Context: an optimization exercise on an open-source flow, tuned for small area and a short achievable clock period. The choices shown serve that exercise and are no tape-out recipe. At most, simulation tests tie the RTL to the original design; equivalence was not proved. Some runs may be left out. An edit can pass the tests and still lose a function that they never use. Only the layout flow was run in runs 3 and 4; the RTL was not checked for function there.

==> flow/design.v <==
module alu16bit (
  input clk,
  input reset,
  input [2:0] operation,
  input [15:0] operand_A,
  input [15:0] operand_B,
  output reg [31:0] result,
  output reg carry_flag,
  output reg zero_flag
);
  wire [15:0] a = operand_A;
  wire [15:0] b = operand_B;
  wire is_add = (operation == 3'd0);
  wire is_sub = (operation == 3'd1);
  wire is_mul = (operation == 3'd2);
  wire [15:0] m = is_mul ? b : {15'd0, is_add | is_sub};
  reg [15:0] cv;
  always @(*) begin
    case (operation)
      3'd0: cv = b;
      3'd1: cv = ~b;
      3'd3: cv = a & b;
      3'd4: cv = a | b;
      3'd5: cv = ~(a & b);
      3'd6: cv = ~(a | b);
      3'd7: cv = a ^ b;
      default: cv = 16'd0;
    endcase
  end
  wire cin = is_sub;
  wire [15:0] pp [0:15];
  genvar gi;
  generate for (gi = 0; gi < 16; gi = gi + 1) begin : g_pp
    assign pp[gi] = a & {16{m[gi]}};
  end endgenerate
  wire s1, c2;
  ha us1 (cin, pp[0][0], s1, c2);
  wire s3, c4;
  fa us3 (pp[0][1], pp[1][0], c2, s3, c4);
  wire s5, c6;
  fa us5 (pp[0][2], pp[1][1], pp[2][0], s5, c6);
  wire s7, c8;
  ha us7 (cv[2], s5, s7, c8);
  wire s9, c10;
  fa us9 (pp[0][3], pp[1][2], pp[2][1], s9, c10);
  wire s11, c12;
  fa us11 (pp[3][0], cv[3], c6, s11, c12);
  wire s13, c14;
  ha us13 (s9, c8, s13, c14);
  wire s15, c16;
  fa us15 (pp[0][4], pp[1][3], pp[2][2], s15, c16);
  wire s17, c18;
  fa us17 (pp[3][1], pp[4][0], cv[4], s17, c18);
  wire s19, c20;
  fa us19 (c10, s15, s17, s19, c20);
  wire s21, c22;
  ha us21 (c12, c14, s21, c22);
  wire s23, c24;
  fa us23 (pp[0][5], pp[1][4], pp[2][3], s23, c24);
  wire s25, c26;
  fa us25 (pp[3][2], pp[4][1], pp[5][0], s25, c26);
  wire s27, c28;
  fa us27 (cv[5], c16, s23, s27, c28);
  wire s29, c30;
  fa us29 (s25, c18, s27, s29, c30);
  wire s31, c32;
  ha us31 (c22, c20, s31, c32);
  wire s33, c34;
  fa us33 (pp[0][6], pp[1][5], pp[2][4], s33, c34);
  wire s35, c36;
  fa us35 (pp[3][3], pp[4][2], pp[5][1], s35, c36);
  wire s37, c38;
  fa us37 (pp[6][0], cv[6], c24, s37, c38);
  wire s39, c40;
  fa us39 (c26, s33, s35, s39, c40);
  wire s41, c42;
  fa us41 (c28, s37, s39, s41, c42);
  wire s43, c44;
  ha us43 (c32, c30, s43, c44);
  wire s45, c46;
  fa us45 (pp[0][7], pp[1][6], pp[2][5], s45, c46);
  wire s47, c48;
  fa us47 (pp[3][4], pp[4][3], pp[5][2], s47, c48);
  wire s49, c50;
  fa us49 (pp[6][1], pp[7][0], cv[7], s49, c50);
  wire s51, c52;
  fa us51 (c34, c36, s45, s51, c52);
  wire s53, c54;
  fa us53 (s47, s49, c38, s53, c54);
  wire s55, c56;
  fa us55 (c40, s51, s53, s55, c56);
  wire s57, c58;
  ha us57 (c42, c44, s57, c58);
  wire s59, c60;
  fa us59 (pp[0][8], pp[1][7], pp[2][6], s59, c60);
  wire s61, c62;
  fa us61 (pp[3][5], pp[4][4], pp[5][3], s61, c62);
  wire s63, c64;
  fa us63 (pp[6][2], pp[7][1], pp[8][0], s63, c64);
  wire s65, c66;
  fa us65 (cv[8], c46, c48, s65, c66);
  wire s67, c68;
  fa us67 (s59, s61, s63, s67, c68);
  wire s69, c70;
  fa us69 (c50, c52, s65, s69, c70);
  wire s71, c72;
  fa us71 (s67, c54, s69, s71, c72);
  wire s73, c74;
  ha us73 (c56, c58, s73, c74);
  wire s75, c76;
  fa us75 (pp[0][9], pp[1][8], pp[2][7], s75, c76);
  wire s77, c78;
  fa us77 (pp[3][6], pp[4][5], pp[5][4], s77, c78);
  wire s79, c80;
  fa us79 (pp[6][3], pp[7][2], pp[8][1], s79, c80);
  wire s81, c82;
  fa us81 (pp[9][0], cv[9], c60, s81, c82);
  wire s83, c84;
  fa us83 (c62, c64, s75, s83, c84);
  wire s85, c86;
  fa us85 (s77, s79, c66, s85, c86);
  wire s87, c88;
  fa us87 (c68, s81, s83, s87, c88);
  wire s89, c90;
  fa us89 (c70, s85, s87, s89, c90);
  wire s91, c92;
  ha us91 (c72, s89, s91, c92);
  wire s93, c94;
  fa us93 (pp[0][10], pp[1][9], pp[2][8], s93, c94);
  wire s95, c96;
  fa us95 (pp[3][7], pp[4][6], pp[5][5], s95, c96);
  wire s97, c98;
  fa us97 (pp[6][4], pp[7][3], pp[8][2], s97, c98);
  wire s99, c100;
  fa us99 (pp[9][1], pp[10][0], cv[10], s99, c100);
  wire s101, c102;
  fa us101 (c76, c78, c80, s101, c102);
  wire s103, c104;
  fa us103 (s93, s95, s97, s103, c104);
  wire s105, c106;
  fa us105 (s99, c82, c84, s105, c106);
  wire s107, c108;
  fa us107 (s101, s103, c86, s107, c108);
  wire s109, c110;
  fa us109 (c88, s105, s107, s109, c110);
  wire s111, c112;
  ha us111 (c90, c92, s111, c112);
  wire s113, c114;
  fa us113 (pp[0][11], pp[1][10], pp[2][9], s113, c114);
  wire s115, c116;
  fa us115 (pp[3][8], pp[4][7], pp[5][6], s115, c116);
  wire s117, c118;
  fa us117 (pp[6][5], pp[7][4], pp[8][3], s117, c118);
  wire s119, c120;
  fa us119 (pp[9][2], pp[10][1], pp[11][0], s119, c120);
  wire s121, c122;
  fa us121 (cv[11], c94, c96, s121, c122);
  wire s123, c124;
  fa us123 (c98, s113, s115, s123, c124);
  wire s125, c126;
  fa us125 (s117, s119, c100, s125, c126);
  wire s127, c128;
  fa us127 (c102, c104, s121, s127, c128);
  wire s129, c130;
  fa us129 (s123, s125, c106, s129, c130);
  wire s131, c132;
  fa us131 (s127, c108, s129, s131, c132);
  wire s133, c134;
  ha us133 (c110, s131, s133, c134);
  wire s135, c136;
  fa us135 (pp[0][12], pp[1][11], pp[2][10], s135, c136);
  wire s137, c138;
  fa us137 (pp[3][9], pp[4][8], pp[5][7], s137, c138);
  wire s139, c140;
  fa us139 (pp[6][6], pp[7][5], pp[8][4], s139, c140);
  wire s141, c142;
  fa us141 (pp[9][3], pp[10][2], pp[11][1], s141, c142);
  wire s143, c144;
  fa us143 (pp[12][0], cv[12], c114, s143, c144);
  wire s145, c146;
  fa us145 (c116, c118, c120, s145, c146);
  wire s147, c148;
  fa us147 (s135, s137, s139, s147, c148);
  wire s149, c150;
  fa us149 (s141, c122, c124, s149, c150);
  wire s151, c152;
  fa us151 (s143, s145, s147, s151, c152);
  wire s153, c154;
  fa us153 (c126, c128, s149, s153, c154);
  wire s155, c156;
  fa us155 (s151, c130, s153, s155, c156);
  wire s157, c158;
  ha us157 (c132, s155, s157, c158);
  wire s159, c160;
  fa us159 (pp[0][13], pp[1][12], pp[2][11], s159, c160);
  wire s161, c162;
  fa us161 (pp[3][10], pp[4][9], pp[5][8], s161, c162);
  wire s163, c164;
  fa us163 (pp[6][7], pp[7][6], pp[8][5], s163, c164);
  wire s165, c166;
  fa us165 (pp[9][4], pp[10][3], pp[11][2], s165, c166);
  wire s167, c168;
  fa us167 (pp[12][1], pp[13][0], cv[13], s167, c168);
  wire s169, c170;
  fa us169 (c136, c138, c140, s169, c170);
  wire s171, c172;
  fa us171 (c142, s159, s161, s171, c172);
  wire s173, c174;
  fa us173 (s163, s165, s167, s173, c174);
  wire s175, c176;
  fa us175 (c144, c146, c148, s175, c176);
  wire s177, c178;
  fa us177 (s169, s171, s173, s177, c178);
  wire s179, c180;
  fa us179 (c150, c152, s175, s179, c180);
  wire s181, c182;
  fa us181 (s177, c154, s179, s181, c182);
  wire s183, c184;
  ha us183 (c156, s181, s183, c184);
  wire s185, c186;
  fa us185 (pp[0][14], pp[1][13], pp[2][12], s185, c186);
  wire s187, c188;
  fa us187 (pp[3][11], pp[4][10], pp[5][9], s187, c188);
  wire s189, c190;
  fa us189 (pp[6][8], pp[7][7], pp[8][6], s189, c190);
  wire s191, c192;
  fa us191 (pp[9][5], pp[10][4], pp[11][3], s191, c192);
  wire s193, c194;
  fa us193 (pp[12][2], pp[13][1], pp[14][0], s193, c194);
  wire s195, c196;
  fa us195 (cv[14], c160, c162, s195, c196);
  wire s197, c198;
  fa us197 (c164, c166, s185, s197, c198);
  wire s199, c200;
  fa us199 (s187, s189, s191, s199, c200);
  wire s201, c202;
  fa us201 (s193, c168, c170, s201, c202);
  wire s203, c204;
  fa us203 (c172, s195, s197, s203, c204);
  wire s205, c206;
  fa us205 (s199, c174, c176, s205, c206);
  wire s207, c208;
  fa us207 (s201, s203, c178, s207, c208);
  wire s209, c210;
  fa us209 (c180, s205, s207, s209, c210);
  wire s211, c212;
  ha us211 (c182, c184, s211, c212);
  wire s213, c214;
  fa us213 (pp[0][15], pp[1][14], pp[2][13], s213, c214);
  wire s215, c216;
  fa us215 (pp[3][12], pp[4][11], pp[5][10], s215, c216);
  wire s217, c218;
  fa us217 (pp[6][9], pp[7][8], pp[8][7], s217, c218);
  wire s219, c220;
  fa us219 (pp[9][6], pp[10][5], pp[11][4], s219, c220);
  wire s221, c222;
  fa us221 (pp[12][3], pp[13][2], pp[14][1], s221, c222);
  wire s223, c224;
  fa us223 (pp[15][0], cv[15], c186, s223, c224);
  wire s225, c226;
  fa us225 (c188, c190, c192, s225, c226);
  wire s227, c228;
  fa us227 (c194, s213, s215, s227, c228);
  wire s229, c230;
  fa us229 (s217, s219, s221, s229, c230);
  wire s231, c232;
  fa us231 (c196, c198, c200, s231, c232);
  wire s233, c234;
  fa us233 (s223, s225, s227, s233, c234);
  wire s235, c236;
  fa us235 (s229, c202, c204, s235, c236);
  wire s237, c238;
  fa us237 (s231, s233, c206, s237, c238);
  wire s239, c240;
  fa us239 (s235, c208, s237, s239, c240);
  wire s241, c242;
  ha us241 (c210, s239, s241, c242);
  wire s243, c244;
  fa us243 (pp[1][15], pp[2][14], pp[3][13], s243, c244);
  wire s245, c246;
  fa us245 (pp[4][12], pp[5][11], pp[6][10], s245, c246);
  wire s247, c248;
  fa us247 (pp[7][9], pp[8][8], pp[9][7], s247, c248);
  wire s249, c250;
  fa us249 (pp[10][6], pp[11][5], pp[12][4], s249, c250);
  wire s251, c252;
  fa us251 (pp[13][3], pp[14][2], pp[15][1], s251, c252);
  wire s253, c254;
  fa us253 (c214, c216, c218, s253, c254);
  wire s255, c256;
  fa us255 (c220, c222, s243, s255, c256);
  wire s257, c258;
  fa us257 (s245, s247, s249, s257, c258);
  wire s259, c260;
  fa us259 (s251, c224, c226, s259, c260);
  wire s261, c262;
  fa us261 (c228, c230, s253, s261, c262);
  wire s263, c264;
  fa us263 (s255, s257, c232, s263, c264);
  wire s265, c266;
  fa us265 (s259, c234, s261, s265, c266);
  wire s267, c268;
  fa us267 (c236, s263, s265, s267, c268);
  wire s269, c270;
  fa us269 (c238, s267, c240, s269, c270);
  wire s271, c272;
  fa us271 (pp[2][15], pp[3][14], pp[4][13], s271, c272);
  wire s273, c274;
  fa us273 (pp[5][12], pp[6][11], pp[7][10], s273, c274);
  wire s275, c276;
  fa us275 (pp[8][9], pp[9][8], pp[10][7], s275, c276);
  wire s277, c278;
  fa us277 (pp[11][6], pp[12][5], pp[13][4], s277, c278);
  wire s279, c280;
  fa us279 (pp[14][3], pp[15][2], c244, s279, c280);
  wire s281, c282;
  fa us281 (c246, c248, c250, s281, c282);
  wire s283, c284;
  fa us283 (c252, s271, s273, s283, c284);
  wire s285, c286;
  fa us285 (s275, s277, c254, s285, c286);
  wire s287, c288;
  fa us287 (c256, c258, s279, s287, c288);
  wire s289, c290;
  fa us289 (s281, s283, c260, s289, c290);
  wire s291, c292;
  fa us291 (c262, s285, s287, s291, c292);
  wire s293, c294;
  fa us293 (c264, s289, c266, s293, c294);
  wire s295, c296;
  fa us295 (s291, c268, s293, s295, c296);
  wire s297, c298;
  fa us297 (pp[3][15], pp[4][14], pp[5][13], s297, c298);
  wire s299, c300;
  fa us299 (pp[6][12], pp[7][11], pp[8][10], s299, c300);
  wire s301, c302;
  fa us301 (pp[9][9], pp[10][8], pp[11][7], s301, c302);
  wire s303, c304;
  fa us303 (pp[12][6], pp[13][5], pp[14][4], s303, c304);
  wire s305, c306;
  fa us305 (pp[15][3], c272, c274, s305, c306);
  wire s307, c308;
  fa us307 (c276, c278, s297, s307, c308);
  wire s309, c310;
  fa us309 (s299, s301, s303, s309, c310);
  wire s311, c312;
  fa us311 (c280, c282, c284, s311, c312);
  wire s313, c314;
  fa us313 (s305, s307, s309, s313, c314);
  wire s315, c316;
  fa us315 (c286, c288, s311, s315, c316);
  wire s317, c318;
  fa us317 (s313, c290, c292, s317, c318);
  wire s319, c320;
  fa us319 (s315, c294, s317, s319, c320);
  wire s321, c322;
  fa us321 (pp[4][15], pp[5][14], pp[6][13], s321, c322);
  wire s323, c324;
  fa us323 (pp[7][12], pp[8][11], pp[9][10], s323, c324);
  wire s325, c326;
  fa us325 (pp[10][9], pp[11][8], pp[12][7], s325, c326);
  wire s327, c328;
  fa us327 (pp[13][6], pp[14][5], pp[15][4], s327, c328);
  wire s329, c330;
  fa us329 (c298, c300, c302, s329, c330);
  wire s331, c332;
  fa us331 (c304, s321, s323, s331, c332);
  wire s333, c334;
  fa us333 (s325, s327, c306, s333, c334);
  wire s335, c336;
  fa us335 (c308, c310, s329, s335, c336);
  wire s337, c338;
  fa us337 (s331, c312, s333, s337, c338);
  wire s339, c340;
  fa us339 (c314, s335, c316, s339, c340);
  wire s341, c342;
  fa us341 (s337, c318, s339, s341, c342);
  wire s343, c344;
  fa us343 (pp[5][15], pp[6][14], pp[7][13], s343, c344);
  wire s345, c346;
  fa us345 (pp[8][12], pp[9][11], pp[10][10], s345, c346);
  wire s347, c348;
  fa us347 (pp[11][9], pp[12][8], pp[13][7], s347, c348);
  wire s349, c350;
  fa us349 (pp[14][6], pp[15][5], c322, s349, c350);
  wire s351, c352;
  fa us351 (c324, c326, c328, s351, c352);
  wire s353, c354;
  fa us353 (s343, s345, s347, s353, c354);
  wire s355, c356;
  fa us355 (c330, c332, s349, s355, c356);
  wire s357, c358;
  fa us357 (s351, s353, c334, s357, c358);
  wire s359, c360;
  fa us359 (c336, s355, c338, s359, c360);
  wire s361, c362;
  fa us361 (s357, c340, s359, s361, c362);
  wire s363, c364;
  fa us363 (pp[6][15], pp[7][14], pp[8][13], s363, c364);
  wire s365, c366;
  fa us365 (pp[9][12], pp[10][11], pp[11][10], s365, c366);
  wire s367, c368;
  fa us367 (pp[12][9], pp[13][8], pp[14][7], s367, c368);
  wire s369, c370;
  fa us369 (pp[15][6], c344, c346, s369, c370);
  wire s371, c372;
  fa us371 (c348, s363, s365, s371, c372);
  wire s373, c374;
  fa us373 (s367, c350, c352, s373, c374);
  wire s375, c376;
  fa us375 (c354, s369, s371, s375, c376);
  wire s377, c378;
  fa us377 (c356, s373, s375, s377, c378);
  wire s379, c380;
  fa us379 (c358, s377, c360, s379, c380);
  wire s381, c382;
  fa us381 (pp[7][15], pp[8][14], pp[9][13], s381, c382);
  wire s383, c384;
  fa us383 (pp[10][12], pp[11][11], pp[12][10], s383, c384);
  wire s385, c386;
  fa us385 (pp[13][9], pp[14][8], pp[15][7], s385, c386);
  wire s387, c388;
  fa us387 (c364, c366, c368, s387, c388);
  wire s389, c390;
  fa us389 (s381, s383, s385, s389, c390);
  wire s391, c392;
  fa us391 (c370, c372, s387, s391, c392);
  wire s393, c394;
  fa us393 (s389, c374, c376, s393, c394);
  wire s395, c396;
  fa us395 (s391, c378, s393, s395, c396);
  wire s397, c398;
  fa us397 (pp[8][15], pp[9][14], pp[10][13], s397, c398);
  wire s399, c400;
  fa us399 (pp[11][12], pp[12][11], pp[13][10], s399, c400);
  wire s401, c402;
  fa us401 (pp[14][9], pp[15][8], c382, s401, c402);
  wire s403, c404;
  fa us403 (c384, c386, s397, s403, c404);
  wire s405, c406;
  fa us405 (s399, c388, c390, s405, c406);
  wire s407, c408;
  fa us407 (s401, s403, c392, s407, c408);
  wire s409, c410;
  fa us409 (s405, c394, s407, s409, c410);
  wire s411, c412;
  fa us411 (pp[9][15], pp[10][14], pp[11][13], s411, c412);
  wire s413, c414;
  fa us413 (pp[12][12], pp[13][11], pp[14][10], s413, c414);
  wire s415, c416;
  fa us415 (pp[15][9], c398, c400, s415, c416);
  wire s417, c418;
  fa us417 (s411, s413, c402, s417, c418);
  wire s419, c420;
  fa us419 (c404, s415, c406, s419, c420);
  wire s421, c422;
  fa us421 (s417, c408, s419, s421, c422);
  wire s423, c424;
  fa us423 (pp[10][15], pp[11][14], pp[12][13], s423, c424);
  wire s425, c426;
  fa us425 (pp[13][12], pp[14][11], pp[15][10], s425, c426);
  wire s427, c428;
  fa us427 (c412, c414, s423, s427, c428);
  wire s429, c430;
  fa us429 (s425, c416, s427, s429, c430);
  wire s431, c432;
  fa us431 (c418, s429, c420, s431, c432);
  wire s433, c434;
  fa us433 (pp[11][15], pp[12][14], pp[13][13], s433, c434);
  wire s435, c436;
  fa us435 (pp[14][12], pp[15][11], c424, s435, c436);
  wire s437, c438;
  fa us437 (c426, s433, c428, s437, c438);
  wire s439, c440;
  fa us439 (s435, c430, s437, s439, c440);
  wire s441, c442;
  fa us441 (pp[12][15], pp[13][14], pp[14][13], s441, c442);
  wire s443, c444;
  fa us443 (pp[15][12], c434, s441, s443, c444);
  wire s445, c446;
  fa us445 (c436, s443, c438, s445, c446);
  wire s447, c448;
  fa us447 (pp[13][15], pp[14][14], pp[15][13], s447, c448);
  wire s449, c450;
  fa us449 (c442, s447, c444, s449, c450);
  wire s451, c452;
  fa us451 (pp[14][15], pp[15][14], c448, s451, c452);
  wire [31:0] x = {1'b0, pp[15][15], c450, c446, c440, c432, c422, c410, c396, c380, c362, c342, c320, c296, c270, c242, c212, s209, c158, c134, c112, s109, c74, s71, s55, s41, s29, s19, s11, c4, cv[1], cv[0]};
  wire [31:0] y = {1'b0, c452, s451, s449, s445, s439, s431, s421, s409, s395, s379, s361, s341, s319, s295, s269, s241, s211, s183, s157, s133, s111, s91, s73, s57, s43, s31, s21, s13, s7, s3, s1};
  wire [31:0] g = x & y;
  wire [31:0] p = x ^ y;
  wire G453 = g[1] | (p[1] & g[0]);
  wire P454 = p[1] & p[0];
  wire G455 = g[3] | (p[3] & g[2]);
  wire P456 = p[3] & p[2];
  wire G457 = g[5] | (p[5] & g[4]);
  wire P458 = p[5] & p[4];
  wire G459 = g[7] | (p[7] & g[6]);
  wire P460 = p[7] & p[6];
  wire G461 = g[9] | (p[9] & g[8]);
  wire P462 = p[9] & p[8];
  wire G463 = g[11] | (p[11] & g[10]);
  wire P464 = p[11] & p[10];
  wire G465 = g[13] | (p[13] & g[12]);
  wire P466 = p[13] & p[12];
  wire G467 = g[15] | (p[15] & g[14]);
  wire P468 = p[15] & p[14];
  wire G469 = g[17] | (p[17] & g[16]);
  wire P470 = p[17] & p[16];
  wire G471 = g[19] | (p[19] & g[18]);
  wire P472 = p[19] & p[18];
  wire G473 = g[21] | (p[21] & g[20]);
  wire P474 = p[21] & p[20];
  wire G475 = g[23] | (p[23] & g[22]);
  wire P476 = p[23] & p[22];
  wire G477 = g[25] | (p[25] & g[24]);
  wire P478 = p[25] & p[24];
  wire G479 = g[27] | (p[27] & g[26]);
  wire P480 = p[27] & p[26];
  wire G481 = g[29] | (p[29] & g[28]);
  wire P482 = p[29] & p[28];
  wire G483 = g[31] | (p[31] & g[30]);
  wire P484 = p[31] & p[30];
  wire G485 = G455 | (P456 & G453);
  wire P486 = P456 & P454;
  wire G487 = G459 | (P460 & G457);
  wire P488 = P460 & P458;
  wire G489 = G463 | (P464 & G461);
  wire P490 = P464 & P462;
  wire G491 = G467 | (P468 & G465);
  wire P492 = P468 & P466;
  wire G493 = G471 | (P472 & G469);
  wire P494 = P472 & P470;
  wire G495 = G475 | (P476 & G473);
  wire P496 = P476 & P474;
  wire G497 = G479 | (P480 & G477);
  wire P498 = P480 & P478;
  wire G499 = G483 | (P484 & G481);
  wire P500 = P484 & P482;
  wire G501 = G487 | (P488 & G485);
  wire P502 = P488 & P486;
  wire G503 = G491 | (P492 & G489);
  wire P504 = P492 & P490;
  wire G505 = G495 | (P496 & G493);
  wire P506 = P496 & P494;
  wire G507 = G499 | (P500 & G497);
  wire P508 = P500 & P498;
  wire G509 = G503 | (P504 & G501);
  wire P510 = P504 & P502;
  wire G511 = G507 | (P508 & G505);
  wire P512 = P508 & P506;
  wire G513 = G511 | (P512 & G509);
  wire P514 = P512 & P510;
  wire G515 = G505 | (P506 & G509);
  wire P516 = P506 & P510;
  wire G517 = G489 | (P490 & G501);
  wire P518 = P490 & P502;
  wire G519 = G493 | (P494 & G509);
  wire P520 = P494 & P510;
  wire G521 = G497 | (P498 & G515);
  wire P522 = P498 & P516;
  wire G523 = G457 | (P458 & G485);
  wire P524 = P458 & P486;
  wire G525 = G461 | (P462 & G501);
  wire P526 = P462 & P502;
  wire G527 = G465 | (P466 & G517);
  wire P528 = P466 & P518;
  wire G529 = G469 | (P470 & G509);
  wire P530 = P470 & P510;
  wire G531 = G473 | (P474 & G519);
  wire P532 = P474 & P520;
  wire G533 = G477 | (P478 & G515);
  wire P534 = P478 & P516;
  wire G535 = G481 | (P482 & G521);
  wire P536 = P482 & P522;
  wire G537 = g[2] | (p[2] & G453);
  wire P538 = p[2] & P454;
  wire G539 = g[4] | (p[4] & G485);
  wire P540 = p[4] & P486;
  wire G541 = g[6] | (p[6] & G523);
  wire P542 = p[6] & P524;
  wire G543 = g[8] | (p[8] & G501);
  wire P544 = p[8] & P502;
  wire G545 = g[10] | (p[10] & G525);
  wire P546 = p[10] & P526;
  wire G547 = g[12] | (p[12] & G517);
  wire P548 = p[12] & P518;
  wire G549 = g[14] | (p[14] & G527);
  wire P550 = p[14] & P528;
  wire G551 = g[16] | (p[16] & G509);
  wire P552 = p[16] & P510;
  wire G553 = g[18] | (p[18] & G529);
  wire P554 = p[18] & P530;
  wire G555 = g[20] | (p[20] & G519);
  wire P556 = p[20] & P520;
  wire G557 = g[22] | (p[22] & G531);
  wire P558 = p[22] & P532;
  wire G559 = g[24] | (p[24] & G515);
  wire P560 = p[24] & P516;
  wire G561 = g[26] | (p[26] & G533);
  wire P562 = p[26] & P534;
  wire G563 = g[28] | (p[28] & G521);
  wire P564 = p[28] & P522;
  wire G565 = g[30] | (p[30] & G535);
  wire P566 = p[30] & P536;
  wire [31:0] S = {p[31] ^ G565, p[30] ^ G535, p[29] ^ G563, p[28] ^ G521, p[27] ^ G561, p[26] ^ G533, p[25] ^ G559, p[24] ^ G515, p[23] ^ G557, p[22] ^ G531, p[21] ^ G555, p[20] ^ G519, p[19] ^ G553, p[18] ^ G529, p[17] ^ G551, p[16] ^ G509, p[15] ^ G549, p[14] ^ G527, p[13] ^ G547, p[12] ^ G517, p[11] ^ G545, p[10] ^ G525, p[9] ^ G543, p[8] ^ G501, p[7] ^ G541, p[6] ^ G523, p[5] ^ G539, p[4] ^ G485, p[3] ^ G537, p[2] ^ G453, p[1] ^ g[0], p[0]};
  wire borrow = is_sub & ~S[16];
  wire zero_lo = (S[15:0] == 16'd0);
  wire zero_mul = (a == 16'd0) | (b == 16'd0);
  wire [31:0] r = {S[31:17] | {15{borrow}}, S[16] ^ is_sub, S[15:0]};
  wire z = is_mul ? zero_mul : zero_lo;
  always @(posedge clk) begin
    if (reset) begin
      result     <= 32'b0;
      carry_flag <= 1'b0;
      zero_flag  <= 1'b0;
    end else begin
      result     <= r;
      carry_flag <= borrow;
      zero_flag  <= z;
    end
  end
endmodule
module fa (input a, input b, input c, output s, output co);
  assign s = a ^ b ^ c;
  assign co = (a & b) | (a & c) | (b & c);
endmodule
module ha (input a, input b, output s, output co);
  assign s = a ^ b;
  assign co = a & b;
endmodule
==> flow/run.sh <==
#!/bin/bash
# synth_recipe.tcl (not shown) runs the flow's synth.tcl, then flattens the netlist and writes it again
# the make line also repeats each setting of config.mk as NAME=value (left out here)
make -C /OpenROAD-flow-scripts/flow DESIGN_CONFIG=/design/flow/config.mk WORK_HOME=/design/flow/orfs CLKGATE_MAP_FILE= SYNTH_SCRIPT=/design/flow/synth_recipe.tcl finish
==> flow/config.mk <==
export PLATFORM = sky130hd
export DESIGN_NAME = alu16bit
export DESIGN_NICKNAME = alu16bit
export VERILOG_FILES = /design/flow/design.v
export SDC_FILE = /design/flow/constraint.sdc
export NUM_CORES = 4
export LEC_CHECK = 0
export ABC_AREA = 1
export CAP_MARGIN = 20
export CORE_MARGIN = 2
export CORE_UTILIZATION = 40
export SLEW_MARGIN = 20
export SYNTH_HIERARCHICAL = 1
==> flow/constraint.sdc <==
create_clock -name core_clock -period 7.2 [get_ports {clk}]
set_input_delay 1.4400 -clock core_clock [delete_from_list [all_inputs] [get_ports {clk}]]
set_output_delay 1.4400 -clock core_clock [all_outputs]
set_load 0.01 [all_outputs]
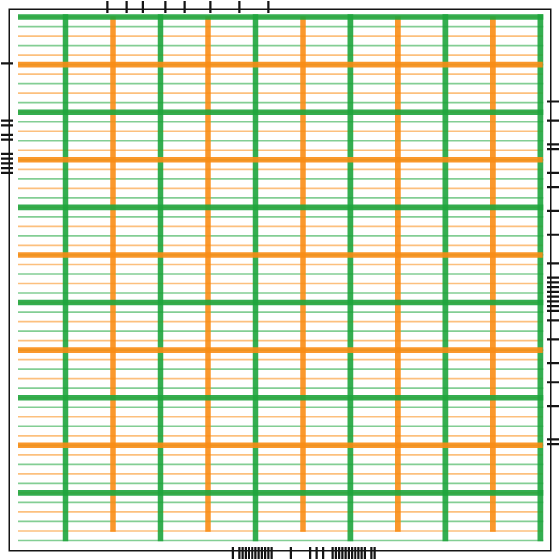
run_1/pdn.png
Pins as bars on the die edge.
color	net
green	VSS
orange	VDD
met1 rails	56
rows	55
met5 straps	11

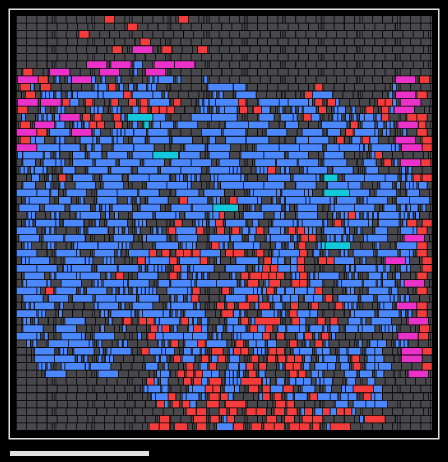
run_1/cell_classes.png
Scale bar: 50 um. Fill, decap, tap and diode cells in gray.
color	class	cells	share of their area
magenta	flops	34	5.9%
red	other buffers and delay cells	260	20%
blue	all other logic	884	73%
cyan	clock drivers and dummy loads	8	1.3%

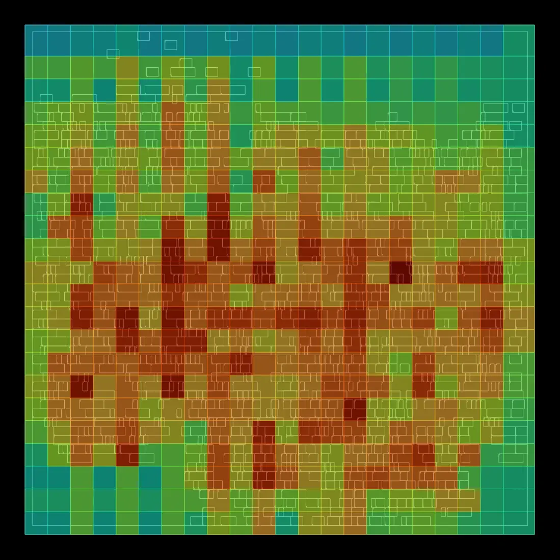
run_1/final_congestion.png
met1 usage: 28.6%
Finished Core Util: 52.7%
global-route usage over all layers: 24.2%
layer with the highest usage after global routing: met2
average wire length per cell after detail routing: 18.7 um

==> impl_metrics.csv, run 1 <==
group,metric,value,unit
place,io_buffer_count,70,
hold_path,type_of_the_most_critical_hold_path,"input port to register",
detailed_routing,routed-via-count,7864,
cells_and_area,diodes,0,
logic_synthesis,seq_area_frac_synth,7.53,%
clocking,clkSinkCount,34,
cells_and_area,final_design_area_no_fill,11800,um^2
place,dp_hpwl,22.7,mm
cells_and_area,finish.net_count,1526,
floorplan,design.portCount,71,
detailed_routing,drt-pass1-iter-count,5,
detailed_routing,drt-total-wl,27.5,mm
timing,highest_clock_frequency_the_design_can_meet,142,MHz
cells_and_area,most-common-layout-cells,"nor2_1, fa_1, buf_4",
logic_synthesis,ys.flop_type,"dfxtp_1",
logic_synthesis,synth-seq-cells,34,
worst_setup_path,critPathCaptureType,"register",
cells_and_area,multiInputGateArea,8070,um^2
timing,tightest_slew,562,ps
detailed_routing,detail_route.drc_violations,0,
timing,setup_slack,165,ps
run_status,outcome,"no timing/DRC/antenna violations",
worst_setup_path,worst_path_dominant_cell_family,"adder cells",
logic_synthesis,synth_area,9040,um^2
hold_path,critical_hold_path_startpoint,"operand_A[13]",
worst_setup_path,worst_ep_required_time,7370,ps
worst_setup_path,critical_path.slowest_cell,"fa_2",
cells_and_area,fillers,2096,
clocking,max-clock-path-buffers,2,
timing,timing.final.setup_violations,0,
==> run 1: synthesized netlist by cell type (all sizes together), types with 4 or more instances <==
master and instances:
nand4 5, clkinv 15, buf 16, nor4 10, nand2 62, ha 77
o22ai 5, inv 65, xor2 13, a211oi 4, a21oi 14, a22oi 24
nor3 6, nand3 11, dfxtp 34, clkbuf 28, nor2 300, o21ai 8
o2111ai 14, o22a 10, fa 227
==> run 1: per-module statistics from Yosys (local to each module, per instance) <==
module    flops+latches  cells inside
ha                    0             1
alu16bit             34           736
fa                    0             1
==> run 1: stage by stage <==
step                utilization [%]  instances
finish                         52.7       1471
global placement               50.6       1456
detailed placement             50.6       1456
floorplan                         -        962
CTS                            51.5       1465
global route                   52.7       1471
==> run 1: cell type report <==
class / instances / area share [%]
Multi-Input combinational cell: 804 / 68.4
Timing Repair Buffer: 260 / 19.0
Sequential cell: 34 / 5.76
Tap cell: 285 / 3.02
Inverter: 80 / 2.60
Clock buffer: 7 / 1.21
Clock inverter: 1 / 0.0424
==> run 1: flip-flops by register name, indices dropped and copies added, names as in the netlist <==
name        flops
zero_flag       1
carry_flag      1
result         32
==> run 1: layer usage <==
layer / global-route usage, % / vias up / wire length, um
met5: 0 / - / 0
met4: 11.0 / 0 / 1360
met3: 3.03 / 82 / 1100
met2: 44.2 / 263 / 14400
met1: 28.6 / 4010 / 10600
li1: - / 3509 / -
==> run 1: cell families (layout without fill, tap and decap cells) <==
| family | count (synthesis) | in the layout |
|---|---|---|
| AOI/OAI and AO/OA | 91 | 91 |
| xor gates and xnor gates | 13 | 13 |
| adders and majority gates | 304 | 304 |
| buffers and inverters | 124 | 348 |
| DFF | 34 | 34 |
| and+or+nand+nor | 396 | 396 |
==> run 1: path summary, 6_finish.rpt <==
path,to,cells after the start
worst min-delay path,zero_flag,7
worst max-delay path,result[30],29
==> run 1: what timing repair did <==
action	4_1_cts	5_1_grt
pin swaps	7	26
buffers inserted	0	5
endpoints found under the setup margin	17	17
cloned	1	1
gates resized for setup	20	65
==> inputs of run 2 (changes only) <==
--- a/flow/config.mk
+++ b/flow/config.mk
@@ -10,4 +10,5 @@
 export CORE_MARGIN = 2
 export CORE_UTILIZATION = 40
+export GPL_TIMING_DRIVEN = 0
 export SLEW_MARGIN = 20
 export SYNTH_HIERARCHICAL = 1
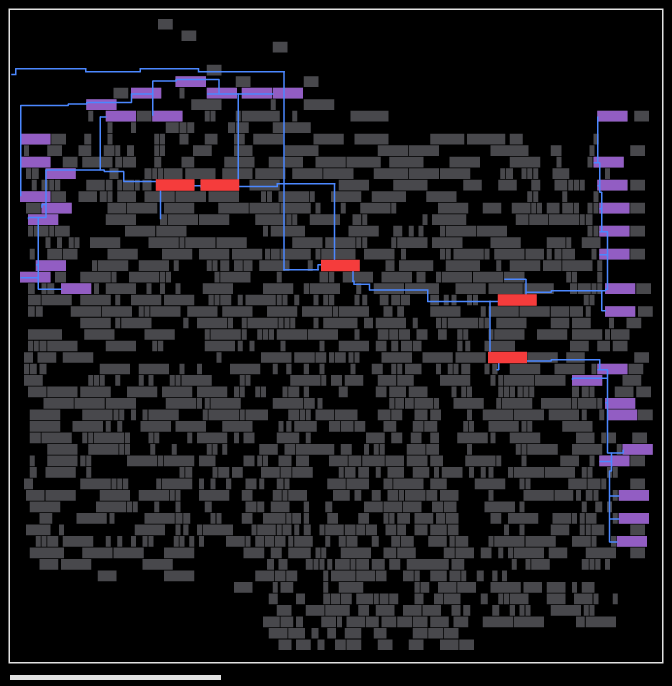
run_2/clock_map.png
Scale bar: 50 um.
[purple] flip-flops | count: 34
[blue] clock wires | length: 653 um
[red] cells driving clock nets | count: 5
routed clock nets	6

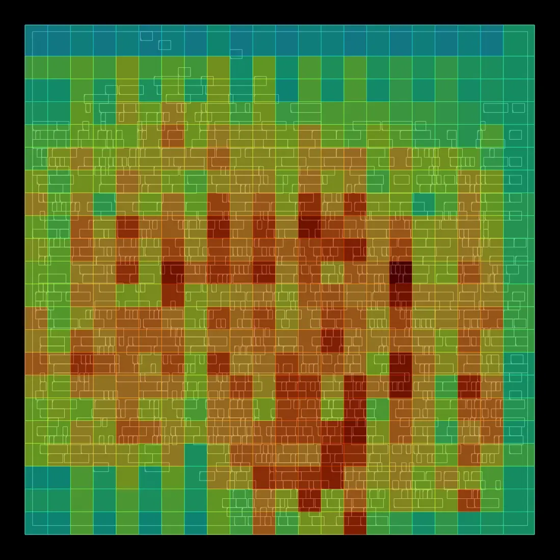
run_2/final_congestion.png
GR met2 Demand/Resource: 41.7%
global-route usage over all layers: 23.7%
average wire length per cell after detail routing: 19.7 um

==> run 2 against run 1 <==
Sequential cell count unchanged. Synthesized area unchanged. Still clean. Global-route usage decreased by 0.55 points.
==> impl_metrics.csv, run 2 <==
group,metric,value,unit
run_status,outcome,"no timing/DRC/antenna violations",
place,post_place_cells,1316,
clocking,max-clock-path-buffers,2,
worst_setup_path,critPathCaptureType,"register",
timing,timing.final.setup_violations,0,
detailed_routing,drt-pass1-iter-count,5,
floorplan,design.portCount,71,
cells_and_area,largest_reg_flops,32,
place,io_buffer_count,69,
worst_setup_path,worst_ep_required_time,7340,ps
cells_and_area,largest_register,"result",
cells_and_area,fillers,2138,
logic_synthesis,ys.flop_type,"dfxtp_1",
detailed_routing,detail_route.drc_violations,0,
logic_synthesis,synth_most_common_cell,"nor2_1",
logic_synthesis,synthTopCellsByCount,"nor2_1, fa_1, ha_1",
timing,highest_clock_frequency_the_design_can_meet,143,MHz
cells_and_area,multiInputGateArea,8210,um^2
place,dp_hpwl,21.6,mm
timing,setup_slack,184,ps
detailed_routing,drt-total-wl,26.3,mm
logic_synthesis,seq_area_frac_synth,7.53,%
clocking,clkSinkCount,34,
cells_and_area,reg_top3,"result (32), carry_flag (1), zero_flag (1)",
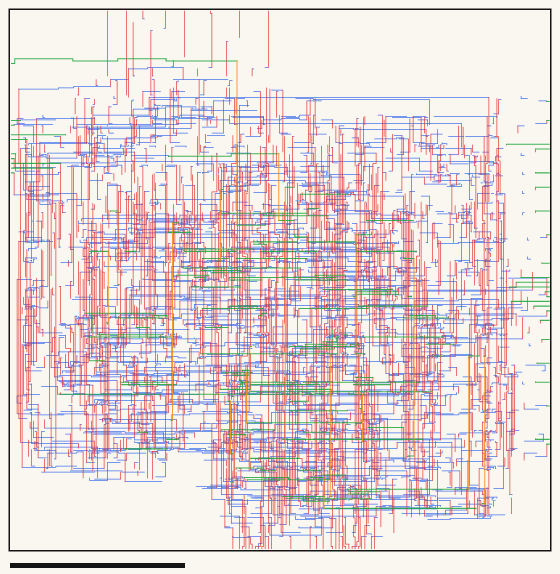
run_2/metal_stack.png
Scale bar: 50 um.
color	layer	wire length
blue	met1	10200 um
orange	met4	654 um
green	met3	1660 um
red	met2	13800 um

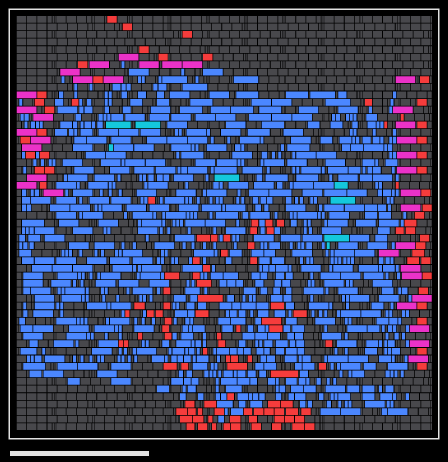
run_2/cell_classes.png
Scale bar: 50 um. Fill, decap, tap and diode cells in gray.
color	class	cells	share of their area
magenta	flops	34	6.4%
cyan	clock drivers and dummy loads	8	1.4%
red	other buffers and delay cells	126	11%
blue	all other logic	884	81%

==> run 2: changes by cell type in the layout (fill, tap and decap cells not counted), sizes merged <==
cell / delta
buf: -147
clkbuf: +17
clkdlybuf4s15: +5
clkdlybuf4s50: -18
clkinv: -2
dlygate4sd2: +4
dlymetal6s2s: +5
inv: +2
==> run 2: per-stage QoR <==
step	util (%)	instance area (um^2)
floorplan	-	9040
global placement	45.0	10100
detailed placement	45.0	10100
CTS	48.1	10800
global route	48.8	10900
finish	48.8	10900
==> run 2: worst min path at each step <==
stage                             from    endpoint  cells past startpoint
after floorplan           operand_A[0]   zero_flag                      5
after global placement           reset   result[0]                      2
after detailed placement         reset   result[0]                      2
after CTS                        reset   result[0]                      2
after global routing             reset  result[28]                      2
final                            reset   result[0]                      2
==> run 2: area by class of cell <==
type	instances	share of cell area (%)
buffer	36	2.95
inverter	80	3.12
clock buffer	7	1.30
sequential	34	6.22
multi-input combinational	804	75.0
timing repair buffer	90	8.12
tap	285	3.26
clock inverter	1	0.0457
==> run 2: what timing repair did <==
item,4_1_cts,5_1_grt
gates resized for setup,172,61
gates cloned,1,0
buffers inserted,15,5
setup endpoints to repair,20,18
pin swaps,13,14
==> run 2: logic make-up after synthesis <==
| kind of cell | after synthesis |
|---|---|
| buffers and inverters | 124 |
| DFF | 34 |
| AOI/OAI and AO/OA | 91 |
| adders and majority gates | 304 |
| xor gates and xnor gates | 13 |
| and+or+nand+nor | 396 |
==> run 2: worst max-delay path, cell delays in order <==
cell	delay (ps)
buf_2	160
nor3_4	230
buf_4	150
buf_12	130
nand2_4	110
buf_8	180
nor2_2	110
fa_1	450
fa_2	390
fa_2	350
fa_2	340
fa_1	450
fa_1	540
ha_4	220
ha_4	270
nand2_1	70
nor2_2	110
inv_1	50
nor2_1	90
nand2_1	90
nand2_4	120
nand2_1	70
nand2_2	110
nand2_2	80
nand2_2	90
a21oi_2	70
fa_1	580
a21oi_1	80
==> run 2: layer usage <==
metal | wire [um] | global-route usage [%] | vias up
li1 | - | - | 3234
met1 | 10200 | 30.6 | 3754
met2 | 13800 | 41.7 | 273
met3 | 1660 | 3.45 | 47
met4 | 653 | 6.70 | 0
met5 | 0 | 0 | -
==> run 2: Yosys stat by module (local to each module, per instance) <==
module | flip-flops and latches | cell area [um^2] | copies in the design | cells
ha | 0 | 12.5 | 15 | 1
alu16bit | 34 | 4630 | 1 | 736
fa | 0 | 20.0 | 211 | 1
--- run 3 (changed files replaced; the others as in run 2) ---
==> flow/design.v <==
module alu16bit (
  input clk,
  input reset,
  input [2:0] operation,
  input [15:0] operand_A,
  input [15:0] operand_B,
  output reg [31:0] result,
  output reg carry_flag,
  output reg zero_flag
);
  wire [15:0] a = operand_A;
  wire [15:0] b = operand_B;
  wire is_add = (operation == 3'd0);
  wire is_sub = (operation == 3'd1);
  wire is_mul = (operation == 3'd2);
  wire [15:0] m = is_mul ? b : {15'd0, is_add | is_sub};
  reg [15:0] cv;
  always @(*) begin
    case (operation)
      3'd0: cv = b;
      3'd1: cv = ~b;
      3'd3: cv = a & b;
      3'd4: cv = a | b;
      3'd5: cv = ~(a & b);
      3'd6: cv = ~(a | b);
      3'd7: cv = a ^ b;
      default: cv = 16'd0;
    endcase
  end
  wire cin = is_sub;
  wire [15:0] an = ~a;
  wire [15:0] mn = ~m;
  wire p1;
  nor2 up1 (an[0], mn[0], p1);
  wire p2;
  nor2 up2 (an[1], mn[0], p2);
  wire p3;
  nor2 up3 (an[2], mn[0], p3);
  wire p4;
  nor2 up4 (an[3], mn[0], p4);
  wire p5;
  nor2 up5 (an[4], mn[0], p5);
  wire p6;
  nor2 up6 (an[5], mn[0], p6);
  wire p7;
  nor2 up7 (an[6], mn[0], p7);
  wire p8;
  nor2 up8 (an[7], mn[0], p8);
  wire p9;
  nor2 up9 (an[8], mn[0], p9);
  wire p10;
  nor2 up10 (an[9], mn[0], p10);
  wire p11;
  nor2 up11 (an[10], mn[0], p11);
  wire p12;
  nor2 up12 (an[11], mn[0], p12);
  wire p13;
  nor2 up13 (an[12], mn[0], p13);
  wire p14;
  nor2 up14 (an[13], mn[0], p14);
  wire p15;
  nor2 up15 (an[14], mn[0], p15);
  wire p16;
  nor2 up16 (an[15], mn[0], p16);
  wire p17;
  nor2 up17 (an[0], mn[1], p17);
  wire p18;
  nor2 up18 (an[1], mn[1], p18);
  wire p19;
  nor2 up19 (an[2], mn[1], p19);
  wire p20;
  nor2 up20 (an[3], mn[1], p20);
  wire p21;
  nor2 up21 (an[4], mn[1], p21);
  wire p22;
  nor2 up22 (an[5], mn[1], p22);
  wire p23;
  nor2 up23 (an[6], mn[1], p23);
  wire p24;
  nor2 up24 (an[7], mn[1], p24);
  wire p25;
  nor2 up25 (an[8], mn[1], p25);
  wire p26;
  nor2 up26 (an[9], mn[1], p26);
  wire p27;
  nor2 up27 (an[10], mn[1], p27);
  wire p28;
  nor2 up28 (an[11], mn[1], p28);
  wire p29;
  nor2 up29 (an[12], mn[1], p29);
  wire p30;
  nor2 up30 (an[13], mn[1], p30);
  wire p31;
  nor2 up31 (an[14], mn[1], p31);
  wire p32;
  nor2 up32 (an[15], mn[1], p32);
  wire p33;
  nor2 up33 (an[0], mn[2], p33);
  wire p34;
  nor2 up34 (an[1], mn[2], p34);
  wire p35;
  nor2 up35 (an[2], mn[2], p35);
  wire p36;
  nor2 up36 (an[3], mn[2], p36);
  wire p37;
  nor2 up37 (an[4], mn[2], p37);
  wire p38;
  nor2 up38 (an[5], mn[2], p38);
  wire p39;
  nor2 up39 (an[6], mn[2], p39);
  wire p40;
  nor2 up40 (an[7], mn[2], p40);
  wire p41;
  nor2 up41 (an[8], mn[2], p41);
  wire p42;
  nor2 up42 (an[9], mn[2], p42);
  wire p43;
  nor2 up43 (an[10], mn[2], p43);
  wire p44;
  nor2 up44 (an[11], mn[2], p44);
  wire p45;
  nor2 up45 (an[12], mn[2], p45);
  wire p46;
  nor2 up46 (an[13], mn[2], p46);
  wire p47;
  nor2 up47 (an[14], mn[2], p47);
  wire p48;
  nor2 up48 (an[15], mn[2], p48);
  wire p49;
  nor2 up49 (an[0], mn[3], p49);
  wire p50;
  nor2 up50 (an[1], mn[3], p50);
  wire p51;
  nor2 up51 (an[2], mn[3], p51);
  wire p52;
  nor2 up52 (an[3], mn[3], p52);
  wire p53;
  nor2 up53 (an[4], mn[3], p53);
  wire p54;
  nor2 up54 (an[5], mn[3], p54);
  wire p55;
  nor2 up55 (an[6], mn[3], p55);
  wire p56;
  nor2 up56 (an[7], mn[3], p56);
  wire p57;
  nor2 up57 (an[8], mn[3], p57);
  wire p58;
  nor2 up58 (an[9], mn[3], p58);
  wire p59;
  nor2 up59 (an[10], mn[3], p59);
  wire p60;
  nor2 up60 (an[11], mn[3], p60);
  wire p61;
  nor2 up61 (an[12], mn[3], p61);
  wire p62;
  nor2 up62 (an[13], mn[3], p62);
  wire p63;
  nor2 up63 (an[14], mn[3], p63);
  wire p64;
  nor2 up64 (an[15], mn[3], p64);
  wire p65;
  nor2 up65 (an[0], mn[4], p65);
  wire p66;
  nor2 up66 (an[1], mn[4], p66);
  wire p67;
  nor2 up67 (an[2], mn[4], p67);
  wire p68;
  nor2 up68 (an[3], mn[4], p68);
  wire p69;
  nor2 up69 (an[4], mn[4], p69);
  wire p70;
  nor2 up70 (an[5], mn[4], p70);
  wire p71;
  nor2 up71 (an[6], mn[4], p71);
  wire p72;
  nor2 up72 (an[7], mn[4], p72);
  wire p73;
  nor2 up73 (an[8], mn[4], p73);
  wire p74;
  nor2 up74 (an[9], mn[4], p74);
  wire p75;
  nor2 up75 (an[10], mn[4], p75);
  wire p76;
  nor2 up76 (an[11], mn[4], p76);
  wire p77;
  nor2 up77 (an[12], mn[4], p77);
  wire p78;
  nor2 up78 (an[13], mn[4], p78);
  wire p79;
  nor2 up79 (an[14], mn[4], p79);
  wire p80;
  nor2 up80 (an[15], mn[4], p80);
  wire p81;
  nor2 up81 (an[0], mn[5], p81);
  wire p82;
  nor2 up82 (an[1], mn[5], p82);
  wire p83;
  nor2 up83 (an[2], mn[5], p83);
  wire p84;
  nor2 up84 (an[3], mn[5], p84);
  wire p85;
  nor2 up85 (an[4], mn[5], p85);
  wire p86;
  nor2 up86 (an[5], mn[5], p86);
  wire p87;
  nor2 up87 (an[6], mn[5], p87);
  wire p88;
  nor2 up88 (an[7], mn[5], p88);
  wire p89;
  nor2 up89 (an[8], mn[5], p89);
  wire p90;
  nor2 up90 (an[9], mn[5], p90);
  wire p91;
  nor2 up91 (an[10], mn[5], p91);
  wire p92;
  nor2 up92 (an[11], mn[5], p92);
  wire p93;
  nor2 up93 (an[12], mn[5], p93);
  wire p94;
  nor2 up94 (an[13], mn[5], p94);
  wire p95;
  nor2 up95 (an[14], mn[5], p95);
  wire p96;
  nor2 up96 (an[15], mn[5], p96);
  wire p97;
  nor2 up97 (an[0], mn[6], p97);
  wire p98;
  nor2 up98 (an[1], mn[6], p98);
  wire p99;
  nor2 up99 (an[2], mn[6], p99);
  wire p100;
  nor2 up100 (an[3], mn[6], p100);
  wire p101;
  nor2 up101 (an[4], mn[6], p101);
  wire p102;
  nor2 up102 (an[5], mn[6], p102);
  wire p103;
  nor2 up103 (an[6], mn[6], p103);
  wire p104;
  nor2 up104 (an[7], mn[6], p104);
  wire p105;
  nor2 up105 (an[8], mn[6], p105);
  wire p106;
  nor2 up106 (an[9], mn[6], p106);
  wire p107;
  nor2 up107 (an[10], mn[6], p107);
  wire p108;
  nor2 up108 (an[11], mn[6], p108);
  wire p109;
  nor2 up109 (an[12], mn[6], p109);
  wire p110;
  nor2 up110 (an[13], mn[6], p110);
  wire p111;
  nor2 up111 (an[14], mn[6], p111);
  wire p112;
  nor2 up112 (an[15], mn[6], p112);
  wire p113;
  nor2 up113 (an[0], mn[7], p113);
  wire p114;
  nor2 up114 (an[1], mn[7], p114);
  wire p115;
  nor2 up115 (an[2], mn[7], p115);
  wire p116;
  nor2 up116 (an[3], mn[7], p116);
  wire p117;
  nor2 up117 (an[4], mn[7], p117);
  wire p118;
  nor2 up118 (an[5], mn[7], p118);
  wire p119;
  nor2 up119 (an[6], mn[7], p119);
  wire p120;
  nor2 up120 (an[7], mn[7], p120);
  wire p121;
  nor2 up121 (an[8], mn[7], p121);
  wire p122;
  nor2 up122 (an[9], mn[7], p122);
  wire p123;
  nor2 up123 (an[10], mn[7], p123);
  wire p124;
  nor2 up124 (an[11], mn[7], p124);
  wire p125;
  nor2 up125 (an[12], mn[7], p125);
  wire p126;
  nor2 up126 (an[13], mn[7], p126);
  wire p127;
  nor2 up127 (an[14], mn[7], p127);
  wire p128;
  nor2 up128 (an[15], mn[7], p128);
  wire p129;
  nor2 up129 (an[0], mn[8], p129);
  wire p130;
  nor2 up130 (an[1], mn[8], p130);
  wire p131;
  nor2 up131 (an[2], mn[8], p131);
  wire p132;
  nor2 up132 (an[3], mn[8], p132);
  wire p133;
  nor2 up133 (an[4], mn[8], p133);
  wire p134;
  nor2 up134 (an[5], mn[8], p134);
  wire p135;
  nor2 up135 (an[6], mn[8], p135);
  wire p136;
  nor2 up136 (an[7], mn[8], p136);
  wire p137;
  nor2 up137 (an[8], mn[8], p137);
  wire p138;
  nor2 up138 (an[9], mn[8], p138);
  wire p139;
  nor2 up139 (an[10], mn[8], p139);
  wire p140;
  nor2 up140 (an[11], mn[8], p140);
  wire p141;
  nor2 up141 (an[12], mn[8], p141);
  wire p142;
  nor2 up142 (an[13], mn[8], p142);
  wire p143;
  nor2 up143 (an[14], mn[8], p143);
  wire p144;
  nor2 up144 (an[15], mn[8], p144);
  wire p145;
  nor2 up145 (an[0], mn[9], p145);
  wire p146;
  nor2 up146 (an[1], mn[9], p146);
  wire p147;
  nor2 up147 (an[2], mn[9], p147);
  wire p148;
  nor2 up148 (an[3], mn[9], p148);
  wire p149;
  nor2 up149 (an[4], mn[9], p149);
  wire p150;
  nor2 up150 (an[5], mn[9], p150);
  wire p151;
  nor2 up151 (an[6], mn[9], p151);
  wire p152;
  nor2 up152 (an[7], mn[9], p152);
  wire p153;
  nor2 up153 (an[8], mn[9], p153);
  wire p154;
  nor2 up154 (an[9], mn[9], p154);
  wire p155;
  nor2 up155 (an[10], mn[9], p155);
  wire p156;
  nor2 up156 (an[11], mn[9], p156);
  wire p157;
  nor2 up157 (an[12], mn[9], p157);
  wire p158;
  nor2 up158 (an[13], mn[9], p158);
  wire p159;
  nor2 up159 (an[14], mn[9], p159);
  wire p160;
  nor2 up160 (an[15], mn[9], p160);
  wire p161;
  nor2 up161 (an[0], mn[10], p161);
  wire p162;
  nor2 up162 (an[1], mn[10], p162);
  wire p163;
  nor2 up163 (an[2], mn[10], p163);
  wire p164;
  nor2 up164 (an[3], mn[10], p164);
  wire p165;
  nor2 up165 (an[4], mn[10], p165);
  wire p166;
  nor2 up166 (an[5], mn[10], p166);
  wire p167;
  nor2 up167 (an[6], mn[10], p167);
  wire p168;
  nor2 up168 (an[7], mn[10], p168);
  wire p169;
  nor2 up169 (an[8], mn[10], p169);
  wire p170;
  nor2 up170 (an[9], mn[10], p170);
  wire p171;
  nor2 up171 (an[10], mn[10], p171);
  wire p172;
  nor2 up172 (an[11], mn[10], p172);
  wire p173;
  nor2 up173 (an[12], mn[10], p173);
  wire p174;
  nor2 up174 (an[13], mn[10], p174);
  wire p175;
  nor2 up175 (an[14], mn[10], p175);
  wire p176;
  nor2 up176 (an[15], mn[10], p176);
  wire p177;
  nor2 up177 (an[0], mn[11], p177);
  wire p178;
  nor2 up178 (an[1], mn[11], p178);
  wire p179;
  nor2 up179 (an[2], mn[11], p179);
  wire p180;
  nor2 up180 (an[3], mn[11], p180);
  wire p181;
  nor2 up181 (an[4], mn[11], p181);
  wire p182;
  nor2 up182 (an[5], mn[11], p182);
  wire p183;
  nor2 up183 (an[6], mn[11], p183);
  wire p184;
  nor2 up184 (an[7], mn[11], p184);
  wire p185;
  nor2 up185 (an[8], mn[11], p185);
  wire p186;
  nor2 up186 (an[9], mn[11], p186);
  wire p187;
  nor2 up187 (an[10], mn[11], p187);
  wire p188;
  nor2 up188 (an[11], mn[11], p188);
  wire p189;
  nor2 up189 (an[12], mn[11], p189);
  wire p190;
  nor2 up190 (an[13], mn[11], p190);
  wire p191;
  nor2 up191 (an[14], mn[11], p191);
  wire p192;
  nor2 up192 (an[15], mn[11], p192);
  wire p193;
  nor2 up193 (an[0], mn[12], p193);
  wire p194;
  nor2 up194 (an[1], mn[12], p194);
  wire p195;
  nor2 up195 (an[2], mn[12], p195);
  wire p196;
  nor2 up196 (an[3], mn[12], p196);
  wire p197;
  nor2 up197 (an[4], mn[12], p197);
  wire p198;
  nor2 up198 (an[5], mn[12], p198);
  wire p199;
  nor2 up199 (an[6], mn[12], p199);
  wire p200;
  nor2 up200 (an[7], mn[12], p200);
  wire p201;
  nor2 up201 (an[8], mn[12], p201);
  wire p202;
  nor2 up202 (an[9], mn[12], p202);
  wire p203;
  nor2 up203 (an[10], mn[12], p203);
  wire p204;
  nor2 up204 (an[11], mn[12], p204);
  wire p205;
  nor2 up205 (an[12], mn[12], p205);
  wire p206;
  nor2 up206 (an[13], mn[12], p206);
  wire p207;
  nor2 up207 (an[14], mn[12], p207);
  wire p208;
  nor2 up208 (an[15], mn[12], p208);
  wire p209;
  nor2 up209 (an[0], mn[13], p209);
  wire p210;
  nor2 up210 (an[1], mn[13], p210);
  wire p211;
  nor2 up211 (an[2], mn[13], p211);
  wire p212;
  nor2 up212 (an[3], mn[13], p212);
  wire p213;
  nor2 up213 (an[4], mn[13], p213);
  wire p214;
  nor2 up214 (an[5], mn[13], p214);
  wire p215;
  nor2 up215 (an[6], mn[13], p215);
  wire p216;
  nor2 up216 (an[7], mn[13], p216);
  wire p217;
  nor2 up217 (an[8], mn[13], p217);
  wire p218;
  nor2 up218 (an[9], mn[13], p218);
  wire p219;
  nor2 up219 (an[10], mn[13], p219);
  wire p220;
  nor2 up220 (an[11], mn[13], p220);
  wire p221;
  nor2 up221 (an[12], mn[13], p221);
  wire p222;
  nor2 up222 (an[13], mn[13], p222);
  wire p223;
  nor2 up223 (an[14], mn[13], p223);
  wire p224;
  nor2 up224 (an[15], mn[13], p224);
  wire p225;
  nor2 up225 (an[0], mn[14], p225);
  wire p226;
  nor2 up226 (an[1], mn[14], p226);
  wire p227;
  nor2 up227 (an[2], mn[14], p227);
  wire p228;
  nor2 up228 (an[3], mn[14], p228);
  wire p229;
  nor2 up229 (an[4], mn[14], p229);
  wire p230;
  nor2 up230 (an[5], mn[14], p230);
  wire p231;
  nor2 up231 (an[6], mn[14], p231);
  wire p232;
  nor2 up232 (an[7], mn[14], p232);
  wire p233;
  nor2 up233 (an[8], mn[14], p233);
  wire p234;
  nor2 up234 (an[9], mn[14], p234);
  wire p235;
  nor2 up235 (an[10], mn[14], p235);
  wire p236;
  nor2 up236 (an[11], mn[14], p236);
  wire p237;
  nor2 up237 (an[12], mn[14], p237);
  wire p238;
  nor2 up238 (an[13], mn[14], p238);
  wire p239;
  nor2 up239 (an[14], mn[14], p239);
  wire p240;
  nor2 up240 (an[15], mn[14], p240);
  wire p241;
  nor2 up241 (an[0], mn[15], p241);
  wire p242;
  nor2 up242 (an[1], mn[15], p242);
  wire p243;
  nor2 up243 (an[2], mn[15], p243);
  wire p244;
  nor2 up244 (an[3], mn[15], p244);
  wire p245;
  nor2 up245 (an[4], mn[15], p245);
  wire p246;
  nor2 up246 (an[5], mn[15], p246);
  wire p247;
  nor2 up247 (an[6], mn[15], p247);
  wire p248;
  nor2 up248 (an[7], mn[15], p248);
  wire p249;
  nor2 up249 (an[8], mn[15], p249);
  wire p250;
  nor2 up250 (an[9], mn[15], p250);
  wire p251;
  nor2 up251 (an[10], mn[15], p251);
  wire p252;
  nor2 up252 (an[11], mn[15], p252);
  wire p253;
  nor2 up253 (an[12], mn[15], p253);
  wire p254;
  nor2 up254 (an[13], mn[15], p254);
  wire p255;
  nor2 up255 (an[14], mn[15], p255);
  wire p256;
  nor2 up256 (an[15], mn[15], p256);
  wire n257, n258;
  ha un257 (cin, p1, n257, n258);
  wire n259, n260;
  fa un259 (p2, p17, cv[1], n259, n260);
  wire n261, n262;
  fa un261 (p3, p18, p33, n261, n262);
  wire n263, n264;
  ha un263 (cv[2], n261, n263, n264);
  wire n265, n266;
  fa un265 (p4, p19, p34, n265, n266);
  wire n267, n268;
  fa un267 (p49, cv[3], n262, n267, n268);
  wire n269, n270;
  ha un269 (n265, n264, n269, n270);
  wire n271, n272;
  fa un271 (p5, p20, p35, n271, n272);
  wire n273, n274;
  fa un273 (p50, p65, cv[4], n273, n274);
  wire n275, n276;
  fa un275 (n266, n271, n273, n275, n276);
  wire n277, n278;
  ha un277 (n268, n270, n277, n278);
  wire n279, n280;
  fa un279 (p6, p21, p36, n279, n280);
  wire n281, n282;
  fa un281 (p51, p66, p81, n281, n282);
  wire n283, n284;
  fa un283 (cv[5], n272, n279, n283, n284);
  wire n285, n286;
  fa un285 (n281, n274, n283, n285, n286);
  wire n287, n288;
  ha un287 (n276, n278, n287, n288);
  wire n289, n290;
  fa un289 (p7, p22, p37, n289, n290);
  wire n291, n292;
  fa un291 (p52, p67, p82, n291, n292);
  wire n293, n294;
  fa un293 (p97, cv[6], n280, n293, n294);
  wire n295, n296;
  fa un295 (n282, n289, n291, n295, n296);
  wire n297, n298;
  fa un297 (n284, n293, n295, n297, n298);
  wire n299, n300;
  ha un299 (n286, n288, n299, n300);
  wire n301, n302;
  fa un301 (p8, p23, p38, n301, n302);
  wire n303, n304;
  fa un303 (p53, p68, p83, n303, n304);
  wire n305, n306;
  fa un305 (p98, p113, cv[7], n305, n306);
  wire n307, n308;
  fa un307 (n290, n292, n301, n307, n308);
  wire n309, n310;
  fa un309 (n303, n305, n294, n309, n310);
  wire n311, n312;
  fa un311 (n296, n307, n309, n311, n312);
  wire n313, n314;
  ha un313 (n298, n300, n313, n314);
  wire n315, n316;
  fa un315 (p9, p24, p39, n315, n316);
  wire n317, n318;
  fa un317 (p54, p69, p84, n317, n318);
  wire n319, n320;
  fa un319 (p99, p114, p129, n319, n320);
  wire n321, n322;
  fa un321 (cv[8], n302, n304, n321, n322);
  wire n323, n324;
  fa un323 (n315, n317, n319, n323, n324);
  wire n325, n326;
  fa un325 (n306, n308, n321, n325, n326);
  wire n327, n328;
  fa un327 (n323, n310, n325, n327, n328);
  wire n329, n330;
  ha un329 (n312, n314, n329, n330);
  wire n331, n332;
  fa un331 (p10, p25, p40, n331, n332);
  wire n333, n334;
  fa un333 (p55, p70, p85, n333, n334);
  wire n335, n336;
  fa un335 (p100, p115, p130, n335, n336);
  wire n337, n338;
  fa un337 (p145, cv[9], n316, n337, n338);
  wire n339, n340;
  fa un339 (n318, n320, n331, n339, n340);
  wire n341, n342;
  fa un341 (n333, n335, n322, n341, n342);
  wire n343, n344;
  fa un343 (n324, n337, n339, n343, n344);
  wire n345, n346;
  fa un345 (n341, n326, n343, n345, n346);
  wire n347, n348;
  ha un347 (n328, n345, n347, n348);
  wire n349, n350;
  fa un349 (p11, p26, p41, n349, n350);
  wire n351, n352;
  fa un351 (p56, p71, p86, n351, n352);
  wire n353, n354;
  fa un353 (p101, p116, p131, n353, n354);
  wire n355, n356;
  fa un355 (p146, p161, cv[10], n355, n356);
  wire n357, n358;
  fa un357 (n332, n334, n336, n357, n358);
  wire n359, n360;
  fa un359 (n349, n351, n353, n359, n360);
  wire n361, n362;
  fa un361 (n355, n338, n340, n361, n362);
  wire n363, n364;
  fa un363 (n357, n359, n342, n363, n364);
  wire n365, n366;
  fa un365 (n344, n361, n363, n365, n366);
  wire n367, n368;
  ha un367 (n346, n348, n367, n368);
  wire n369, n370;
  fa un369 (p12, p27, p42, n369, n370);
  wire n371, n372;
  fa un371 (p57, p72, p87, n371, n372);
  wire n373, n374;
  fa un373 (p102, p117, p132, n373, n374);
  wire n375, n376;
  fa un375 (p147, p162, p177, n375, n376);
  wire n377, n378;
  fa un377 (cv[11], n350, n352, n377, n378);
  wire n379, n380;
  fa un379 (n354, n369, n371, n379, n380);
  wire n381, n382;
  fa un381 (n373, n375, n356, n381, n382);
  wire n383, n384;
  fa un383 (n358, n360, n377, n383, n384);
  wire n385, n386;
  fa un385 (n379, n381, n362, n385, n386);
  wire n387, n388;
  fa un387 (n383, n364, n385, n387, n388);
  wire n389, n390;
  ha un389 (n366, n387, n389, n390);
  wire n391, n392;
  fa un391 (p13, p28, p43, n391, n392);
  wire n393, n394;
  fa un393 (p58, p73, p88, n393, n394);
  wire n395, n396;
  fa un395 (p103, p118, p133, n395, n396);
  wire n397, n398;
  fa un397 (p148, p163, p178, n397, n398);
  wire n399, n400;
  fa un399 (p193, cv[12], n370, n399, n400);
  wire n401, n402;
  fa un401 (n372, n374, n376, n401, n402);
  wire n403, n404;
  fa un403 (n391, n393, n395, n403, n404);
  wire n405, n406;
  fa un405 (n397, n378, n380, n405, n406);
  wire n407, n408;
  fa un407 (n399, n401, n382, n407, n408);
  wire n409, n410;
  fa un409 (n403, n384, n405, n409, n410);
  wire n411, n412;
  fa un411 (n407, n386, n409, n411, n412);
  wire n413, n414;
  ha un413 (n388, n411, n413, n414);
  wire n415, n416;
  fa un415 (p14, p29, p44, n415, n416);
  wire n417, n418;
  fa un417 (p59, p74, p89, n417, n418);
  wire n419, n420;
  fa un419 (p104, p119, p134, n419, n420);
  wire n421, n422;
  fa un421 (p149, p164, p179, n421, n422);
  wire n423, n424;
  fa un423 (p194, p209, cv[13], n423, n424);
  wire n425, n426;
  fa un425 (n392, n394, n396, n425, n426);
  wire n427, n428;
  fa un427 (n398, n415, n417, n427, n428);
  wire n429, n430;
  fa un429 (n419, n421, n423, n429, n430);
  wire n431, n432;
  fa un431 (n400, n402, n404, n431, n432);
  wire n433, n434;
  fa un433 (n425, n427, n429, n433, n434);
  wire n435, n436;
  fa un435 (n406, n408, n431, n435, n436);
  wire n437, n438;
  fa un437 (n433, n410, n435, n437, n438);
  wire n439, n440;
  ha un439 (n412, n437, n439, n440);
  wire n441, n442;
  fa un441 (p15, p30, p45, n441, n442);
  wire n443, n444;
  fa un443 (p60, p75, p90, n443, n444);
  wire n445, n446;
  fa un445 (p105, p120, p135, n445, n446);
  wire n447, n448;
  fa un447 (p150, p165, p180, n447, n448);
  wire n449, n450;
  fa un449 (p195, p210, p225, n449, n450);
  wire n451, n452;
  fa un451 (cv[14], n416, n418, n451, n452);
  wire n453, n454;
  fa un453 (n420, n422, n441, n453, n454);
  wire n455, n456;
  fa un455 (n443, n445, n447, n455, n456);
  wire n457, n458;
  fa un457 (n449, n424, n426, n457, n458);
  wire n459, n460;
  fa un459 (n428, n451, n453, n459, n460);
  wire n461, n462;
  fa un461 (n455, n430, n457, n461, n462);
  wire n463, n464;
  fa un463 (n432, n459, n434, n463, n464);
  wire n465, n466;
  fa un465 (n436, n461, n463, n465, n466);
  wire n467, n468;
  ha un467 (n438, n465, n467, n468);
  wire n469, n470;
  fa un469 (p16, p31, p46, n469, n470);
  wire n471, n472;
  fa un471 (p61, p76, p91, n471, n472);
  wire n473, n474;
  fa un473 (p106, p121, p136, n473, n474);
  wire n475, n476;
  fa un475 (p151, p166, p181, n475, n476);
  wire n477, n478;
  fa un477 (p196, p211, p226, n477, n478);
  wire n479, n480;
  fa un479 (p241, cv[15], n442, n479, n480);
  wire n481, n482;
  fa un481 (n444, n446, n448, n481, n482);
  wire n483, n484;
  fa un483 (n450, n469, n471, n483, n484);
  wire n485, n486;
  fa un485 (n473, n475, n477, n485, n486);
  wire n487, n488;
  fa un487 (n452, n454, n456, n487, n488);
  wire n489, n490;
  fa un489 (n479, n481, n483, n489, n490);
  wire n491, n492;
  fa un491 (n485, n458, n460, n491, n492);
  wire n493, n494;
  fa un493 (n487, n489, n462, n493, n494);
  wire n495, n496;
  fa un495 (n491, n464, n493, n495, n496);
  wire n497, n498;
  ha un497 (n466, n468, n497, n498);
  wire n499, n500;
  fa un499 (p32, p47, p62, n499, n500);
  wire n501, n502;
  fa un501 (p77, p92, p107, n501, n502);
  wire n503, n504;
  fa un503 (p122, p137, p152, n503, n504);
  wire n505, n506;
  fa un505 (p167, p182, p197, n505, n506);
  wire n507, n508;
  fa un507 (p212, p227, p242, n507, n508);
  wire n509, n510;
  fa un509 (n470, n472, n474, n509, n510);
  wire n511, n512;
  fa un511 (n476, n478, n499, n511, n512);
  wire n513, n514;
  fa un513 (n501, n503, n505, n513, n514);
  wire n515, n516;
  fa un515 (n507, n480, n482, n515, n516);
  wire n517, n518;
  fa un517 (n484, n486, n509, n517, n518);
  wire n519, n520;
  fa un519 (n511, n513, n515, n519, n520);
  wire n521, n522;
  fa un521 (n488, n490, n517, n521, n522);
  wire n523, n524;
  fa un523 (n492, n519, n521, n523, n524);
  wire n525, n526;
  fa un525 (n494, n523, n496, n525, n526);
  wire n527, n528;
  fa un527 (p48, p63, p78, n527, n528);
  wire n529, n530;
  fa un529 (p93, p108, p123, n529, n530);
  wire n531, n532;
  fa un531 (p138, p153, p168, n531, n532);
  wire n533, n534;
  fa un533 (p183, p198, p213, n533, n534);
  wire n535, n536;
  fa un535 (p228, p243, n500, n535, n536);
  wire n537, n538;
  fa un537 (n502, n504, n506, n537, n538);
  wire n539, n540;
  fa un539 (n508, n527, n529, n539, n540);
  wire n541, n542;
  fa un541 (n531, n533, n510, n541, n542);
  wire n543, n544;
  fa un543 (n512, n514, n535, n543, n544);
  wire n545, n546;
  fa un545 (n537, n539, n516, n545, n546);
  wire n547, n548;
  fa un547 (n541, n518, n543, n547, n548);
  wire n549, n550;
  fa un549 (n545, n520, n522, n549, n550);
  wire n551, n552;
  fa un551 (n547, n549, n524, n551, n552);
  wire n553, n554;
  fa un553 (p64, p79, p94, n553, n554);
  wire n555, n556;
  fa un555 (p109, p124, p139, n555, n556);
  wire n557, n558;
  fa un557 (p154, p169, p184, n557, n558);
  wire n559, n560;
  fa un559 (p199, p214, p229, n559, n560);
  wire n561, n562;
  fa un561 (p244, n528, n530, n561, n562);
  wire n563, n564;
  fa un563 (n532, n534, n553, n563, n564);
  wire n565, n566;
  fa un565 (n555, n557, n559, n565, n566);
  wire n567, n568;
  fa un567 (n536, n538, n540, n567, n568);
  wire n569, n570;
  fa un569 (n561, n563, n565, n569, n570);
  wire n571, n572;
  fa un571 (n542, n544, n567, n571, n572);
  wire n573, n574;
  fa un573 (n569, n546, n548, n573, n574);
  wire n575, n576;
  fa un575 (n571, n550, n573, n575, n576);
  wire n577, n578;
  fa un577 (p80, p95, p110, n577, n578);
  wire n579, n580;
  fa un579 (p125, p140, p155, n579, n580);
  wire n581, n582;
  fa un581 (p170, p185, p200, n581, n582);
  wire n583, n584;
  fa un583 (p215, p230, p245, n583, n584);
  wire n585, n586;
  fa un585 (n554, n556, n558, n585, n586);
  wire n587, n588;
  fa un587 (n560, n577, n579, n587, n588);
  wire n589, n590;
  fa un589 (n581, n583, n562, n589, n590);
  wire n591, n592;
  fa un591 (n564, n566, n585, n591, n592);
  wire n593, n594;
  fa un593 (n587, n589, n568, n593, n594);
  wire n595, n596;
  fa un595 (n570, n591, n572, n595, n596);
  wire n597, n598;
  fa un597 (n593, n574, n595, n597, n598);
  wire n599, n600;
  fa un599 (p96, p111, p126, n599, n600);
  wire n601, n602;
  fa un601 (p141, p156, p171, n601, n602);
  wire n603, n604;
  fa un603 (p186, p201, p216, n603, n604);
  wire n605, n606;
  fa un605 (p231, p246, n578, n605, n606);
  wire n607, n608;
  fa un607 (n580, n582, n584, n607, n608);
  wire n609, n610;
  fa un609 (n599, n601, n603, n609, n610);
  wire n611, n612;
  fa un611 (n586, n588, n605, n611, n612);
  wire n613, n614;
  fa un613 (n607, n609, n590, n613, n614);
  wire n615, n616;
  fa un615 (n592, n611, n613, n615, n616);
  wire n617, n618;
  fa un617 (n594, n615, n596, n617, n618);
  wire n619, n620;
  fa un619 (p112, p127, p142, n619, n620);
  wire n621, n622;
  fa un621 (p157, p172, p187, n621, n622);
  wire n623, n624;
  fa un623 (p202, p217, p232, n623, n624);
  wire n625, n626;
  fa un625 (p247, n600, n602, n625, n626);
  wire n627, n628;
  fa un627 (n604, n619, n621, n627, n628);
  wire n629, n630;
  fa un629 (n623, n606, n608, n629, n630);
  wire n631, n632;
  fa un631 (n610, n625, n627, n631, n632);
  wire n633, n634;
  fa un633 (n629, n612, n631, n633, n634);
  wire n635, n636;
  fa un635 (n614, n633, n616, n635, n636);
  wire n637, n638;
  fa un637 (p128, p143, p158, n637, n638);
  wire n639, n640;
  fa un639 (p173, p188, p203, n639, n640);
  wire n641, n642;
  fa un641 (p218, p233, p248, n641, n642);
  wire n643, n644;
  fa un643 (n620, n622, n624, n643, n644);
  wire n645, n646;
  fa un645 (n637, n639, n641, n645, n646);
  wire n647, n648;
  fa un647 (n626, n628, n643, n647, n648);
  wire n649, n650;
  fa un649 (n645, n630, n632, n649, n650);
  wire n651, n652;
  fa un651 (n647, n634, n649, n651, n652);
  wire n653, n654;
  fa un653 (p144, p159, p174, n653, n654);
  wire n655, n656;
  fa un655 (p189, p204, p219, n655, n656);
  wire n657, n658;
  fa un657 (p234, p249, n638, n657, n658);
  wire n659, n660;
  fa un659 (n640, n642, n653, n659, n660);
  wire n661, n662;
  fa un661 (n655, n644, n646, n661, n662);
  wire n663, n664;
  fa un663 (n657, n659, n648, n663, n664);
  wire n665, n666;
  fa un665 (n661, n650, n663, n665, n666);
  wire n667, n668;
  fa un667 (p160, p175, p190, n667, n668);
  wire n669, n670;
  fa un669 (p205, p220, p235, n669, n670);
  wire n671, n672;
  fa un671 (p250, n654, n656, n671, n672);
  wire n673, n674;
  fa un673 (n667, n669, n658, n673, n674);
  wire n675, n676;
  fa un675 (n660, n671, n673, n675, n676);
  wire n677, n678;
  fa un677 (n662, n664, n675, n677, n678);
  wire n679, n680;
  fa un679 (p176, p191, p206, n679, n680);
  wire n681, n682;
  fa un681 (p221, p236, p251, n681, n682);
  wire n683, n684;
  fa un683 (n668, n670, n679, n683, n684);
  wire n685, n686;
  fa un685 (n681, n672, n683, n685, n686);
  wire n687, n688;
  fa un687 (n674, n685, n676, n687, n688);
  wire n689, n690;
  fa un689 (p192, p207, p222, n689, n690);
  wire n691, n692;
  fa un691 (p237, p252, n680, n691, n692);
  wire n693, n694;
  fa un693 (n682, n689, n684, n693, n694);
  wire n695, n696;
  fa un695 (n691, n686, n693, n695, n696);
  wire n697, n698;
  fa un697 (p208, p223, p238, n697, n698);
  wire n699, n700;
  fa un699 (p253, n690, n697, n699, n700);
  wire n701, n702;
  fa un701 (n692, n699, n694, n701, n702);
  wire n703, n704;
  fa un703 (p224, p239, p254, n703, n704);
  wire n705, n706;
  fa un705 (n698, n703, n700, n705, n706);
  wire n707, n708;
  fa un707 (p240, p255, n704, n707, n708);
  wire n709, n710;
  ha un709 (cv[0], n257, n709, n710);
  wire n711, n712;
  fa un711 (n258, n710, n259, n711, n712);
  wire n713, n714;
  fa un713 (n260, n263, n712, n713, n714);
  wire n715, n716;
  fa un715 (n267, n269, n714, n715, n716);
  wire n717, n718;
  fa un717 (n275, n277, n716, n717, n718);
  wire n719, n720;
  fa un719 (n285, n287, n718, n719, n720);
  wire n721, n722;
  ha un721 (n297, n299, n721, n722);
  wire n723, n724;
  ha un723 (n311, n313, n723, n724);
  wire n725, n726;
  ha un725 (n327, n329, n725, n726);
  wire n727, n728;
  ha un727 (n330, n347, n727, n728);
  wire n729, n730;
  ha un729 (n365, n367, n729, n730);
  wire n731, n732;
  ha un731 (n368, n389, n731, n732);
  wire n733, n734;
  ha un733 (n390, n413, n733, n734);
  wire n735, n736;
  ha un735 (n414, n439, n735, n736);
  wire n737, n738;
  ha un737 (n440, n467, n737, n738);
  wire n739, n740;
  ha un739 (n495, n497, n739, n740);
  wire n741, n742;
  ha un741 (n498, n525, n741, n742);
  wire n743, n744;
  ha un743 (n526, n551, n743, n744);
  wire n745, n746;
  ha un745 (n552, n575, n745, n746);
  wire n747, n748;
  ha un747 (n576, n597, n747, n748);
  wire n749, n750;
  ha un749 (n598, n617, n749, n750);
  wire n751, n752;
  ha un751 (n618, n635, n751, n752);
  wire n753, n754;
  ha un753 (n636, n651, n753, n754);
  wire n755, n756;
  ha un755 (n652, n665, n755, n756);
  wire n757, n758;
  ha un757 (n666, n677, n757, n758);
  wire n759, n760;
  ha un759 (n678, n687, n759, n760);
  wire n761, n762;
  ha un761 (n688, n695, n761, n762);
  wire n763, n764;
  ha un763 (n696, n701, n763, n764);
  wire n765, n766;
  ha un765 (n702, n705, n765, n766);
  wire n767, n768;
  ha un767 (n706, n707, n767, n768);
  wire n769, n770;
  ha un769 (p256, n708, n769, n770);
  wire n771;
  aoi21 un771 (n721, n720, n722, n771);
  wire n772;
  aoi21 un772 (n725, n724, n726, n772);
  wire n773;
  nand2 un773 (n725, n723, n773);
  wire n774;
  aoi21 un774 (n729, n728, n730, n774);
  wire n775;
  nand2 un775 (n729, n727, n775);
  wire n776;
  aoi21 un776 (n733, n732, n734, n776);
  wire n777;
  nand2 un777 (n733, n731, n777);
  wire n778;
  aoi21 un778 (n737, n736, n738, n778);
  wire n779;
  nand2 un779 (n737, n735, n779);
  wire n780;
  aoi21 un780 (n741, n740, n742, n780);
  wire n781;
  nand2 un781 (n741, n739, n781);
  wire n782;
  aoi21 un782 (n745, n744, n746, n782);
  wire n783;
  nand2 un783 (n745, n743, n783);
  wire n784;
  aoi21 un784 (n749, n748, n750, n784);
  wire n785;
  nand2 un785 (n749, n747, n785);
  wire n786;
  aoi21 un786 (n753, n752, n754, n786);
  wire n787;
  nand2 un787 (n753, n751, n787);
  wire n788;
  aoi21 un788 (n757, n756, n758, n788);
  wire n789;
  nand2 un789 (n757, n755, n789);
  wire n790;
  aoi21 un790 (n761, n760, n762, n790);
  wire n791;
  nand2 un791 (n761, n759, n791);
  wire n792;
  aoi21 un792 (n765, n764, n766, n792);
  wire n793;
  nand2 un793 (n765, n763, n793);
  wire n794;
  aoi21 un794 (n769, n768, n770, n794);
  wire n795;
  nand2 un795 (n769, n767, n795);
  wire n796;
  oai21 un796 (n773, n771, n772, n796);
  wire n797;
  oai21 un797 (n777, n774, n776, n797);
  wire n798;
  nor2 un798 (n777, n775, n798);
  wire n799;
  oai21 un799 (n781, n778, n780, n799);
  wire n800;
  nor2 un800 (n781, n779, n800);
  wire n801;
  oai21 un801 (n785, n782, n784, n801);
  wire n802;
  nor2 un802 (n785, n783, n802);
  wire n803;
  oai21 un803 (n789, n786, n788, n803);
  wire n804;
  nor2 un804 (n789, n787, n804);
  wire n805;
  oai21 un805 (n793, n790, n792, n805);
  wire n806;
  nor2 un806 (n793, n791, n806);
  wire n807;
  aoi21 un807 (n798, n796, n797, n807);
  wire n808;
  aoi21 un808 (n802, n799, n801, n808);
  wire n809;
  nand2 un809 (n802, n800, n809);
  wire n810;
  aoi21 un810 (n806, n803, n805, n810);
  wire n811;
  nand2 un811 (n806, n804, n811);
  wire n812;
  oai21 un812 (n809, n807, n808, n812);
  wire n813;
  inv1 un813 (n812, n813);
  wire n814;
  oai21 un814 (n811, n813, n810, n814);
  wire n815;
  inv1 un815 (n807, n815);
  wire n816;
  aoi21 un816 (n800, n815, n799, n816);
  wire n817;
  aoi21 un817 (n804, n812, n803, n817);
  wire n818;
  inv1 un818 (n796, n818);
  wire n819;
  oai21 un819 (n775, n818, n774, n819);
  wire n820;
  oai21 un820 (n779, n807, n778, n820);
  wire n821;
  oai21 un821 (n783, n816, n782, n821);
  wire n822;
  inv1 un822 (n812, n822);
  wire n823;
  oai21 un823 (n787, n822, n786, n823);
  wire n824;
  oai21 un824 (n791, n817, n790, n824);
  wire n825;
  inv1 un825 (n814, n825);
  wire n826;
  oai21 un826 (n795, n825, n794, n826);
  wire n827;
  inv1 un827 (n771, n827);
  wire n828;
  aoi21 un828 (n723, n827, n724, n828);
  wire n829;
  aoi21 un829 (n727, n796, n728, n829);
  wire n830;
  aoi21 un830 (n731, n819, n732, n830);
  wire n831;
  inv1 un831 (n807, n831);
  wire n832;
  aoi21 un832 (n735, n831, n736, n832);
  wire n833;
  aoi21 un833 (n739, n820, n740, n833);
  wire n834;
  inv1 un834 (n816, n834);
  wire n835;
  aoi21 un835 (n743, n834, n744, n835);
  wire n836;
  aoi21 un836 (n747, n821, n748, n836);
  wire n837;
  aoi21 un837 (n751, n812, n752, n837);
  wire n838;
  aoi21 un838 (n755, n823, n756, n838);
  wire n839;
  inv1 un839 (n817, n839);
  wire n840;
  aoi21 un840 (n759, n839, n760, n840);
  wire n841;
  aoi21 un841 (n763, n824, n764, n841);
  wire n842;
  aoi21 un842 (n767, n814, n768, n842);
  wire n843;
  aoi21 un843 (1'b0, n826, 1'b0, n843);
  wire n844;
  xor2 un844 (n721, n720, n844);
  wire n845;
  xnor2 un845 (n723, n771, n845);
  wire n846;
  xnor2 un846 (n725, n828, n846);
  wire n847;
  xor2 un847 (n727, n796, n847);
  wire n848;
  xnor2 un848 (n729, n829, n848);
  wire n849;
  xor2 un849 (n731, n819, n849);
  wire n850;
  xnor2 un850 (n733, n830, n850);
  wire n851;
  xnor2 un851 (n735, n807, n851);
  wire n852;
  xnor2 un852 (n737, n832, n852);
  wire n853;
  xor2 un853 (n739, n820, n853);
  wire n854;
  xnor2 un854 (n741, n833, n854);
  wire n855;
  xnor2 un855 (n743, n816, n855);
  wire n856;
  xnor2 un856 (n745, n835, n856);
  wire n857;
  xor2 un857 (n747, n821, n857);
  wire n858;
  xnor2 un858 (n749, n836, n858);
  wire n859;
  xor2 un859 (n751, n812, n859);
  wire n860;
  xnor2 un860 (n753, n837, n860);
  wire n861;
  xor2 un861 (n755, n823, n861);
  wire n862;
  xnor2 un862 (n757, n838, n862);
  wire n863;
  xnor2 un863 (n759, n817, n863);
  wire n864;
  xnor2 un864 (n761, n840, n864);
  wire n865;
  xor2 un865 (n763, n824, n865);
  wire n866;
  xnor2 un866 (n765, n841, n866);
  wire n867;
  xor2 un867 (n767, n814, n867);
  wire n868;
  xnor2 un868 (n769, n842, n868);
  wire [31:0] s = {n826, n868, n867, n866, n865, n864, n863, n862, n861, n860, n859, n858, n857, n856, n855, n854, n853, n852, n851, n850, n849, n848, n847, n846, n845, n844, n719, n717, n715, n713, n711, n709};
  wire borrow = is_sub & ~s[16];
  wire zero_lo = (s[15:0] == 16'd0);
  wire zero_mul = (a == 16'd0) | (b == 16'd0);
  wire [31:0] r = {s[31:17] | {15{borrow}}, s[16] ^ is_sub, s[15:0]};
  wire z = is_mul ? zero_mul : zero_lo;
  always @(posedge clk) begin
    if (reset) begin
      result     <= 32'b0;
      carry_flag <= 1'b0;
      zero_flag  <= 1'b0;
    end else begin
      result     <= r;
      carry_flag <= borrow;
      zero_flag  <= z;
    end
  end
endmodule
module fa (input a, input b, input c, output s, output co);
  assign s = a ^ b ^ c;
  assign co = (a & b) | (a & c) | (b & c);
endmodule
module ha (input a, input b, output s, output co);
  assign s = a ^ b;
  assign co = a & b;
endmodule
module xor2 (input a, input b, output y);
  assign y = a ^ b;
endmodule
module xnor2 (input a, input b, output y);
  assign y = ~(a ^ b);
endmodule
module and2 (input a, input b, output y);
  assign y = a & b;
endmodule
module nand2 (input a, input b, output y);
  assign y = ~(a & b);
endmodule
module nor2 (input a, input b, output y);
  assign y = ~(a | b);
endmodule
module inv1 (input a, output y);
  assign y = ~a;
endmodule
module aoi21 (input a, input b, input c, output y);
  assign y = ~((a & b) | c);
endmodule
module oai21 (input a, input b, input c, output y);
  assign y = ~((a | b) & c);
endmodule
==> flow/config.mk <==
export PLATFORM = sky130hd
export DESIGN_NAME = alu16bit
export DESIGN_NICKNAME = alu16bit
export VERILOG_FILES = /design/flow/design.v
export SDC_FILE = /design/flow/constraint.sdc
export NUM_CORES = 4
export LEC_CHECK = 0
export ABC_AREA = 0
export CAP_MARGIN = 20
export CORE_MARGIN = 2
export CORE_UTILIZATION = 65
export GPL_TIMING_DRIVEN = 0
export PLACE_DENSITY = 0.75
export SLEW_MARGIN = 20
export SYNTH_HIERARCHICAL = 1
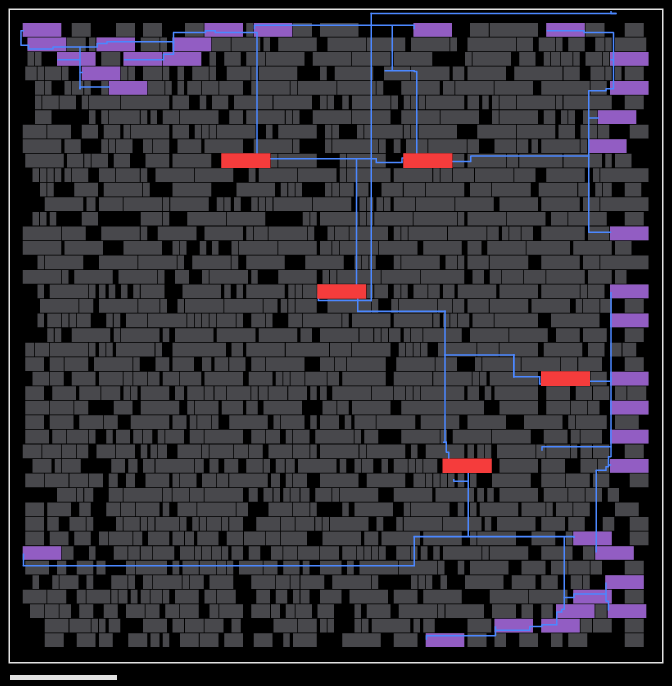
run_3/clock_map.png
Scale bar: 20 um.
[purple] flip-flops | count: 34
[red] cells driving clock nets | count: 5
[blue] clock wires | length: 771 um
flops lie	all over the die
routed clock nets	6

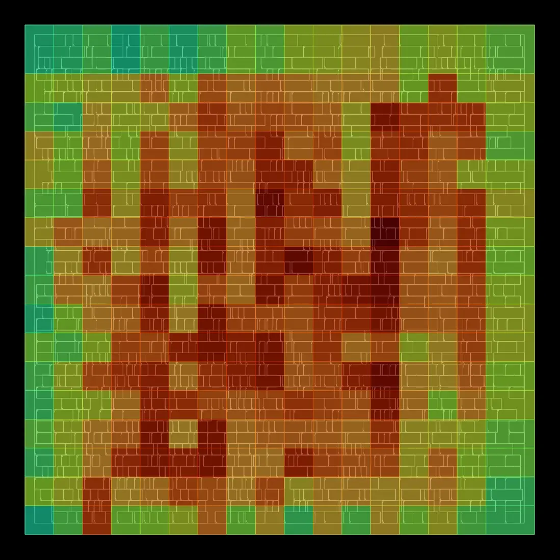
run_3/final_congestion.png
average wire length per cell after detail routing: 22.1 um
grt met3 use: 11.8%
met1 usage: 49.4%
global-route usage over all layers: 37.9%
Finished Core Util: 83.6%

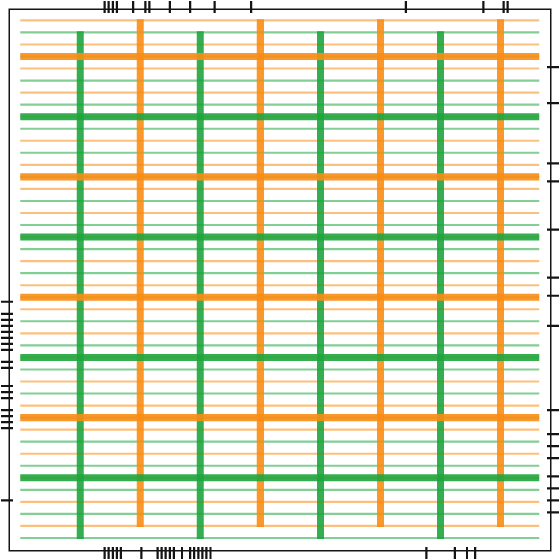
run_3/pdn.png
Pins as bars on the die edge.
color	net
green	VSS
orange	VDD
rows	43
met1 rails	44
signal pins	71
met5 straps	8

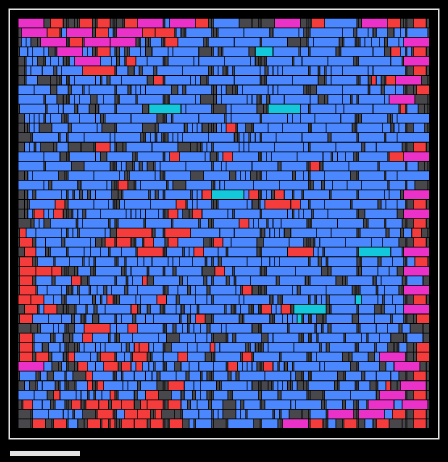
run_3/cell_classes.png
Scale bar: 20 um. Fill, decap, tap and diode cells in gray.
color	class	cells	share of their area
magenta	flops	34	6.1%
cyan	clock drivers and dummy loads	8	1.3%
red	other buffers and delay cells	147	12%
blue	all other logic	893	81%

==> run 3 against run 2 <==
Synthesized area up 0.17%. Non-clock buffer count is 21 higher. Synthesized cell count is 1.6% lower. Highest routed layer unchanged. Routed wire length up 6.0%. Die area shrank 37%.
==> impl_metrics.csv, run 3 <==
group,metric,value,unit
clocking,worst_setup_hold_path_clk_slew,70,ps
cells_and_area,largest_register,"result",
logic_synthesis,synth_area_leader_cell,"fa_1",
cells_and_area,reg_top3,"result (32), carry_flag (1), zero_flag (1)",
timing,final_max_slew_viol_count,0,
worst_setup_path,cpMostUsedCell,"fa_1",
detailed_routing,drt-pass1-iter-count,7,
logic_synthesis,ys.flop_type,"dfxtp_1",
worst_setup_path,worst_ep_required_time,7400,ps
worst_setup_path,critical_path_class,"input port to register",
logic_synthesis,seq_area_frac_synth,7.52,%
logic_synthesis,synth_most_common_cell,"nor2_1",
timing,timing.final.setup_violations,0,
cells_and_area,final_design_area_no_fill,11500,um^2
floorplan,floorplan.initialDensity,66.0,%
timing,highest_clock_frequency_the_design_can_meet,141,MHz
run_status,outcome,"no timing/DRC/antenna violations",
worst_setup_path,critPathCaptureType,"register",
place,dp_hpwl,18.6,mm
logic_synthesis,synthCells,947,
logic_synthesis,synth-warning-count,7,
place,post_place_cells,1196,
cells_and_area,final_cell_count_no_fill,1262,
place,placed_area,9970,um^2
worst_setup_path,timing.critical_path.slowest_cell_delay,610,ps
detailed_routing,drt-total-wl,27.9,mm
cells_and_area,area_growth_syn_to_layout,26.6,%
cells_and_area,most-common-layout-cells,"nor2_1, fa_1, ha_1",
worst_setup_path,critical_path.slowest_cell,"fa_1",
global_route,wire_length_of_the_first_global_routing_pass,42.5,mm
place,io_buffer_count,69,
clocking,clkSinkCount,34,
cells_and_area,fillers,807,
clocking,cts.hold.buffers_added,0,
clocking,max-clock-path-buffers,2,
detailed_routing,detail_route.drc_violations,0,
cells_and_area,post_route_cells_drive_above_1_share,22.9,%
floorplan,design.portCount,71,
logic_synthesis,synthTopCellsByCount,"nor2_1, fa_1, ha_1",
timing,tightest_slew,875,ps
worst_setup_path,cp.buffers_inverters,6,
global_route,grt_overflow_total,0,
timing,final_period_minus_worst_setup_slack,7120,ps
timing,fin_hold_ws,1690,ps
worst_setup_path,worst_path_dominant_cell_family,"adder cells",
cells_and_area,largest_reg_flops,32,
floorplan,placement_rows,43,
-- run 3: path summary, 6_finish.rpt --
check                    startpoint         to  slack, ps  cells after the start
worst min-delay path  operand_A[15]  zero_flag       1690                      4
worst max-delay path   operation[2]  zero_flag         80                     25
-- run 3: what timing repair did --
item / in CTS / in global routing
endpoints found under the setup margin: 21 / 17
gates cloned: 3 / 2
buffers inserted: 30 / 23
pin swaps: 19 / 20
gates resized for setup: 131 / 83
-- run 3: tightest hold or removal path, cell delays in order --
cell	delay, ps
dlymetal6s2s_1	190
nor4_1	90
nand4_1	110
a311oi_2	120
-- run 3: modules after synthesis (local to each module, per instance) --
module / area [um^2] / copies in the design / flip-flops and latches
alu16bit: 2600 / 1 / 34
xor2: 8.76 / 9 / 0
xnor2: 8.76 / 16 / 0
nor2: 3.75 / 261 / 0
inv1: 3.75 / 9 / 0
oai21: 5.00 / 14 / 0
aoi21: 8.76 / 30 / 0
ha: 12.5 / 41 / 0
fa: 20.0 / 216 / 0
nand2: 3.75 / 14 / 0
-- run 3: logic make-up after synthesis --
| group | after synthesis | synth area share (%) |
|---|---|---|
| flip-flops | 34 | 7.52 |
| XOR/XNOR | 27 | 2.61 |
| AND/OR/NAND/NOR | 399 | 17.9 |
| multiplexers | 20 | 2.29 |
| adder cells (fa/ha/maj) | 290 | 58.0 |
| AO/OA/AOI/OAI | 109 | 8.59 |
| buffers and inverters | 68 | 3.08 |
-- run 3: stage by stage --
stage          TNS (ps)  setup slack [ps]
2_1_floorplan         0              81.9
3_3_place_gp     -22130             -1430
3_5_place_dp     -23910             -1510
4_1_cts               0              18.3
5_1_grt            -303             -85.8
6_report              0              83.1
-- run 3: area by class of cell --
| type | count | area [um^2] | area share (%) |
|---|---|---|---|
| Timing Repair Buffer | 124 | 1200 | 10.5 |
| Clock buffer | 7 | 143 | 1.24 |
| Tap cell | 180 | 225 | 1.96 |
| Buffer | 23 | 146 | 1.28 |
| Inverter | 45 | 225 | 1.96 |
| Clock inverter | 1 | 5.00 | 0.0437 |
| Multi-Input combinational cell | 848 | 8830 | 77.1 |
| Sequential cell | 34 | 681 | 5.94 |
-- run 3: metal layers --
layer  part of all wire (%)  global-route usage [%]
met1                     37                    49.4
met2                     47                    59.6
met3                     11                    11.8
met4                    4.5                    15.1
met5                      0                       0
==> inputs of run 4 (changes only) <==
--- a/flow/config.mk
+++ b/flow/config.mk
@@ -9,7 +9,6 @@
 export CAP_MARGIN = 20
 export CORE_MARGIN = 2
-export CORE_UTILIZATION = 65
+export CORE_UTILIZATION = 40
 export GPL_TIMING_DRIVEN = 0
-export PLACE_DENSITY = 0.75
 export SLEW_MARGIN = 20
 export SYNTH_HIERARCHICAL = 1
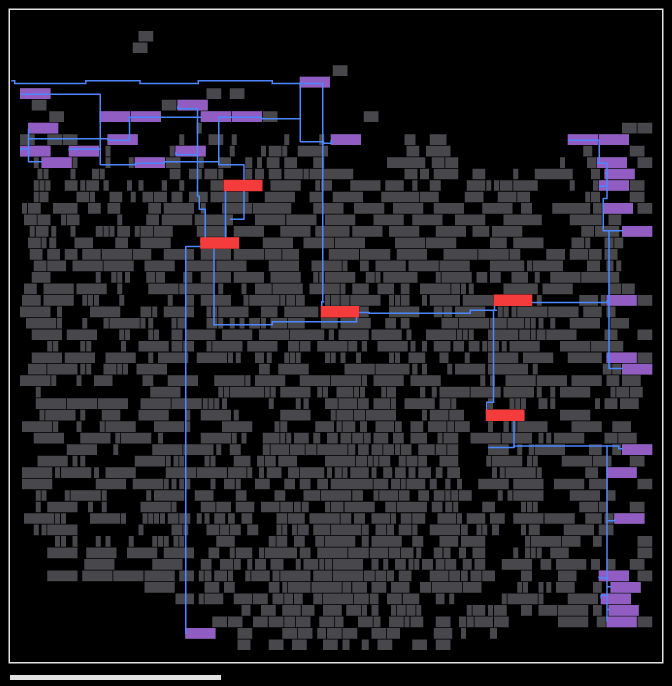
run_4/clock_map.png
Scale bar: 50 um.
[red] cells driving clock nets | count: 5
[blue] clock wires | length: 809 um
[purple] flip-flops | count: 34
routed clock nets	6

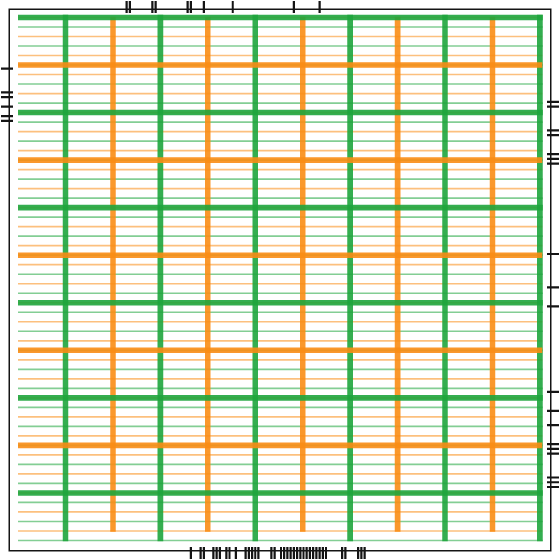
run_4/pdn.png
Pins as bars on the die edge.
color	net
green	VSS
orange	VDD
signal pins	71
rows	55
met1 rails	56

==> run 4 against run 3 <==
Still clean. Critical path depth unchanged. Die area grew 60%. Critical endpoint unchanged.
==> impl_metrics.csv, run 4 <==
group,metric,value,unit
run_status,outcome,"no timing/DRC/antenna violations",
worst_setup_path,cp.buffers_inverters,7,
place,post_place_cells,1301,
cells_and_area,area_growth_syn_to_layout,28.9,%
clocking,max-clock-path-buffers,2,
floorplan,design.portCount,71,
logic_synthesis,synthCells,947,
global_route,wire_length_of_the_first_global_routing_pass,45.8,mm
cells_and_area,largest_register,"result",
place,io_buffer_count,69,
timing,final_max_slew_viol_count,0,
logic_synthesis,synthTopCellsByCount,"nor2_1, fa_1, ha_1",
detailed_routing,route.detailed.wl_per_inst,21.0,um
detailed_routing,drt-total-wl,29.1,mm
floorplan,floorplan.initialDensity,40.4,%
global_route,grt_overflow_total,0,
cells_and_area,most-common-layout-cells,"nor2_1, fa_1, buf_4, ha_1, clkdlybuf4s50_1",
logic_synthesis,synth_most_common_cell,"nor2_1",
cells_and_area,final_cell_count_no_fill,1383,
logic_synthesis,seq_area_frac_synth,7.52,%
cells_and_area,reg_top3,"result (32), carry_flag (1), zero_flag (1)",
place,dp_hpwl,20.0,mm
worst_setup_path,critPathCaptureType,"register",
cells_and_area,largest_reg_flops,32,
timing,tightest_slew,803,ps
detailed_routing,drt-pass1-iter-count,5,
logic_synthesis,synth-warning-count,7,
logic_synthesis,synth_area_leader_cell,"fa_1",
worst_setup_path,critical_path.slowest_cell,"fa_1",
worst_setup_path,worst_ep_required_time,7400,ps
timing,highest_clock_frequency_the_design_can_meet,140,MHz
worst_setup_path,timing.critical_path.slowest_cell_delay,560,ps
timing,setup_slack,57.2,ps
cells_and_area,fillers,2056,
timing,totalNegativeSetupSlack,0,ps
hold_path,critical_hold_path_startpoint,"operand_A[13]",
place,placed_area,10100,um^2
timing,final_period_minus_worst_setup_slack,7140,ps
worst_setup_path,worst_path_dominant_cell_family,"adder cells",
timing,timing.final.setup_violations,0,
clocking,worst_setup_hold_path_clk_slew,70,ps
cells_and_area,post_route_cells_drive_above_1_share,22.4,%
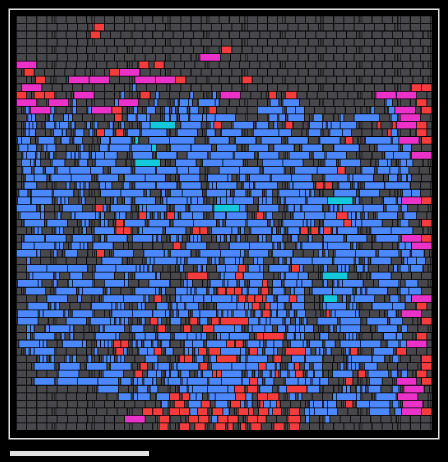
run_4/cell_classes.png
Scale bar: 50 um. Fill, decap, tap and diode cells in gray.
color	class	cells	share of their area
red	other buffers and delay cells	162	13%
blue	all other logic	894	80%
magenta	flops	34	6.0%
cyan	clock drivers and dummy loads	8	1.3%

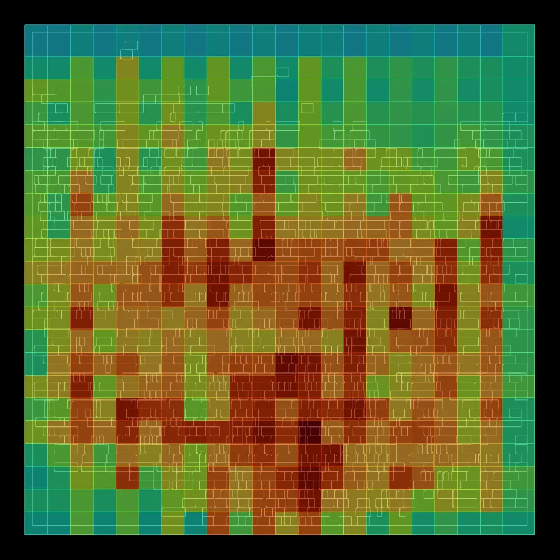
run_4/final_congestion.png
grt met3 use: 4.09%
met1 usage: 31.2%
GR met2 Demand/Resource: 43.5%

run 4: cell counts after synthesis:
No cell type changed its count.
run 4: what timing repair did:
action                                  in CTS  in global routing
hold buffers                                 0                  0
pin swaps                                   23                 21
endpoints found under the setup margin      21                 18
gates cloned                                 2                  3
buffers inserted                            44                 25
resized for setup                          143                 57
run 4: cell families after synthesis:
| group | after synthesis | share of synthesized area [%] |
|---|---|---|
| AND/OR/NAND/NOR | 399 | 17.9 |
| adder cells (fa/ha/maj) | 290 | 58.0 |
| AO/OA/AOI/OAI | 109 | 8.59 |
| buffers and inverters | 68 | 3.08 |
| flip-flops | 34 | 7.52 |
| XOR/XNOR | 27 | 2.61 |
| multiplexers | 20 | 2.29 |
run 4: layout make-up:
cell class / instances / area (um^2) / share of cell area (%)
well taps: 285 / 357 / 3.05
flip-flops and latches: 34 / 681 / 5.83
clock inverters: 1 / 5.00 / 0.0429
plain buffers: 23 / 144 / 1.23
inverters: 45 / 229 / 1.96
multi-input cells: 849 / 8830 / 75.7
repair buffers: 139 / 1280 / 11.0
clock buffers: 7 / 143 / 1.22
run 4: per-module statistics from Yosys (local to each module, per instance), a selection:
module | times used | flip-flops and latches | area, um^2
alu16bit | 1 | 34 | 2600
fa | 216 | 0 | 20.0
ha | 41 | 0 | 12.5
xor2 | 9 | 0 | 8.76
aoi21 | 30 | 0 | 8.76
xnor2 | 16 | 0 | 8.76
oai21 | 14 | 0 | 5.00
nand2 | 14 | 0 | 3.75
nor2 | 261 | 0 | 3.75
run 4: worst max-delay path by stage:
stage                            end  slack, ps          start  cells after the start
after global routing      result[28]       -130   operation[2]                     25
final                      zero_flag         60   operation[2]                     25
after detailed placement   zero_flag      -1690   operation[1]                     22
after CTS                  zero_flag         -6  operand_A[12]                     19
after floorplan           result[28]         80   operation[2]                     23
after global placement     zero_flag      -1660   operation[1]                     22
run 4: per-layer routing:
metal | part of all wire (%) | up-vias | global-route usage (%)
li1 | - | 3381 | -
met1 | 38 | 3993 | 31.2
met2 | 50 | 349 | 43.5
met3 | 7.8 | 83 | 4.09
met4 | 4.1 | 0 | 9.83
met5 | 0 | - | 0
run 4: stage by stage:
step | hold WS [ps] | utilization (%)
after CTS | 1830 | 50.1
after floorplan | 1510 | -
after global placement | 1950 | 45.0
final | 1640 | 52.0
after detailed placement | 1940 | 45.0
after global routing | 1660 | 52.0
run_4/final_clocks.png
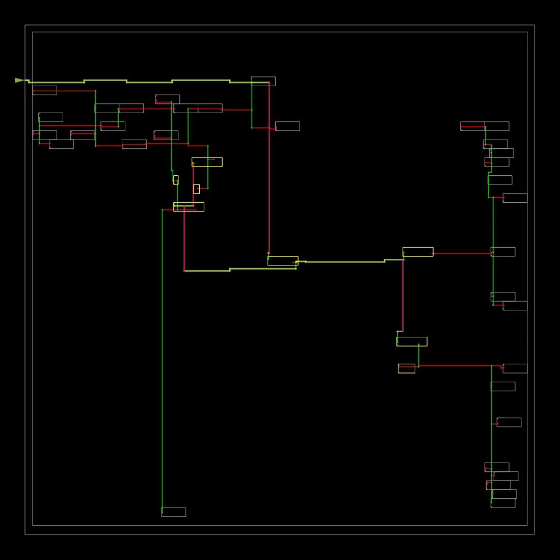

==> run 5: too many edits to list; what changed since run 4 <==
flow/design.v: 1304 -> 1247 lines; modules unchanged: 10
  alu16bit: edited, 1272 -> 1215 lines
--- a/flow/config.mk
+++ b/flow/config.mk
@@ -6,5 +6,5 @@
 export NUM_CORES = 4
 export LEC_CHECK = 0
-export ABC_AREA = 0
+export ABC_AREA = 1
 export CAP_MARGIN = 20
 export CORE_MARGIN = 2
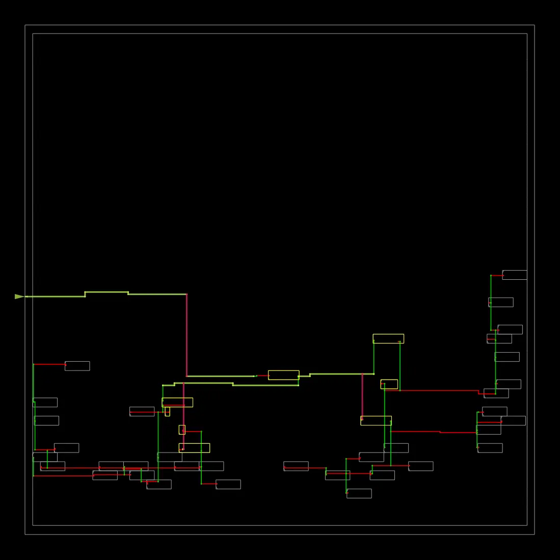
run_5/final_clocks.png
number of sinks on the clock net: 34
FFs & Latches: 34
cts bufs inserted: 5

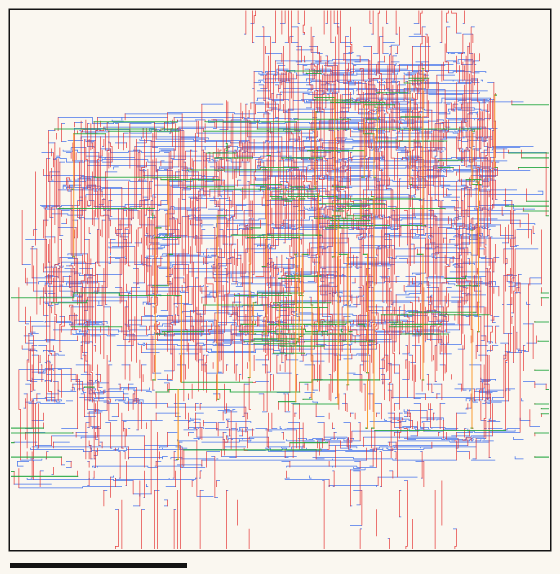
run_5/metal_stack.png
Scale bar: 50 um.
color	layer	wire length
green	met3	1610 um
blue	met1	9760 um
red	met2	13400 um
orange	met4	1010 um

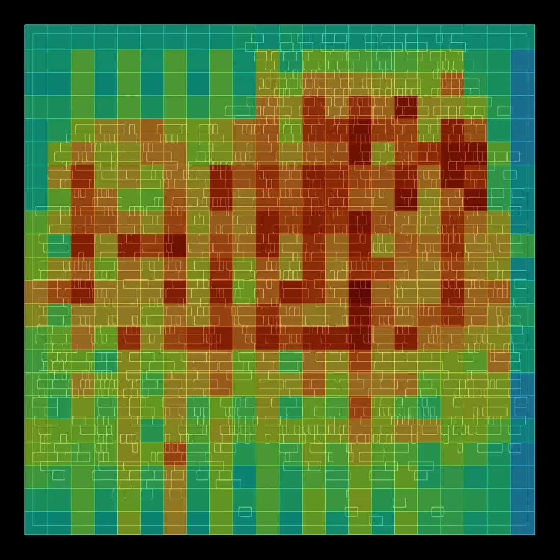
run_5/final_congestion.png
met1 usage: 27.7%
average wire length per cell after detail routing: 19.5 um
global-route usage over all layers: 22.2%

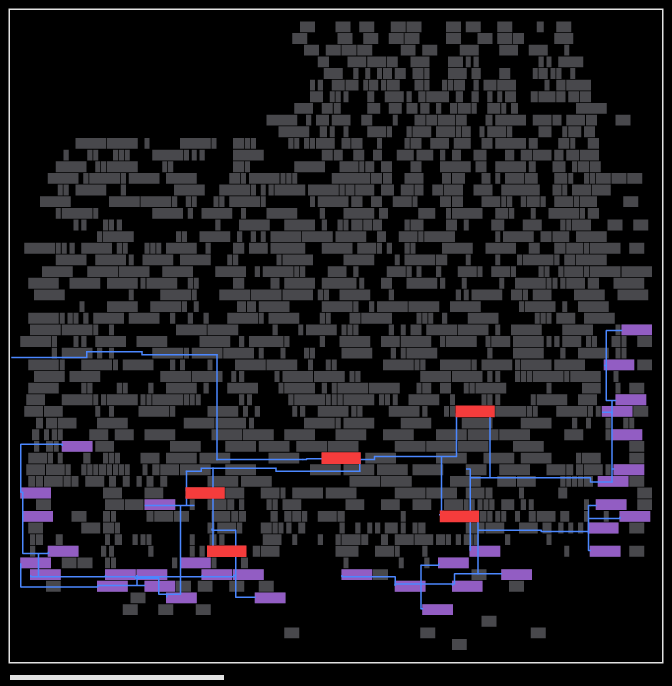
run_5/clock_map.png
Scale bar: 50 um.
[blue] clock wires | length: 665 um
[red] cells driving clock nets | count: 5
[purple] flip-flops | count: 34
routed clock nets	6

==> run 5 against run 4 <==
Critical path type unchanged. Non-clock buffer count is 47 lower. Maximum frequency increased by 2.9%. Synthesized cell count is 1.8% lower. First-iteration DRC count is 6.6% higher. Critical path depth decreased by 2. Synthesized area shrank 3.0%. Count of clock-buffer cells in the layout stayed put.
==> impl_metrics.csv, run 5 <==
group,metric,value,unit
timing,timing.final.setup_violations,0,
logic_synthesis,muxShareOfSynthArea,0,%
place,dp_hpwl,19.0,mm
timing,final_period_minus_worst_setup_slack,6940,ps
cells_and_area,largest_reg_flops,32,
cells_and_area,area_growth_syn_to_layout,19.6,%
cells_and_area,post_route_cells_drive_above_1_share,9.41,%
timing,totalNegativeSetupSlack,0,ps
global_route,wire_length_of_the_first_global_routing_pass,40.6,mm
worst_setup_path,worst_ep_required_time,7420,ps
place,io_buffer_count,69,
logic_synthesis,synth-warning-count,7,
logic_synthesis,synth_area_leader_cell,"fa_1",
timing,final_max_slew_viol_count,0,
worst_setup_path,crit_path_cell_trace,"clkdlybuf4s50_1 -> inv_1 -> ha_1 -> a22oi_1 -> o2111ai_2 -> fa_1 -> fa_1 -> fa_1 -> fa_1 -> fa_1 -> fa_1 -> nand2_1 -> nand2_1 -> nand2_1 -> nand2_2 -> nand2_1 -> nand2_1 -> a31o_2 -> ha_1 -> nor4_1 -> a31oi_1 -> or2_2 -> nor2_1",
worst_setup_path,crit_fanout,5,
global_route,grt_overflow_total,0,
logic_synthesis,seq_area_frac_synth,7.75,%
logic_synthesis,synth_compound_gate_area_share,7.04,%
global_route,grt_start_max_net_pins,19,
worst_setup_path,critPathCaptureType,"register",
logic_synthesis,synthCells,930,
worst_setup_path,critical_path.slowest_cell,"clkdlybuf4s50_1",
cells_and_area,reg_top3,"result (32), carry_flag (1), zero_flag (1)",
timing,tightest_slew,900,ps
worst_setup_path,timing.critical_path.slowest_cell_delay,620,ps
detailed_routing,drt-total-wl,25.7,mm
floorplan,core,21700,um^2
cells_and_area,final_cell_count_no_fill,1321,
logic_synthesis,synthTopCellsByCount,"nor2_1, fa_1, ha_1",
clocking,worst_setup_hold_path_clk_slew,60,ps
clocking,tritoncts,"done",
timing,highest_clock_frequency_the_design_can_meet,144,MHz
hold_path,critical_hold_path_startpoint,"reset",
logic_synthesis,syn_avg_cell_area,9.44,um^2
cells_and_area,largest_register,"result",
place,post_place_cells,1281,
floorplan,floorplan.initialDensity,40.5,%
logic_synthesis,synth_xor_xnor_area_share,0,%
detailed_routing,drt-pass1-iter-count,8,
logic_synthesis,synth_fa_ha_area_share,63.3,%
floorplan,design.portCount,71,
worst_setup_path,cp.buffers_inverters,2,
worst_setup_path,worst_path_dominant_cell_family,"adder cells",
cells_and_area,most-common-layout-cells,"nor2_1, fa_1, ha_1",
place,gpl.final_weighted_congestion,0.874,
logic_synthesis,synth-simple-area-share,18.3,%
run_status,outcome,"no timing/DRC/antenna violations",
logic_synthesis,synth_most_common_cell,"nor2_1",
clocking,max-clock-path-buffers,2,
==> run 5: changes by cell type in the layout (fill, tap and decap cells not counted), moves of 12 or more <==
| cell | before | now |
|---|---|---|
| nor2_1 | 262 | 298 |
| buf_4 | 66 | 32 |
| ha_1 | 66 | 98 |
| nand2_1 | 31 | 61 |
| inv_1 | 27 | 56 |
| a21oi_2 | 28 | 0 |
| nor2_2 | 28 | 5 |
| nor2b_1 | 23 | 0 |
| xnor2_1 | 17 | 0 |
| a21oi_1 | 22 | 37 |
| mux2i_1 | 14 | 0 |
| nor2_4 | 15 | 1 |
| o2111ai_1 | 0 | 12 |
| o22ai_1 | 0 | 12 |
==> run 5: layer usage <==
metal | vias up | GRT usage (%) | wire [um]
li1 | 3212 | - | -
met1 | 3763 | 27.7 | 9760
met2 | 297 | 39.0 | 13400
met3 | 75 | 3.16 | 1610
met4 | 0 | 8.63 | 1010
met5 | - | 0 | 0
==> run 5: cell families after synthesis <==
| kind of cell | count (synthesis) |
|---|---|
| adder cells (fa/ha/maj) | 315 |
| AO/OA/AOI/OAI | 93 |
| AND/OR/NAND/NOR | 406 |
| buffers and inverters | 82 |
| flip-flops | 34 |
==> run 5: what timing repair did <==
item	in CTS	in global routing
hold buffers	0	0
pin swaps	2	2
endpoints found under the setup margin	21	17
cloned	0	2
resized for setup	41	24
buffers inserted	6	24
==> run 5: worst max-delay path by stage <==
stage                     slack (ps)  depth (start not counted)    endpoint    startpoint
final                            260                         23   zero_flag  operand_B[1]
after global routing              -9                         24  result[24]  operand_B[1]
after global placement         -1420                         23  result[25]  operation[1]
after detailed placement       -1480                         23  result[17]  operation[1]
after CTS                          8                         24  result[28]  operation[1]
after floorplan                  390                         22  result[17]  operation[1]
==> run 5: layout make-up <==
cell class	instances	area, um^2
Timing Repair Buffer	103	992
Inverter	70	304
Buffer	12	82.6
Tap cell	280	350
Fill cell	2078	11200
Sequential cell	34	681
Multi-Input combinational cell	814	7950
Clock inverter	1	5.00
Clock buffer	7	143
==> run 5: metrics by stage <==
step	hold slack, ps	setup WS (ps)	instance area (um^2)	utilization (%)
2_1_floorplan	1710	387	8780	-
3_3_place_gp	1800	-1420	9820	45.3
3_5_place_dp	1800	-1480	9840	45.4
4_1_cts	1500	7.77	10200	47.1
5_1_grt	1550	-9.35	10500	48.4
6_report	1500	256	10500	48.4
==> run 5: modules after synthesis (local to each module, per instance) <==
| module | times used | flops+latches | area, um^2 |
|---|---|---|---|
| nor2 | 256 | 0 | 3.75 |
| alu16bit | 1 | 34 | 2670 |
| ha | 66 | 0 | 12.5 |
| fa | 216 | 0 | 20.0 |
==> inputs of run 6 (changes only) <==
--- a/flow/config.mk
+++ b/flow/config.mk
@@ -10,4 +10,5 @@
 export CORE_MARGIN = 2
 export CORE_UTILIZATION = 40
+export CTS_BUF_LIST = sky130_fd_sc_hd__clkbuf_4
 export GPL_TIMING_DRIVEN = 0
 export SLEW_MARGIN = 20
==> run 6 against run 5 <==
Sequential share of layout area about the same. Routed wire length increased by 0.27%. Global-route usage decreased by 0.095 points. Setup slack got worse by 18 ps. Cell area about the same. Via count increased by 0.34%. Critical path depth decreased by 1. Count of clock-buffer cells in the layout decreased by 1. Critical path type unchanged. Still clean on timing, DRC and antenna. Maximum frequency decreased by 0.26%.
==> impl_metrics.csv, run 6 <==
group,metric,value,unit
floorplan,design.portCount,71,
logic_synthesis,synth-seq-cells,34,
cells_and_area,final_design_area_no_fill,10500,um^2
logic_synthesis,syn_avg_cell_area,9.44,um^2
logic_synthesis,synth-simple-area-share,18.3,%
worst_setup_path,timing.critical_path.slowest_cell_delay,610,ps
logic_synthesis,synth_most_common_cell,"nor2_1",
detailed_routing,drt-pass1-iter-count,7,
cells_and_area,final_cell_count_no_fill,1324,
timing,timing.final.setup_violations,0,
logic_synthesis,synth_fa_ha_area_share,63.3,%
place,dp_hpwl,19.0,mm
run_status,outcome,"no timing/DRC/antenna violations",
global_route,grt_start_max_net_pins,19,
place,placed_area,9840,um^2
cells_and_area,area_growth_syn_to_layout,19.7,%
clocking,tritoncts,"done",
logic_synthesis,seq_area_frac_synth,7.75,%
clocking,tritoncts.num_buffers,5,
logic_synthesis,synth-warning-count,7,
cells_and_area,most-common-layout-cells,"nor2_1, fa_1, ha_1",
cells_and_area,reg_top3,"result (32), carry_flag (1), zero_flag (1)",
logic_synthesis,synth_compound_gate_area_share,7.04,%
logic_synthesis,synth_xor_xnor_area_share,0,%
cells_and_area,largest_reg_flops,32,
timing,final_max_slew_viol_count,0,
worst_setup_path,critical_path.slowest_cell,"inv_1",
logic_synthesis,muxShareOfSynthArea,0,%
clocking,worst_setup_hold_path_clk_slew,120,ps
cells_and_area,post_route_cells_drive_above_1_share,10.2,%
worst_setup_path,critPathCaptureType,"register",
detailed_routing,drt-total-wl,25.8,mm
place,io_buffer_count,69,
global_route,groute.usage.overall,22.1,%
global_route,wire_length_of_the_first_global_routing_pass,40.5,mm
global_route,grt_overflow_total,0,
worst_setup_path,worst_path_dominant_cell_family,"adder cells",
timing,final_period_minus_worst_setup_slack,6960,ps
timing,highest_clock_frequency_the_design_can_meet,144,MHz
worst_setup_path,worst_ep_required_time,7500,ps
timing,tightest_slew,900,ps
logic_synthesis,synthTopCellsByCount,"nor2_1, fa_1, ha_1",
worst_setup_path,crit_start,"operand_A[9]",
clocking,clkSinkCount,34,
clocking,max-clock-path-buffers,2,
worst_setup_path,crit_fanout,18,
worst_setup_path,cp.buffers_inverters,2,
worst_setup_path,crit_path_cell_trace,"clkdlybuf4s50_1 -> inv_1 -> ha_1 -> nand2_1 -> o21ai_0 -> a21oi_1 -> o2111ai_1 -> fa_1 -> fa_1 -> fa_1 -> fa_1 -> ha_1 -> nand2_1 -> nand2_1 -> a21oi_1 -> nand2_1 -> a31o_2 -> ha_1 -> nor4_1 -> a31oi_1 -> or2_2 -> nor2_1",
logic_synthesis,synth_area,8780,um^2
## run 6: final timing paths
| path | end | slack, ps | cells past startpoint |
|---|---|---|---|
| max | zero_flag | 240 | 22 |
| min | result[18] | 1440 | 2 |
## run 6: Yosys stat by module, one instance, submodules excluded
module | cell area (um^2) | times used | flops+latches
ha | 12.5 | 66 | 0
nor2 | 3.75 | 256 | 0
alu16bit | 2670 | 1 | 34
fa | 20.0 | 216 | 0
## run 6: per-layer routing
layer	vias up	GRT usage [%]	wire length, um
met5	-	0	0
met4	0	7.43	801
met3	61	3.01	1690
met2	322	39.3	13600
met1	3777	27.7	9780
li1	3212	-	-
## run 6: cell type report
| cell class | count | area, um^2 | area share, % |
|---|---|---|---|
| Multi-Input combinational cell | 814 | 8010 | 76.2 |
| Timing Repair Buffer | 106 | 1040 | 9.85 |
| Sequential cell | 34 | 681 | 6.47 |
| Tap cell | 280 | 350 | 3.33 |
| Inverter | 70 | 297 | 2.82 |
| Buffer | 12 | 82.6 | 0.785 |
| Clock buffer | 6 | 45.0 | 0.428 |
| Clock inverter | 2 | 8.76 | 0.0833 |
## run 6: logic make-up (layout without fill, tap and decap cells)
group           count (synthesis)  after routing
buf+inv                        82            196
simple gates                  406            406
compound gates                 93             93
flops                          34             34
fa+ha+maj                     315            315
## run 6: what timing repair did
action,CTS,global route
hold buffers,0,0
setup buffers,4,29
gates resized for setup,28,49
setup endpoints to repair,20,17
pin swaps,2,2
gates cloned,0,2
## run 6: per-stage QoR
stage / setup slack [ps] / setup TNS, ps
6_report: 238 / 0
5_1_grt: -14.9 / -26.0
4_1_cts: 0.112 / 0
3_5_place_dp: -1480 / -25160
3_3_place_gp: -1420 / -24070
2_1_floorplan: 387 / 0
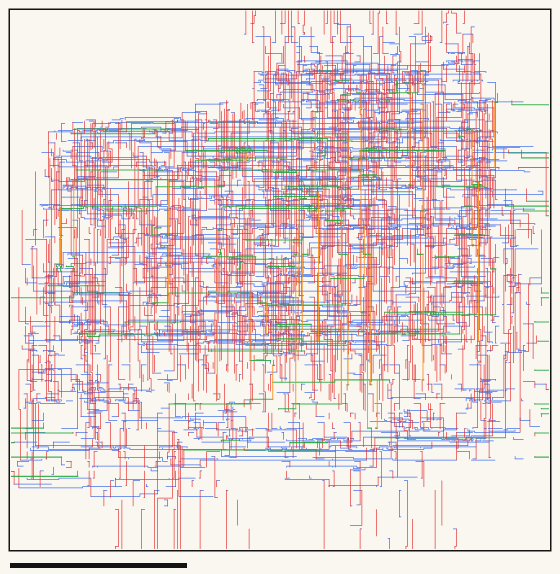
run_6/metal_stack.png
Scale bar: 50 um.
color	layer	wire length
blue	met1	9780 um
red	met2	13600 um
orange	met4	801 um
green	met3	1690 um

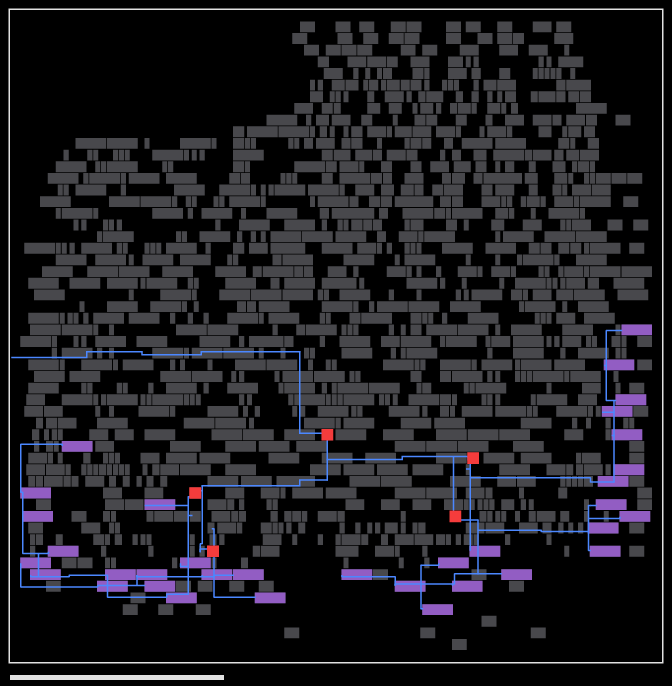
run_6/clock_map.png
Scale bar: 50 um.
[red] cells driving clock nets | count: 5
[blue] clock wires | length: 649 um
[purple] flip-flops | count: 34
routed clock nets	6

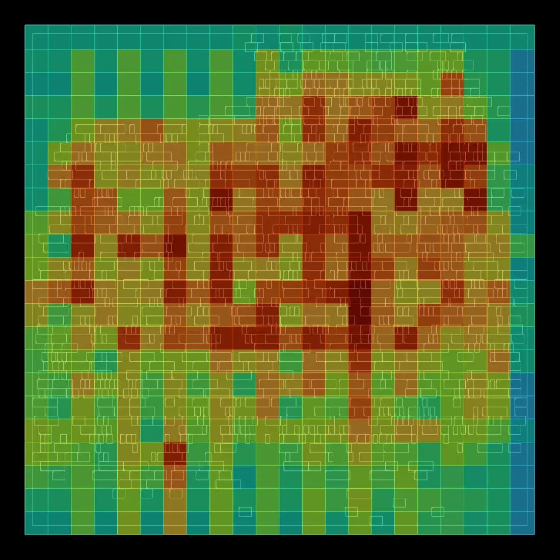
run_6/final_congestion.png
grt met3 use: 3.01%
average wire length per cell after detail routing: 19.5 um

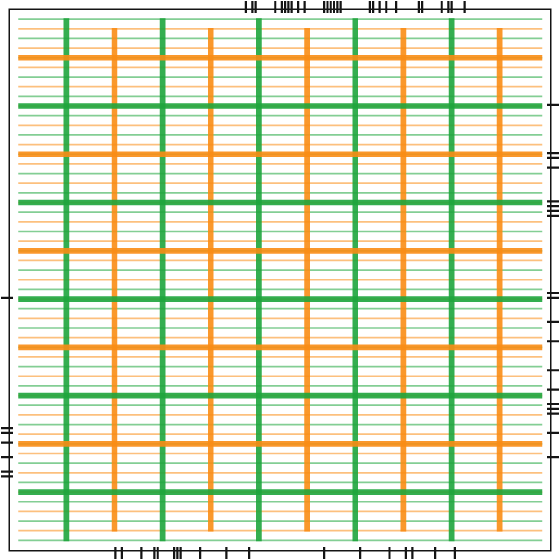
run_6/pdn.png
Pins as bars on the die edge.
color	net
orange	VDD
green	VSS
met1 rails	55
met5 straps	10
rows	54
met4 straps	10


==> gallery <==
Clock routing.
panel A
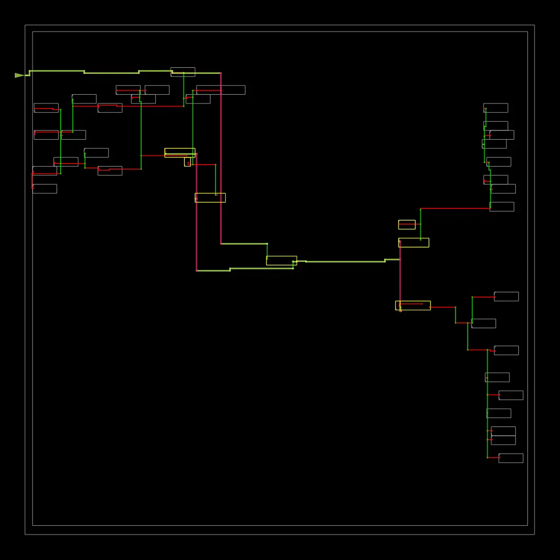
panel B
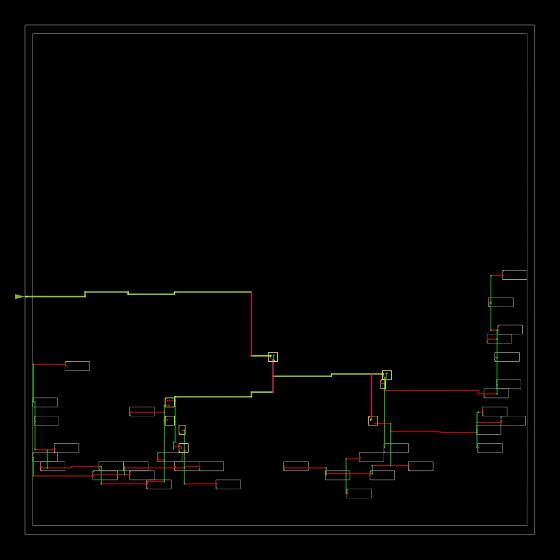
panel C
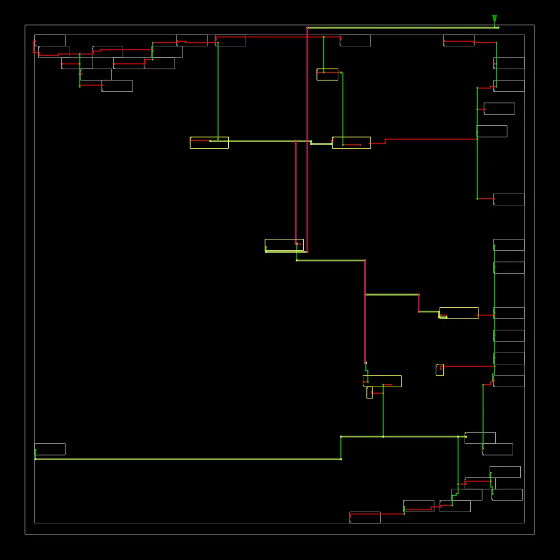
run 6: panel B
run 3: panel C
run 1: panel A


==> notes/layouts.md <==
Pictures saved along the way, in no particular order.

Signal wires by layer.
picture 1
Scale bar: 50 um.
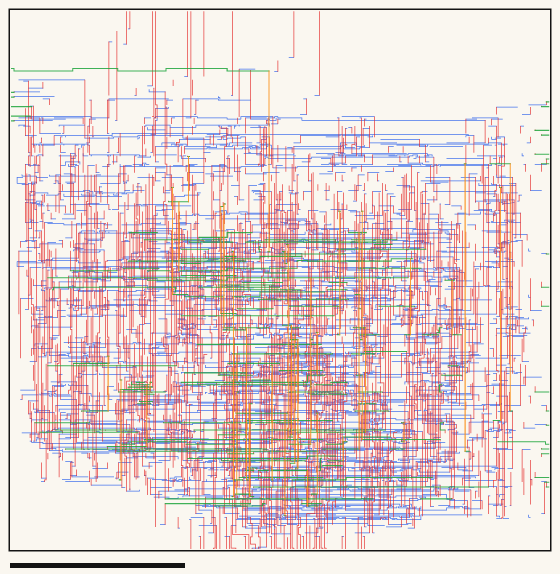
picture 2
Scale bar: 20 um.
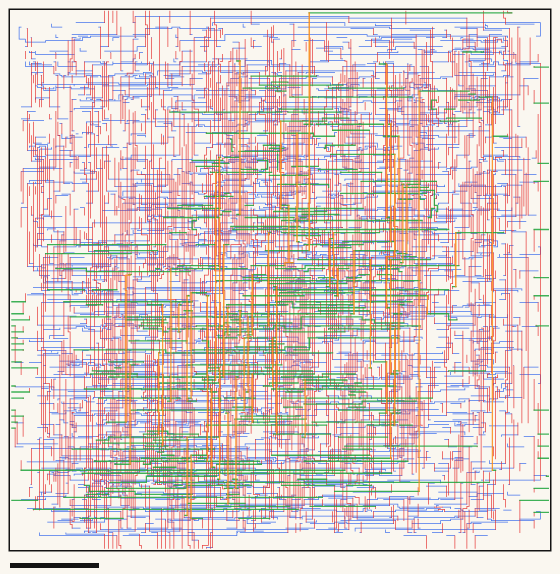
picture 3
Scale bar: 50 um.
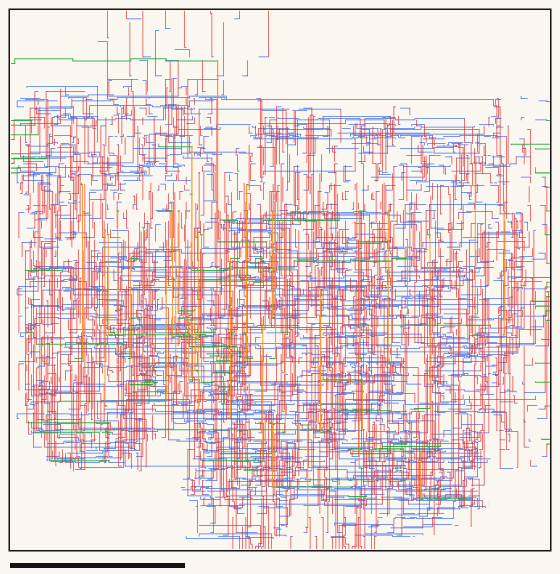
| picture | from |
|---|---|
| picture 1 | run 4 |
| picture 3 | run 1 |
| picture 2 | run 3 |

Key to picture 3:
color	layer	wire length
green	met3	1100 um
blue	met1	10600 um
red	met2	14400 um
orange	met4	1360 um

static timing again, ports no longer ideal:
How much do the figures lean on ideal ports? The routed layouts below were timed once more, with nothing changed but the port constraints.
Step 1 sets driving cells, clkbuf_16 on the clock port and buf_2 on the other inputs (assumed; they add their load-dependent delay and slew).
Step 2 also shifts input and output timing later by t, the mid clock arrival at the registers, as if the neighbouring blocks saw the same clock.
Slacks: ideal / step 1 / step 2; pairs: ideal / step 1.
run | t (ns) | setup slack, ns | worst setup path at the end | cell pins on the clock port's net
run 1 | 0.330 | 0.165 / 0.190 / -0.140 | input to register | 1
run 2 | 0.327 | 0.184 / 0.200 / -0.127 | input to register | 1
run 3 | 0.335 | 0.083 / 0.101 / -0.233 | input to register | 1
run 4 | 0.337 | 0.057 / 0.080 / -0.256 | input to register | 1
run 5 | 0.318 | 0.256 / 0.269 / -0.049 | input to register | 1
run 6 | 0.380 | 0.238 / 0.246 / -0.134 | input to register | 1
Met with ideal ports but missed after step 2: setup timing in every run listed. The setup slack of run 6, which loses most, moves by +0.008 ns with the drivers and by -0.372 ns with both steps.
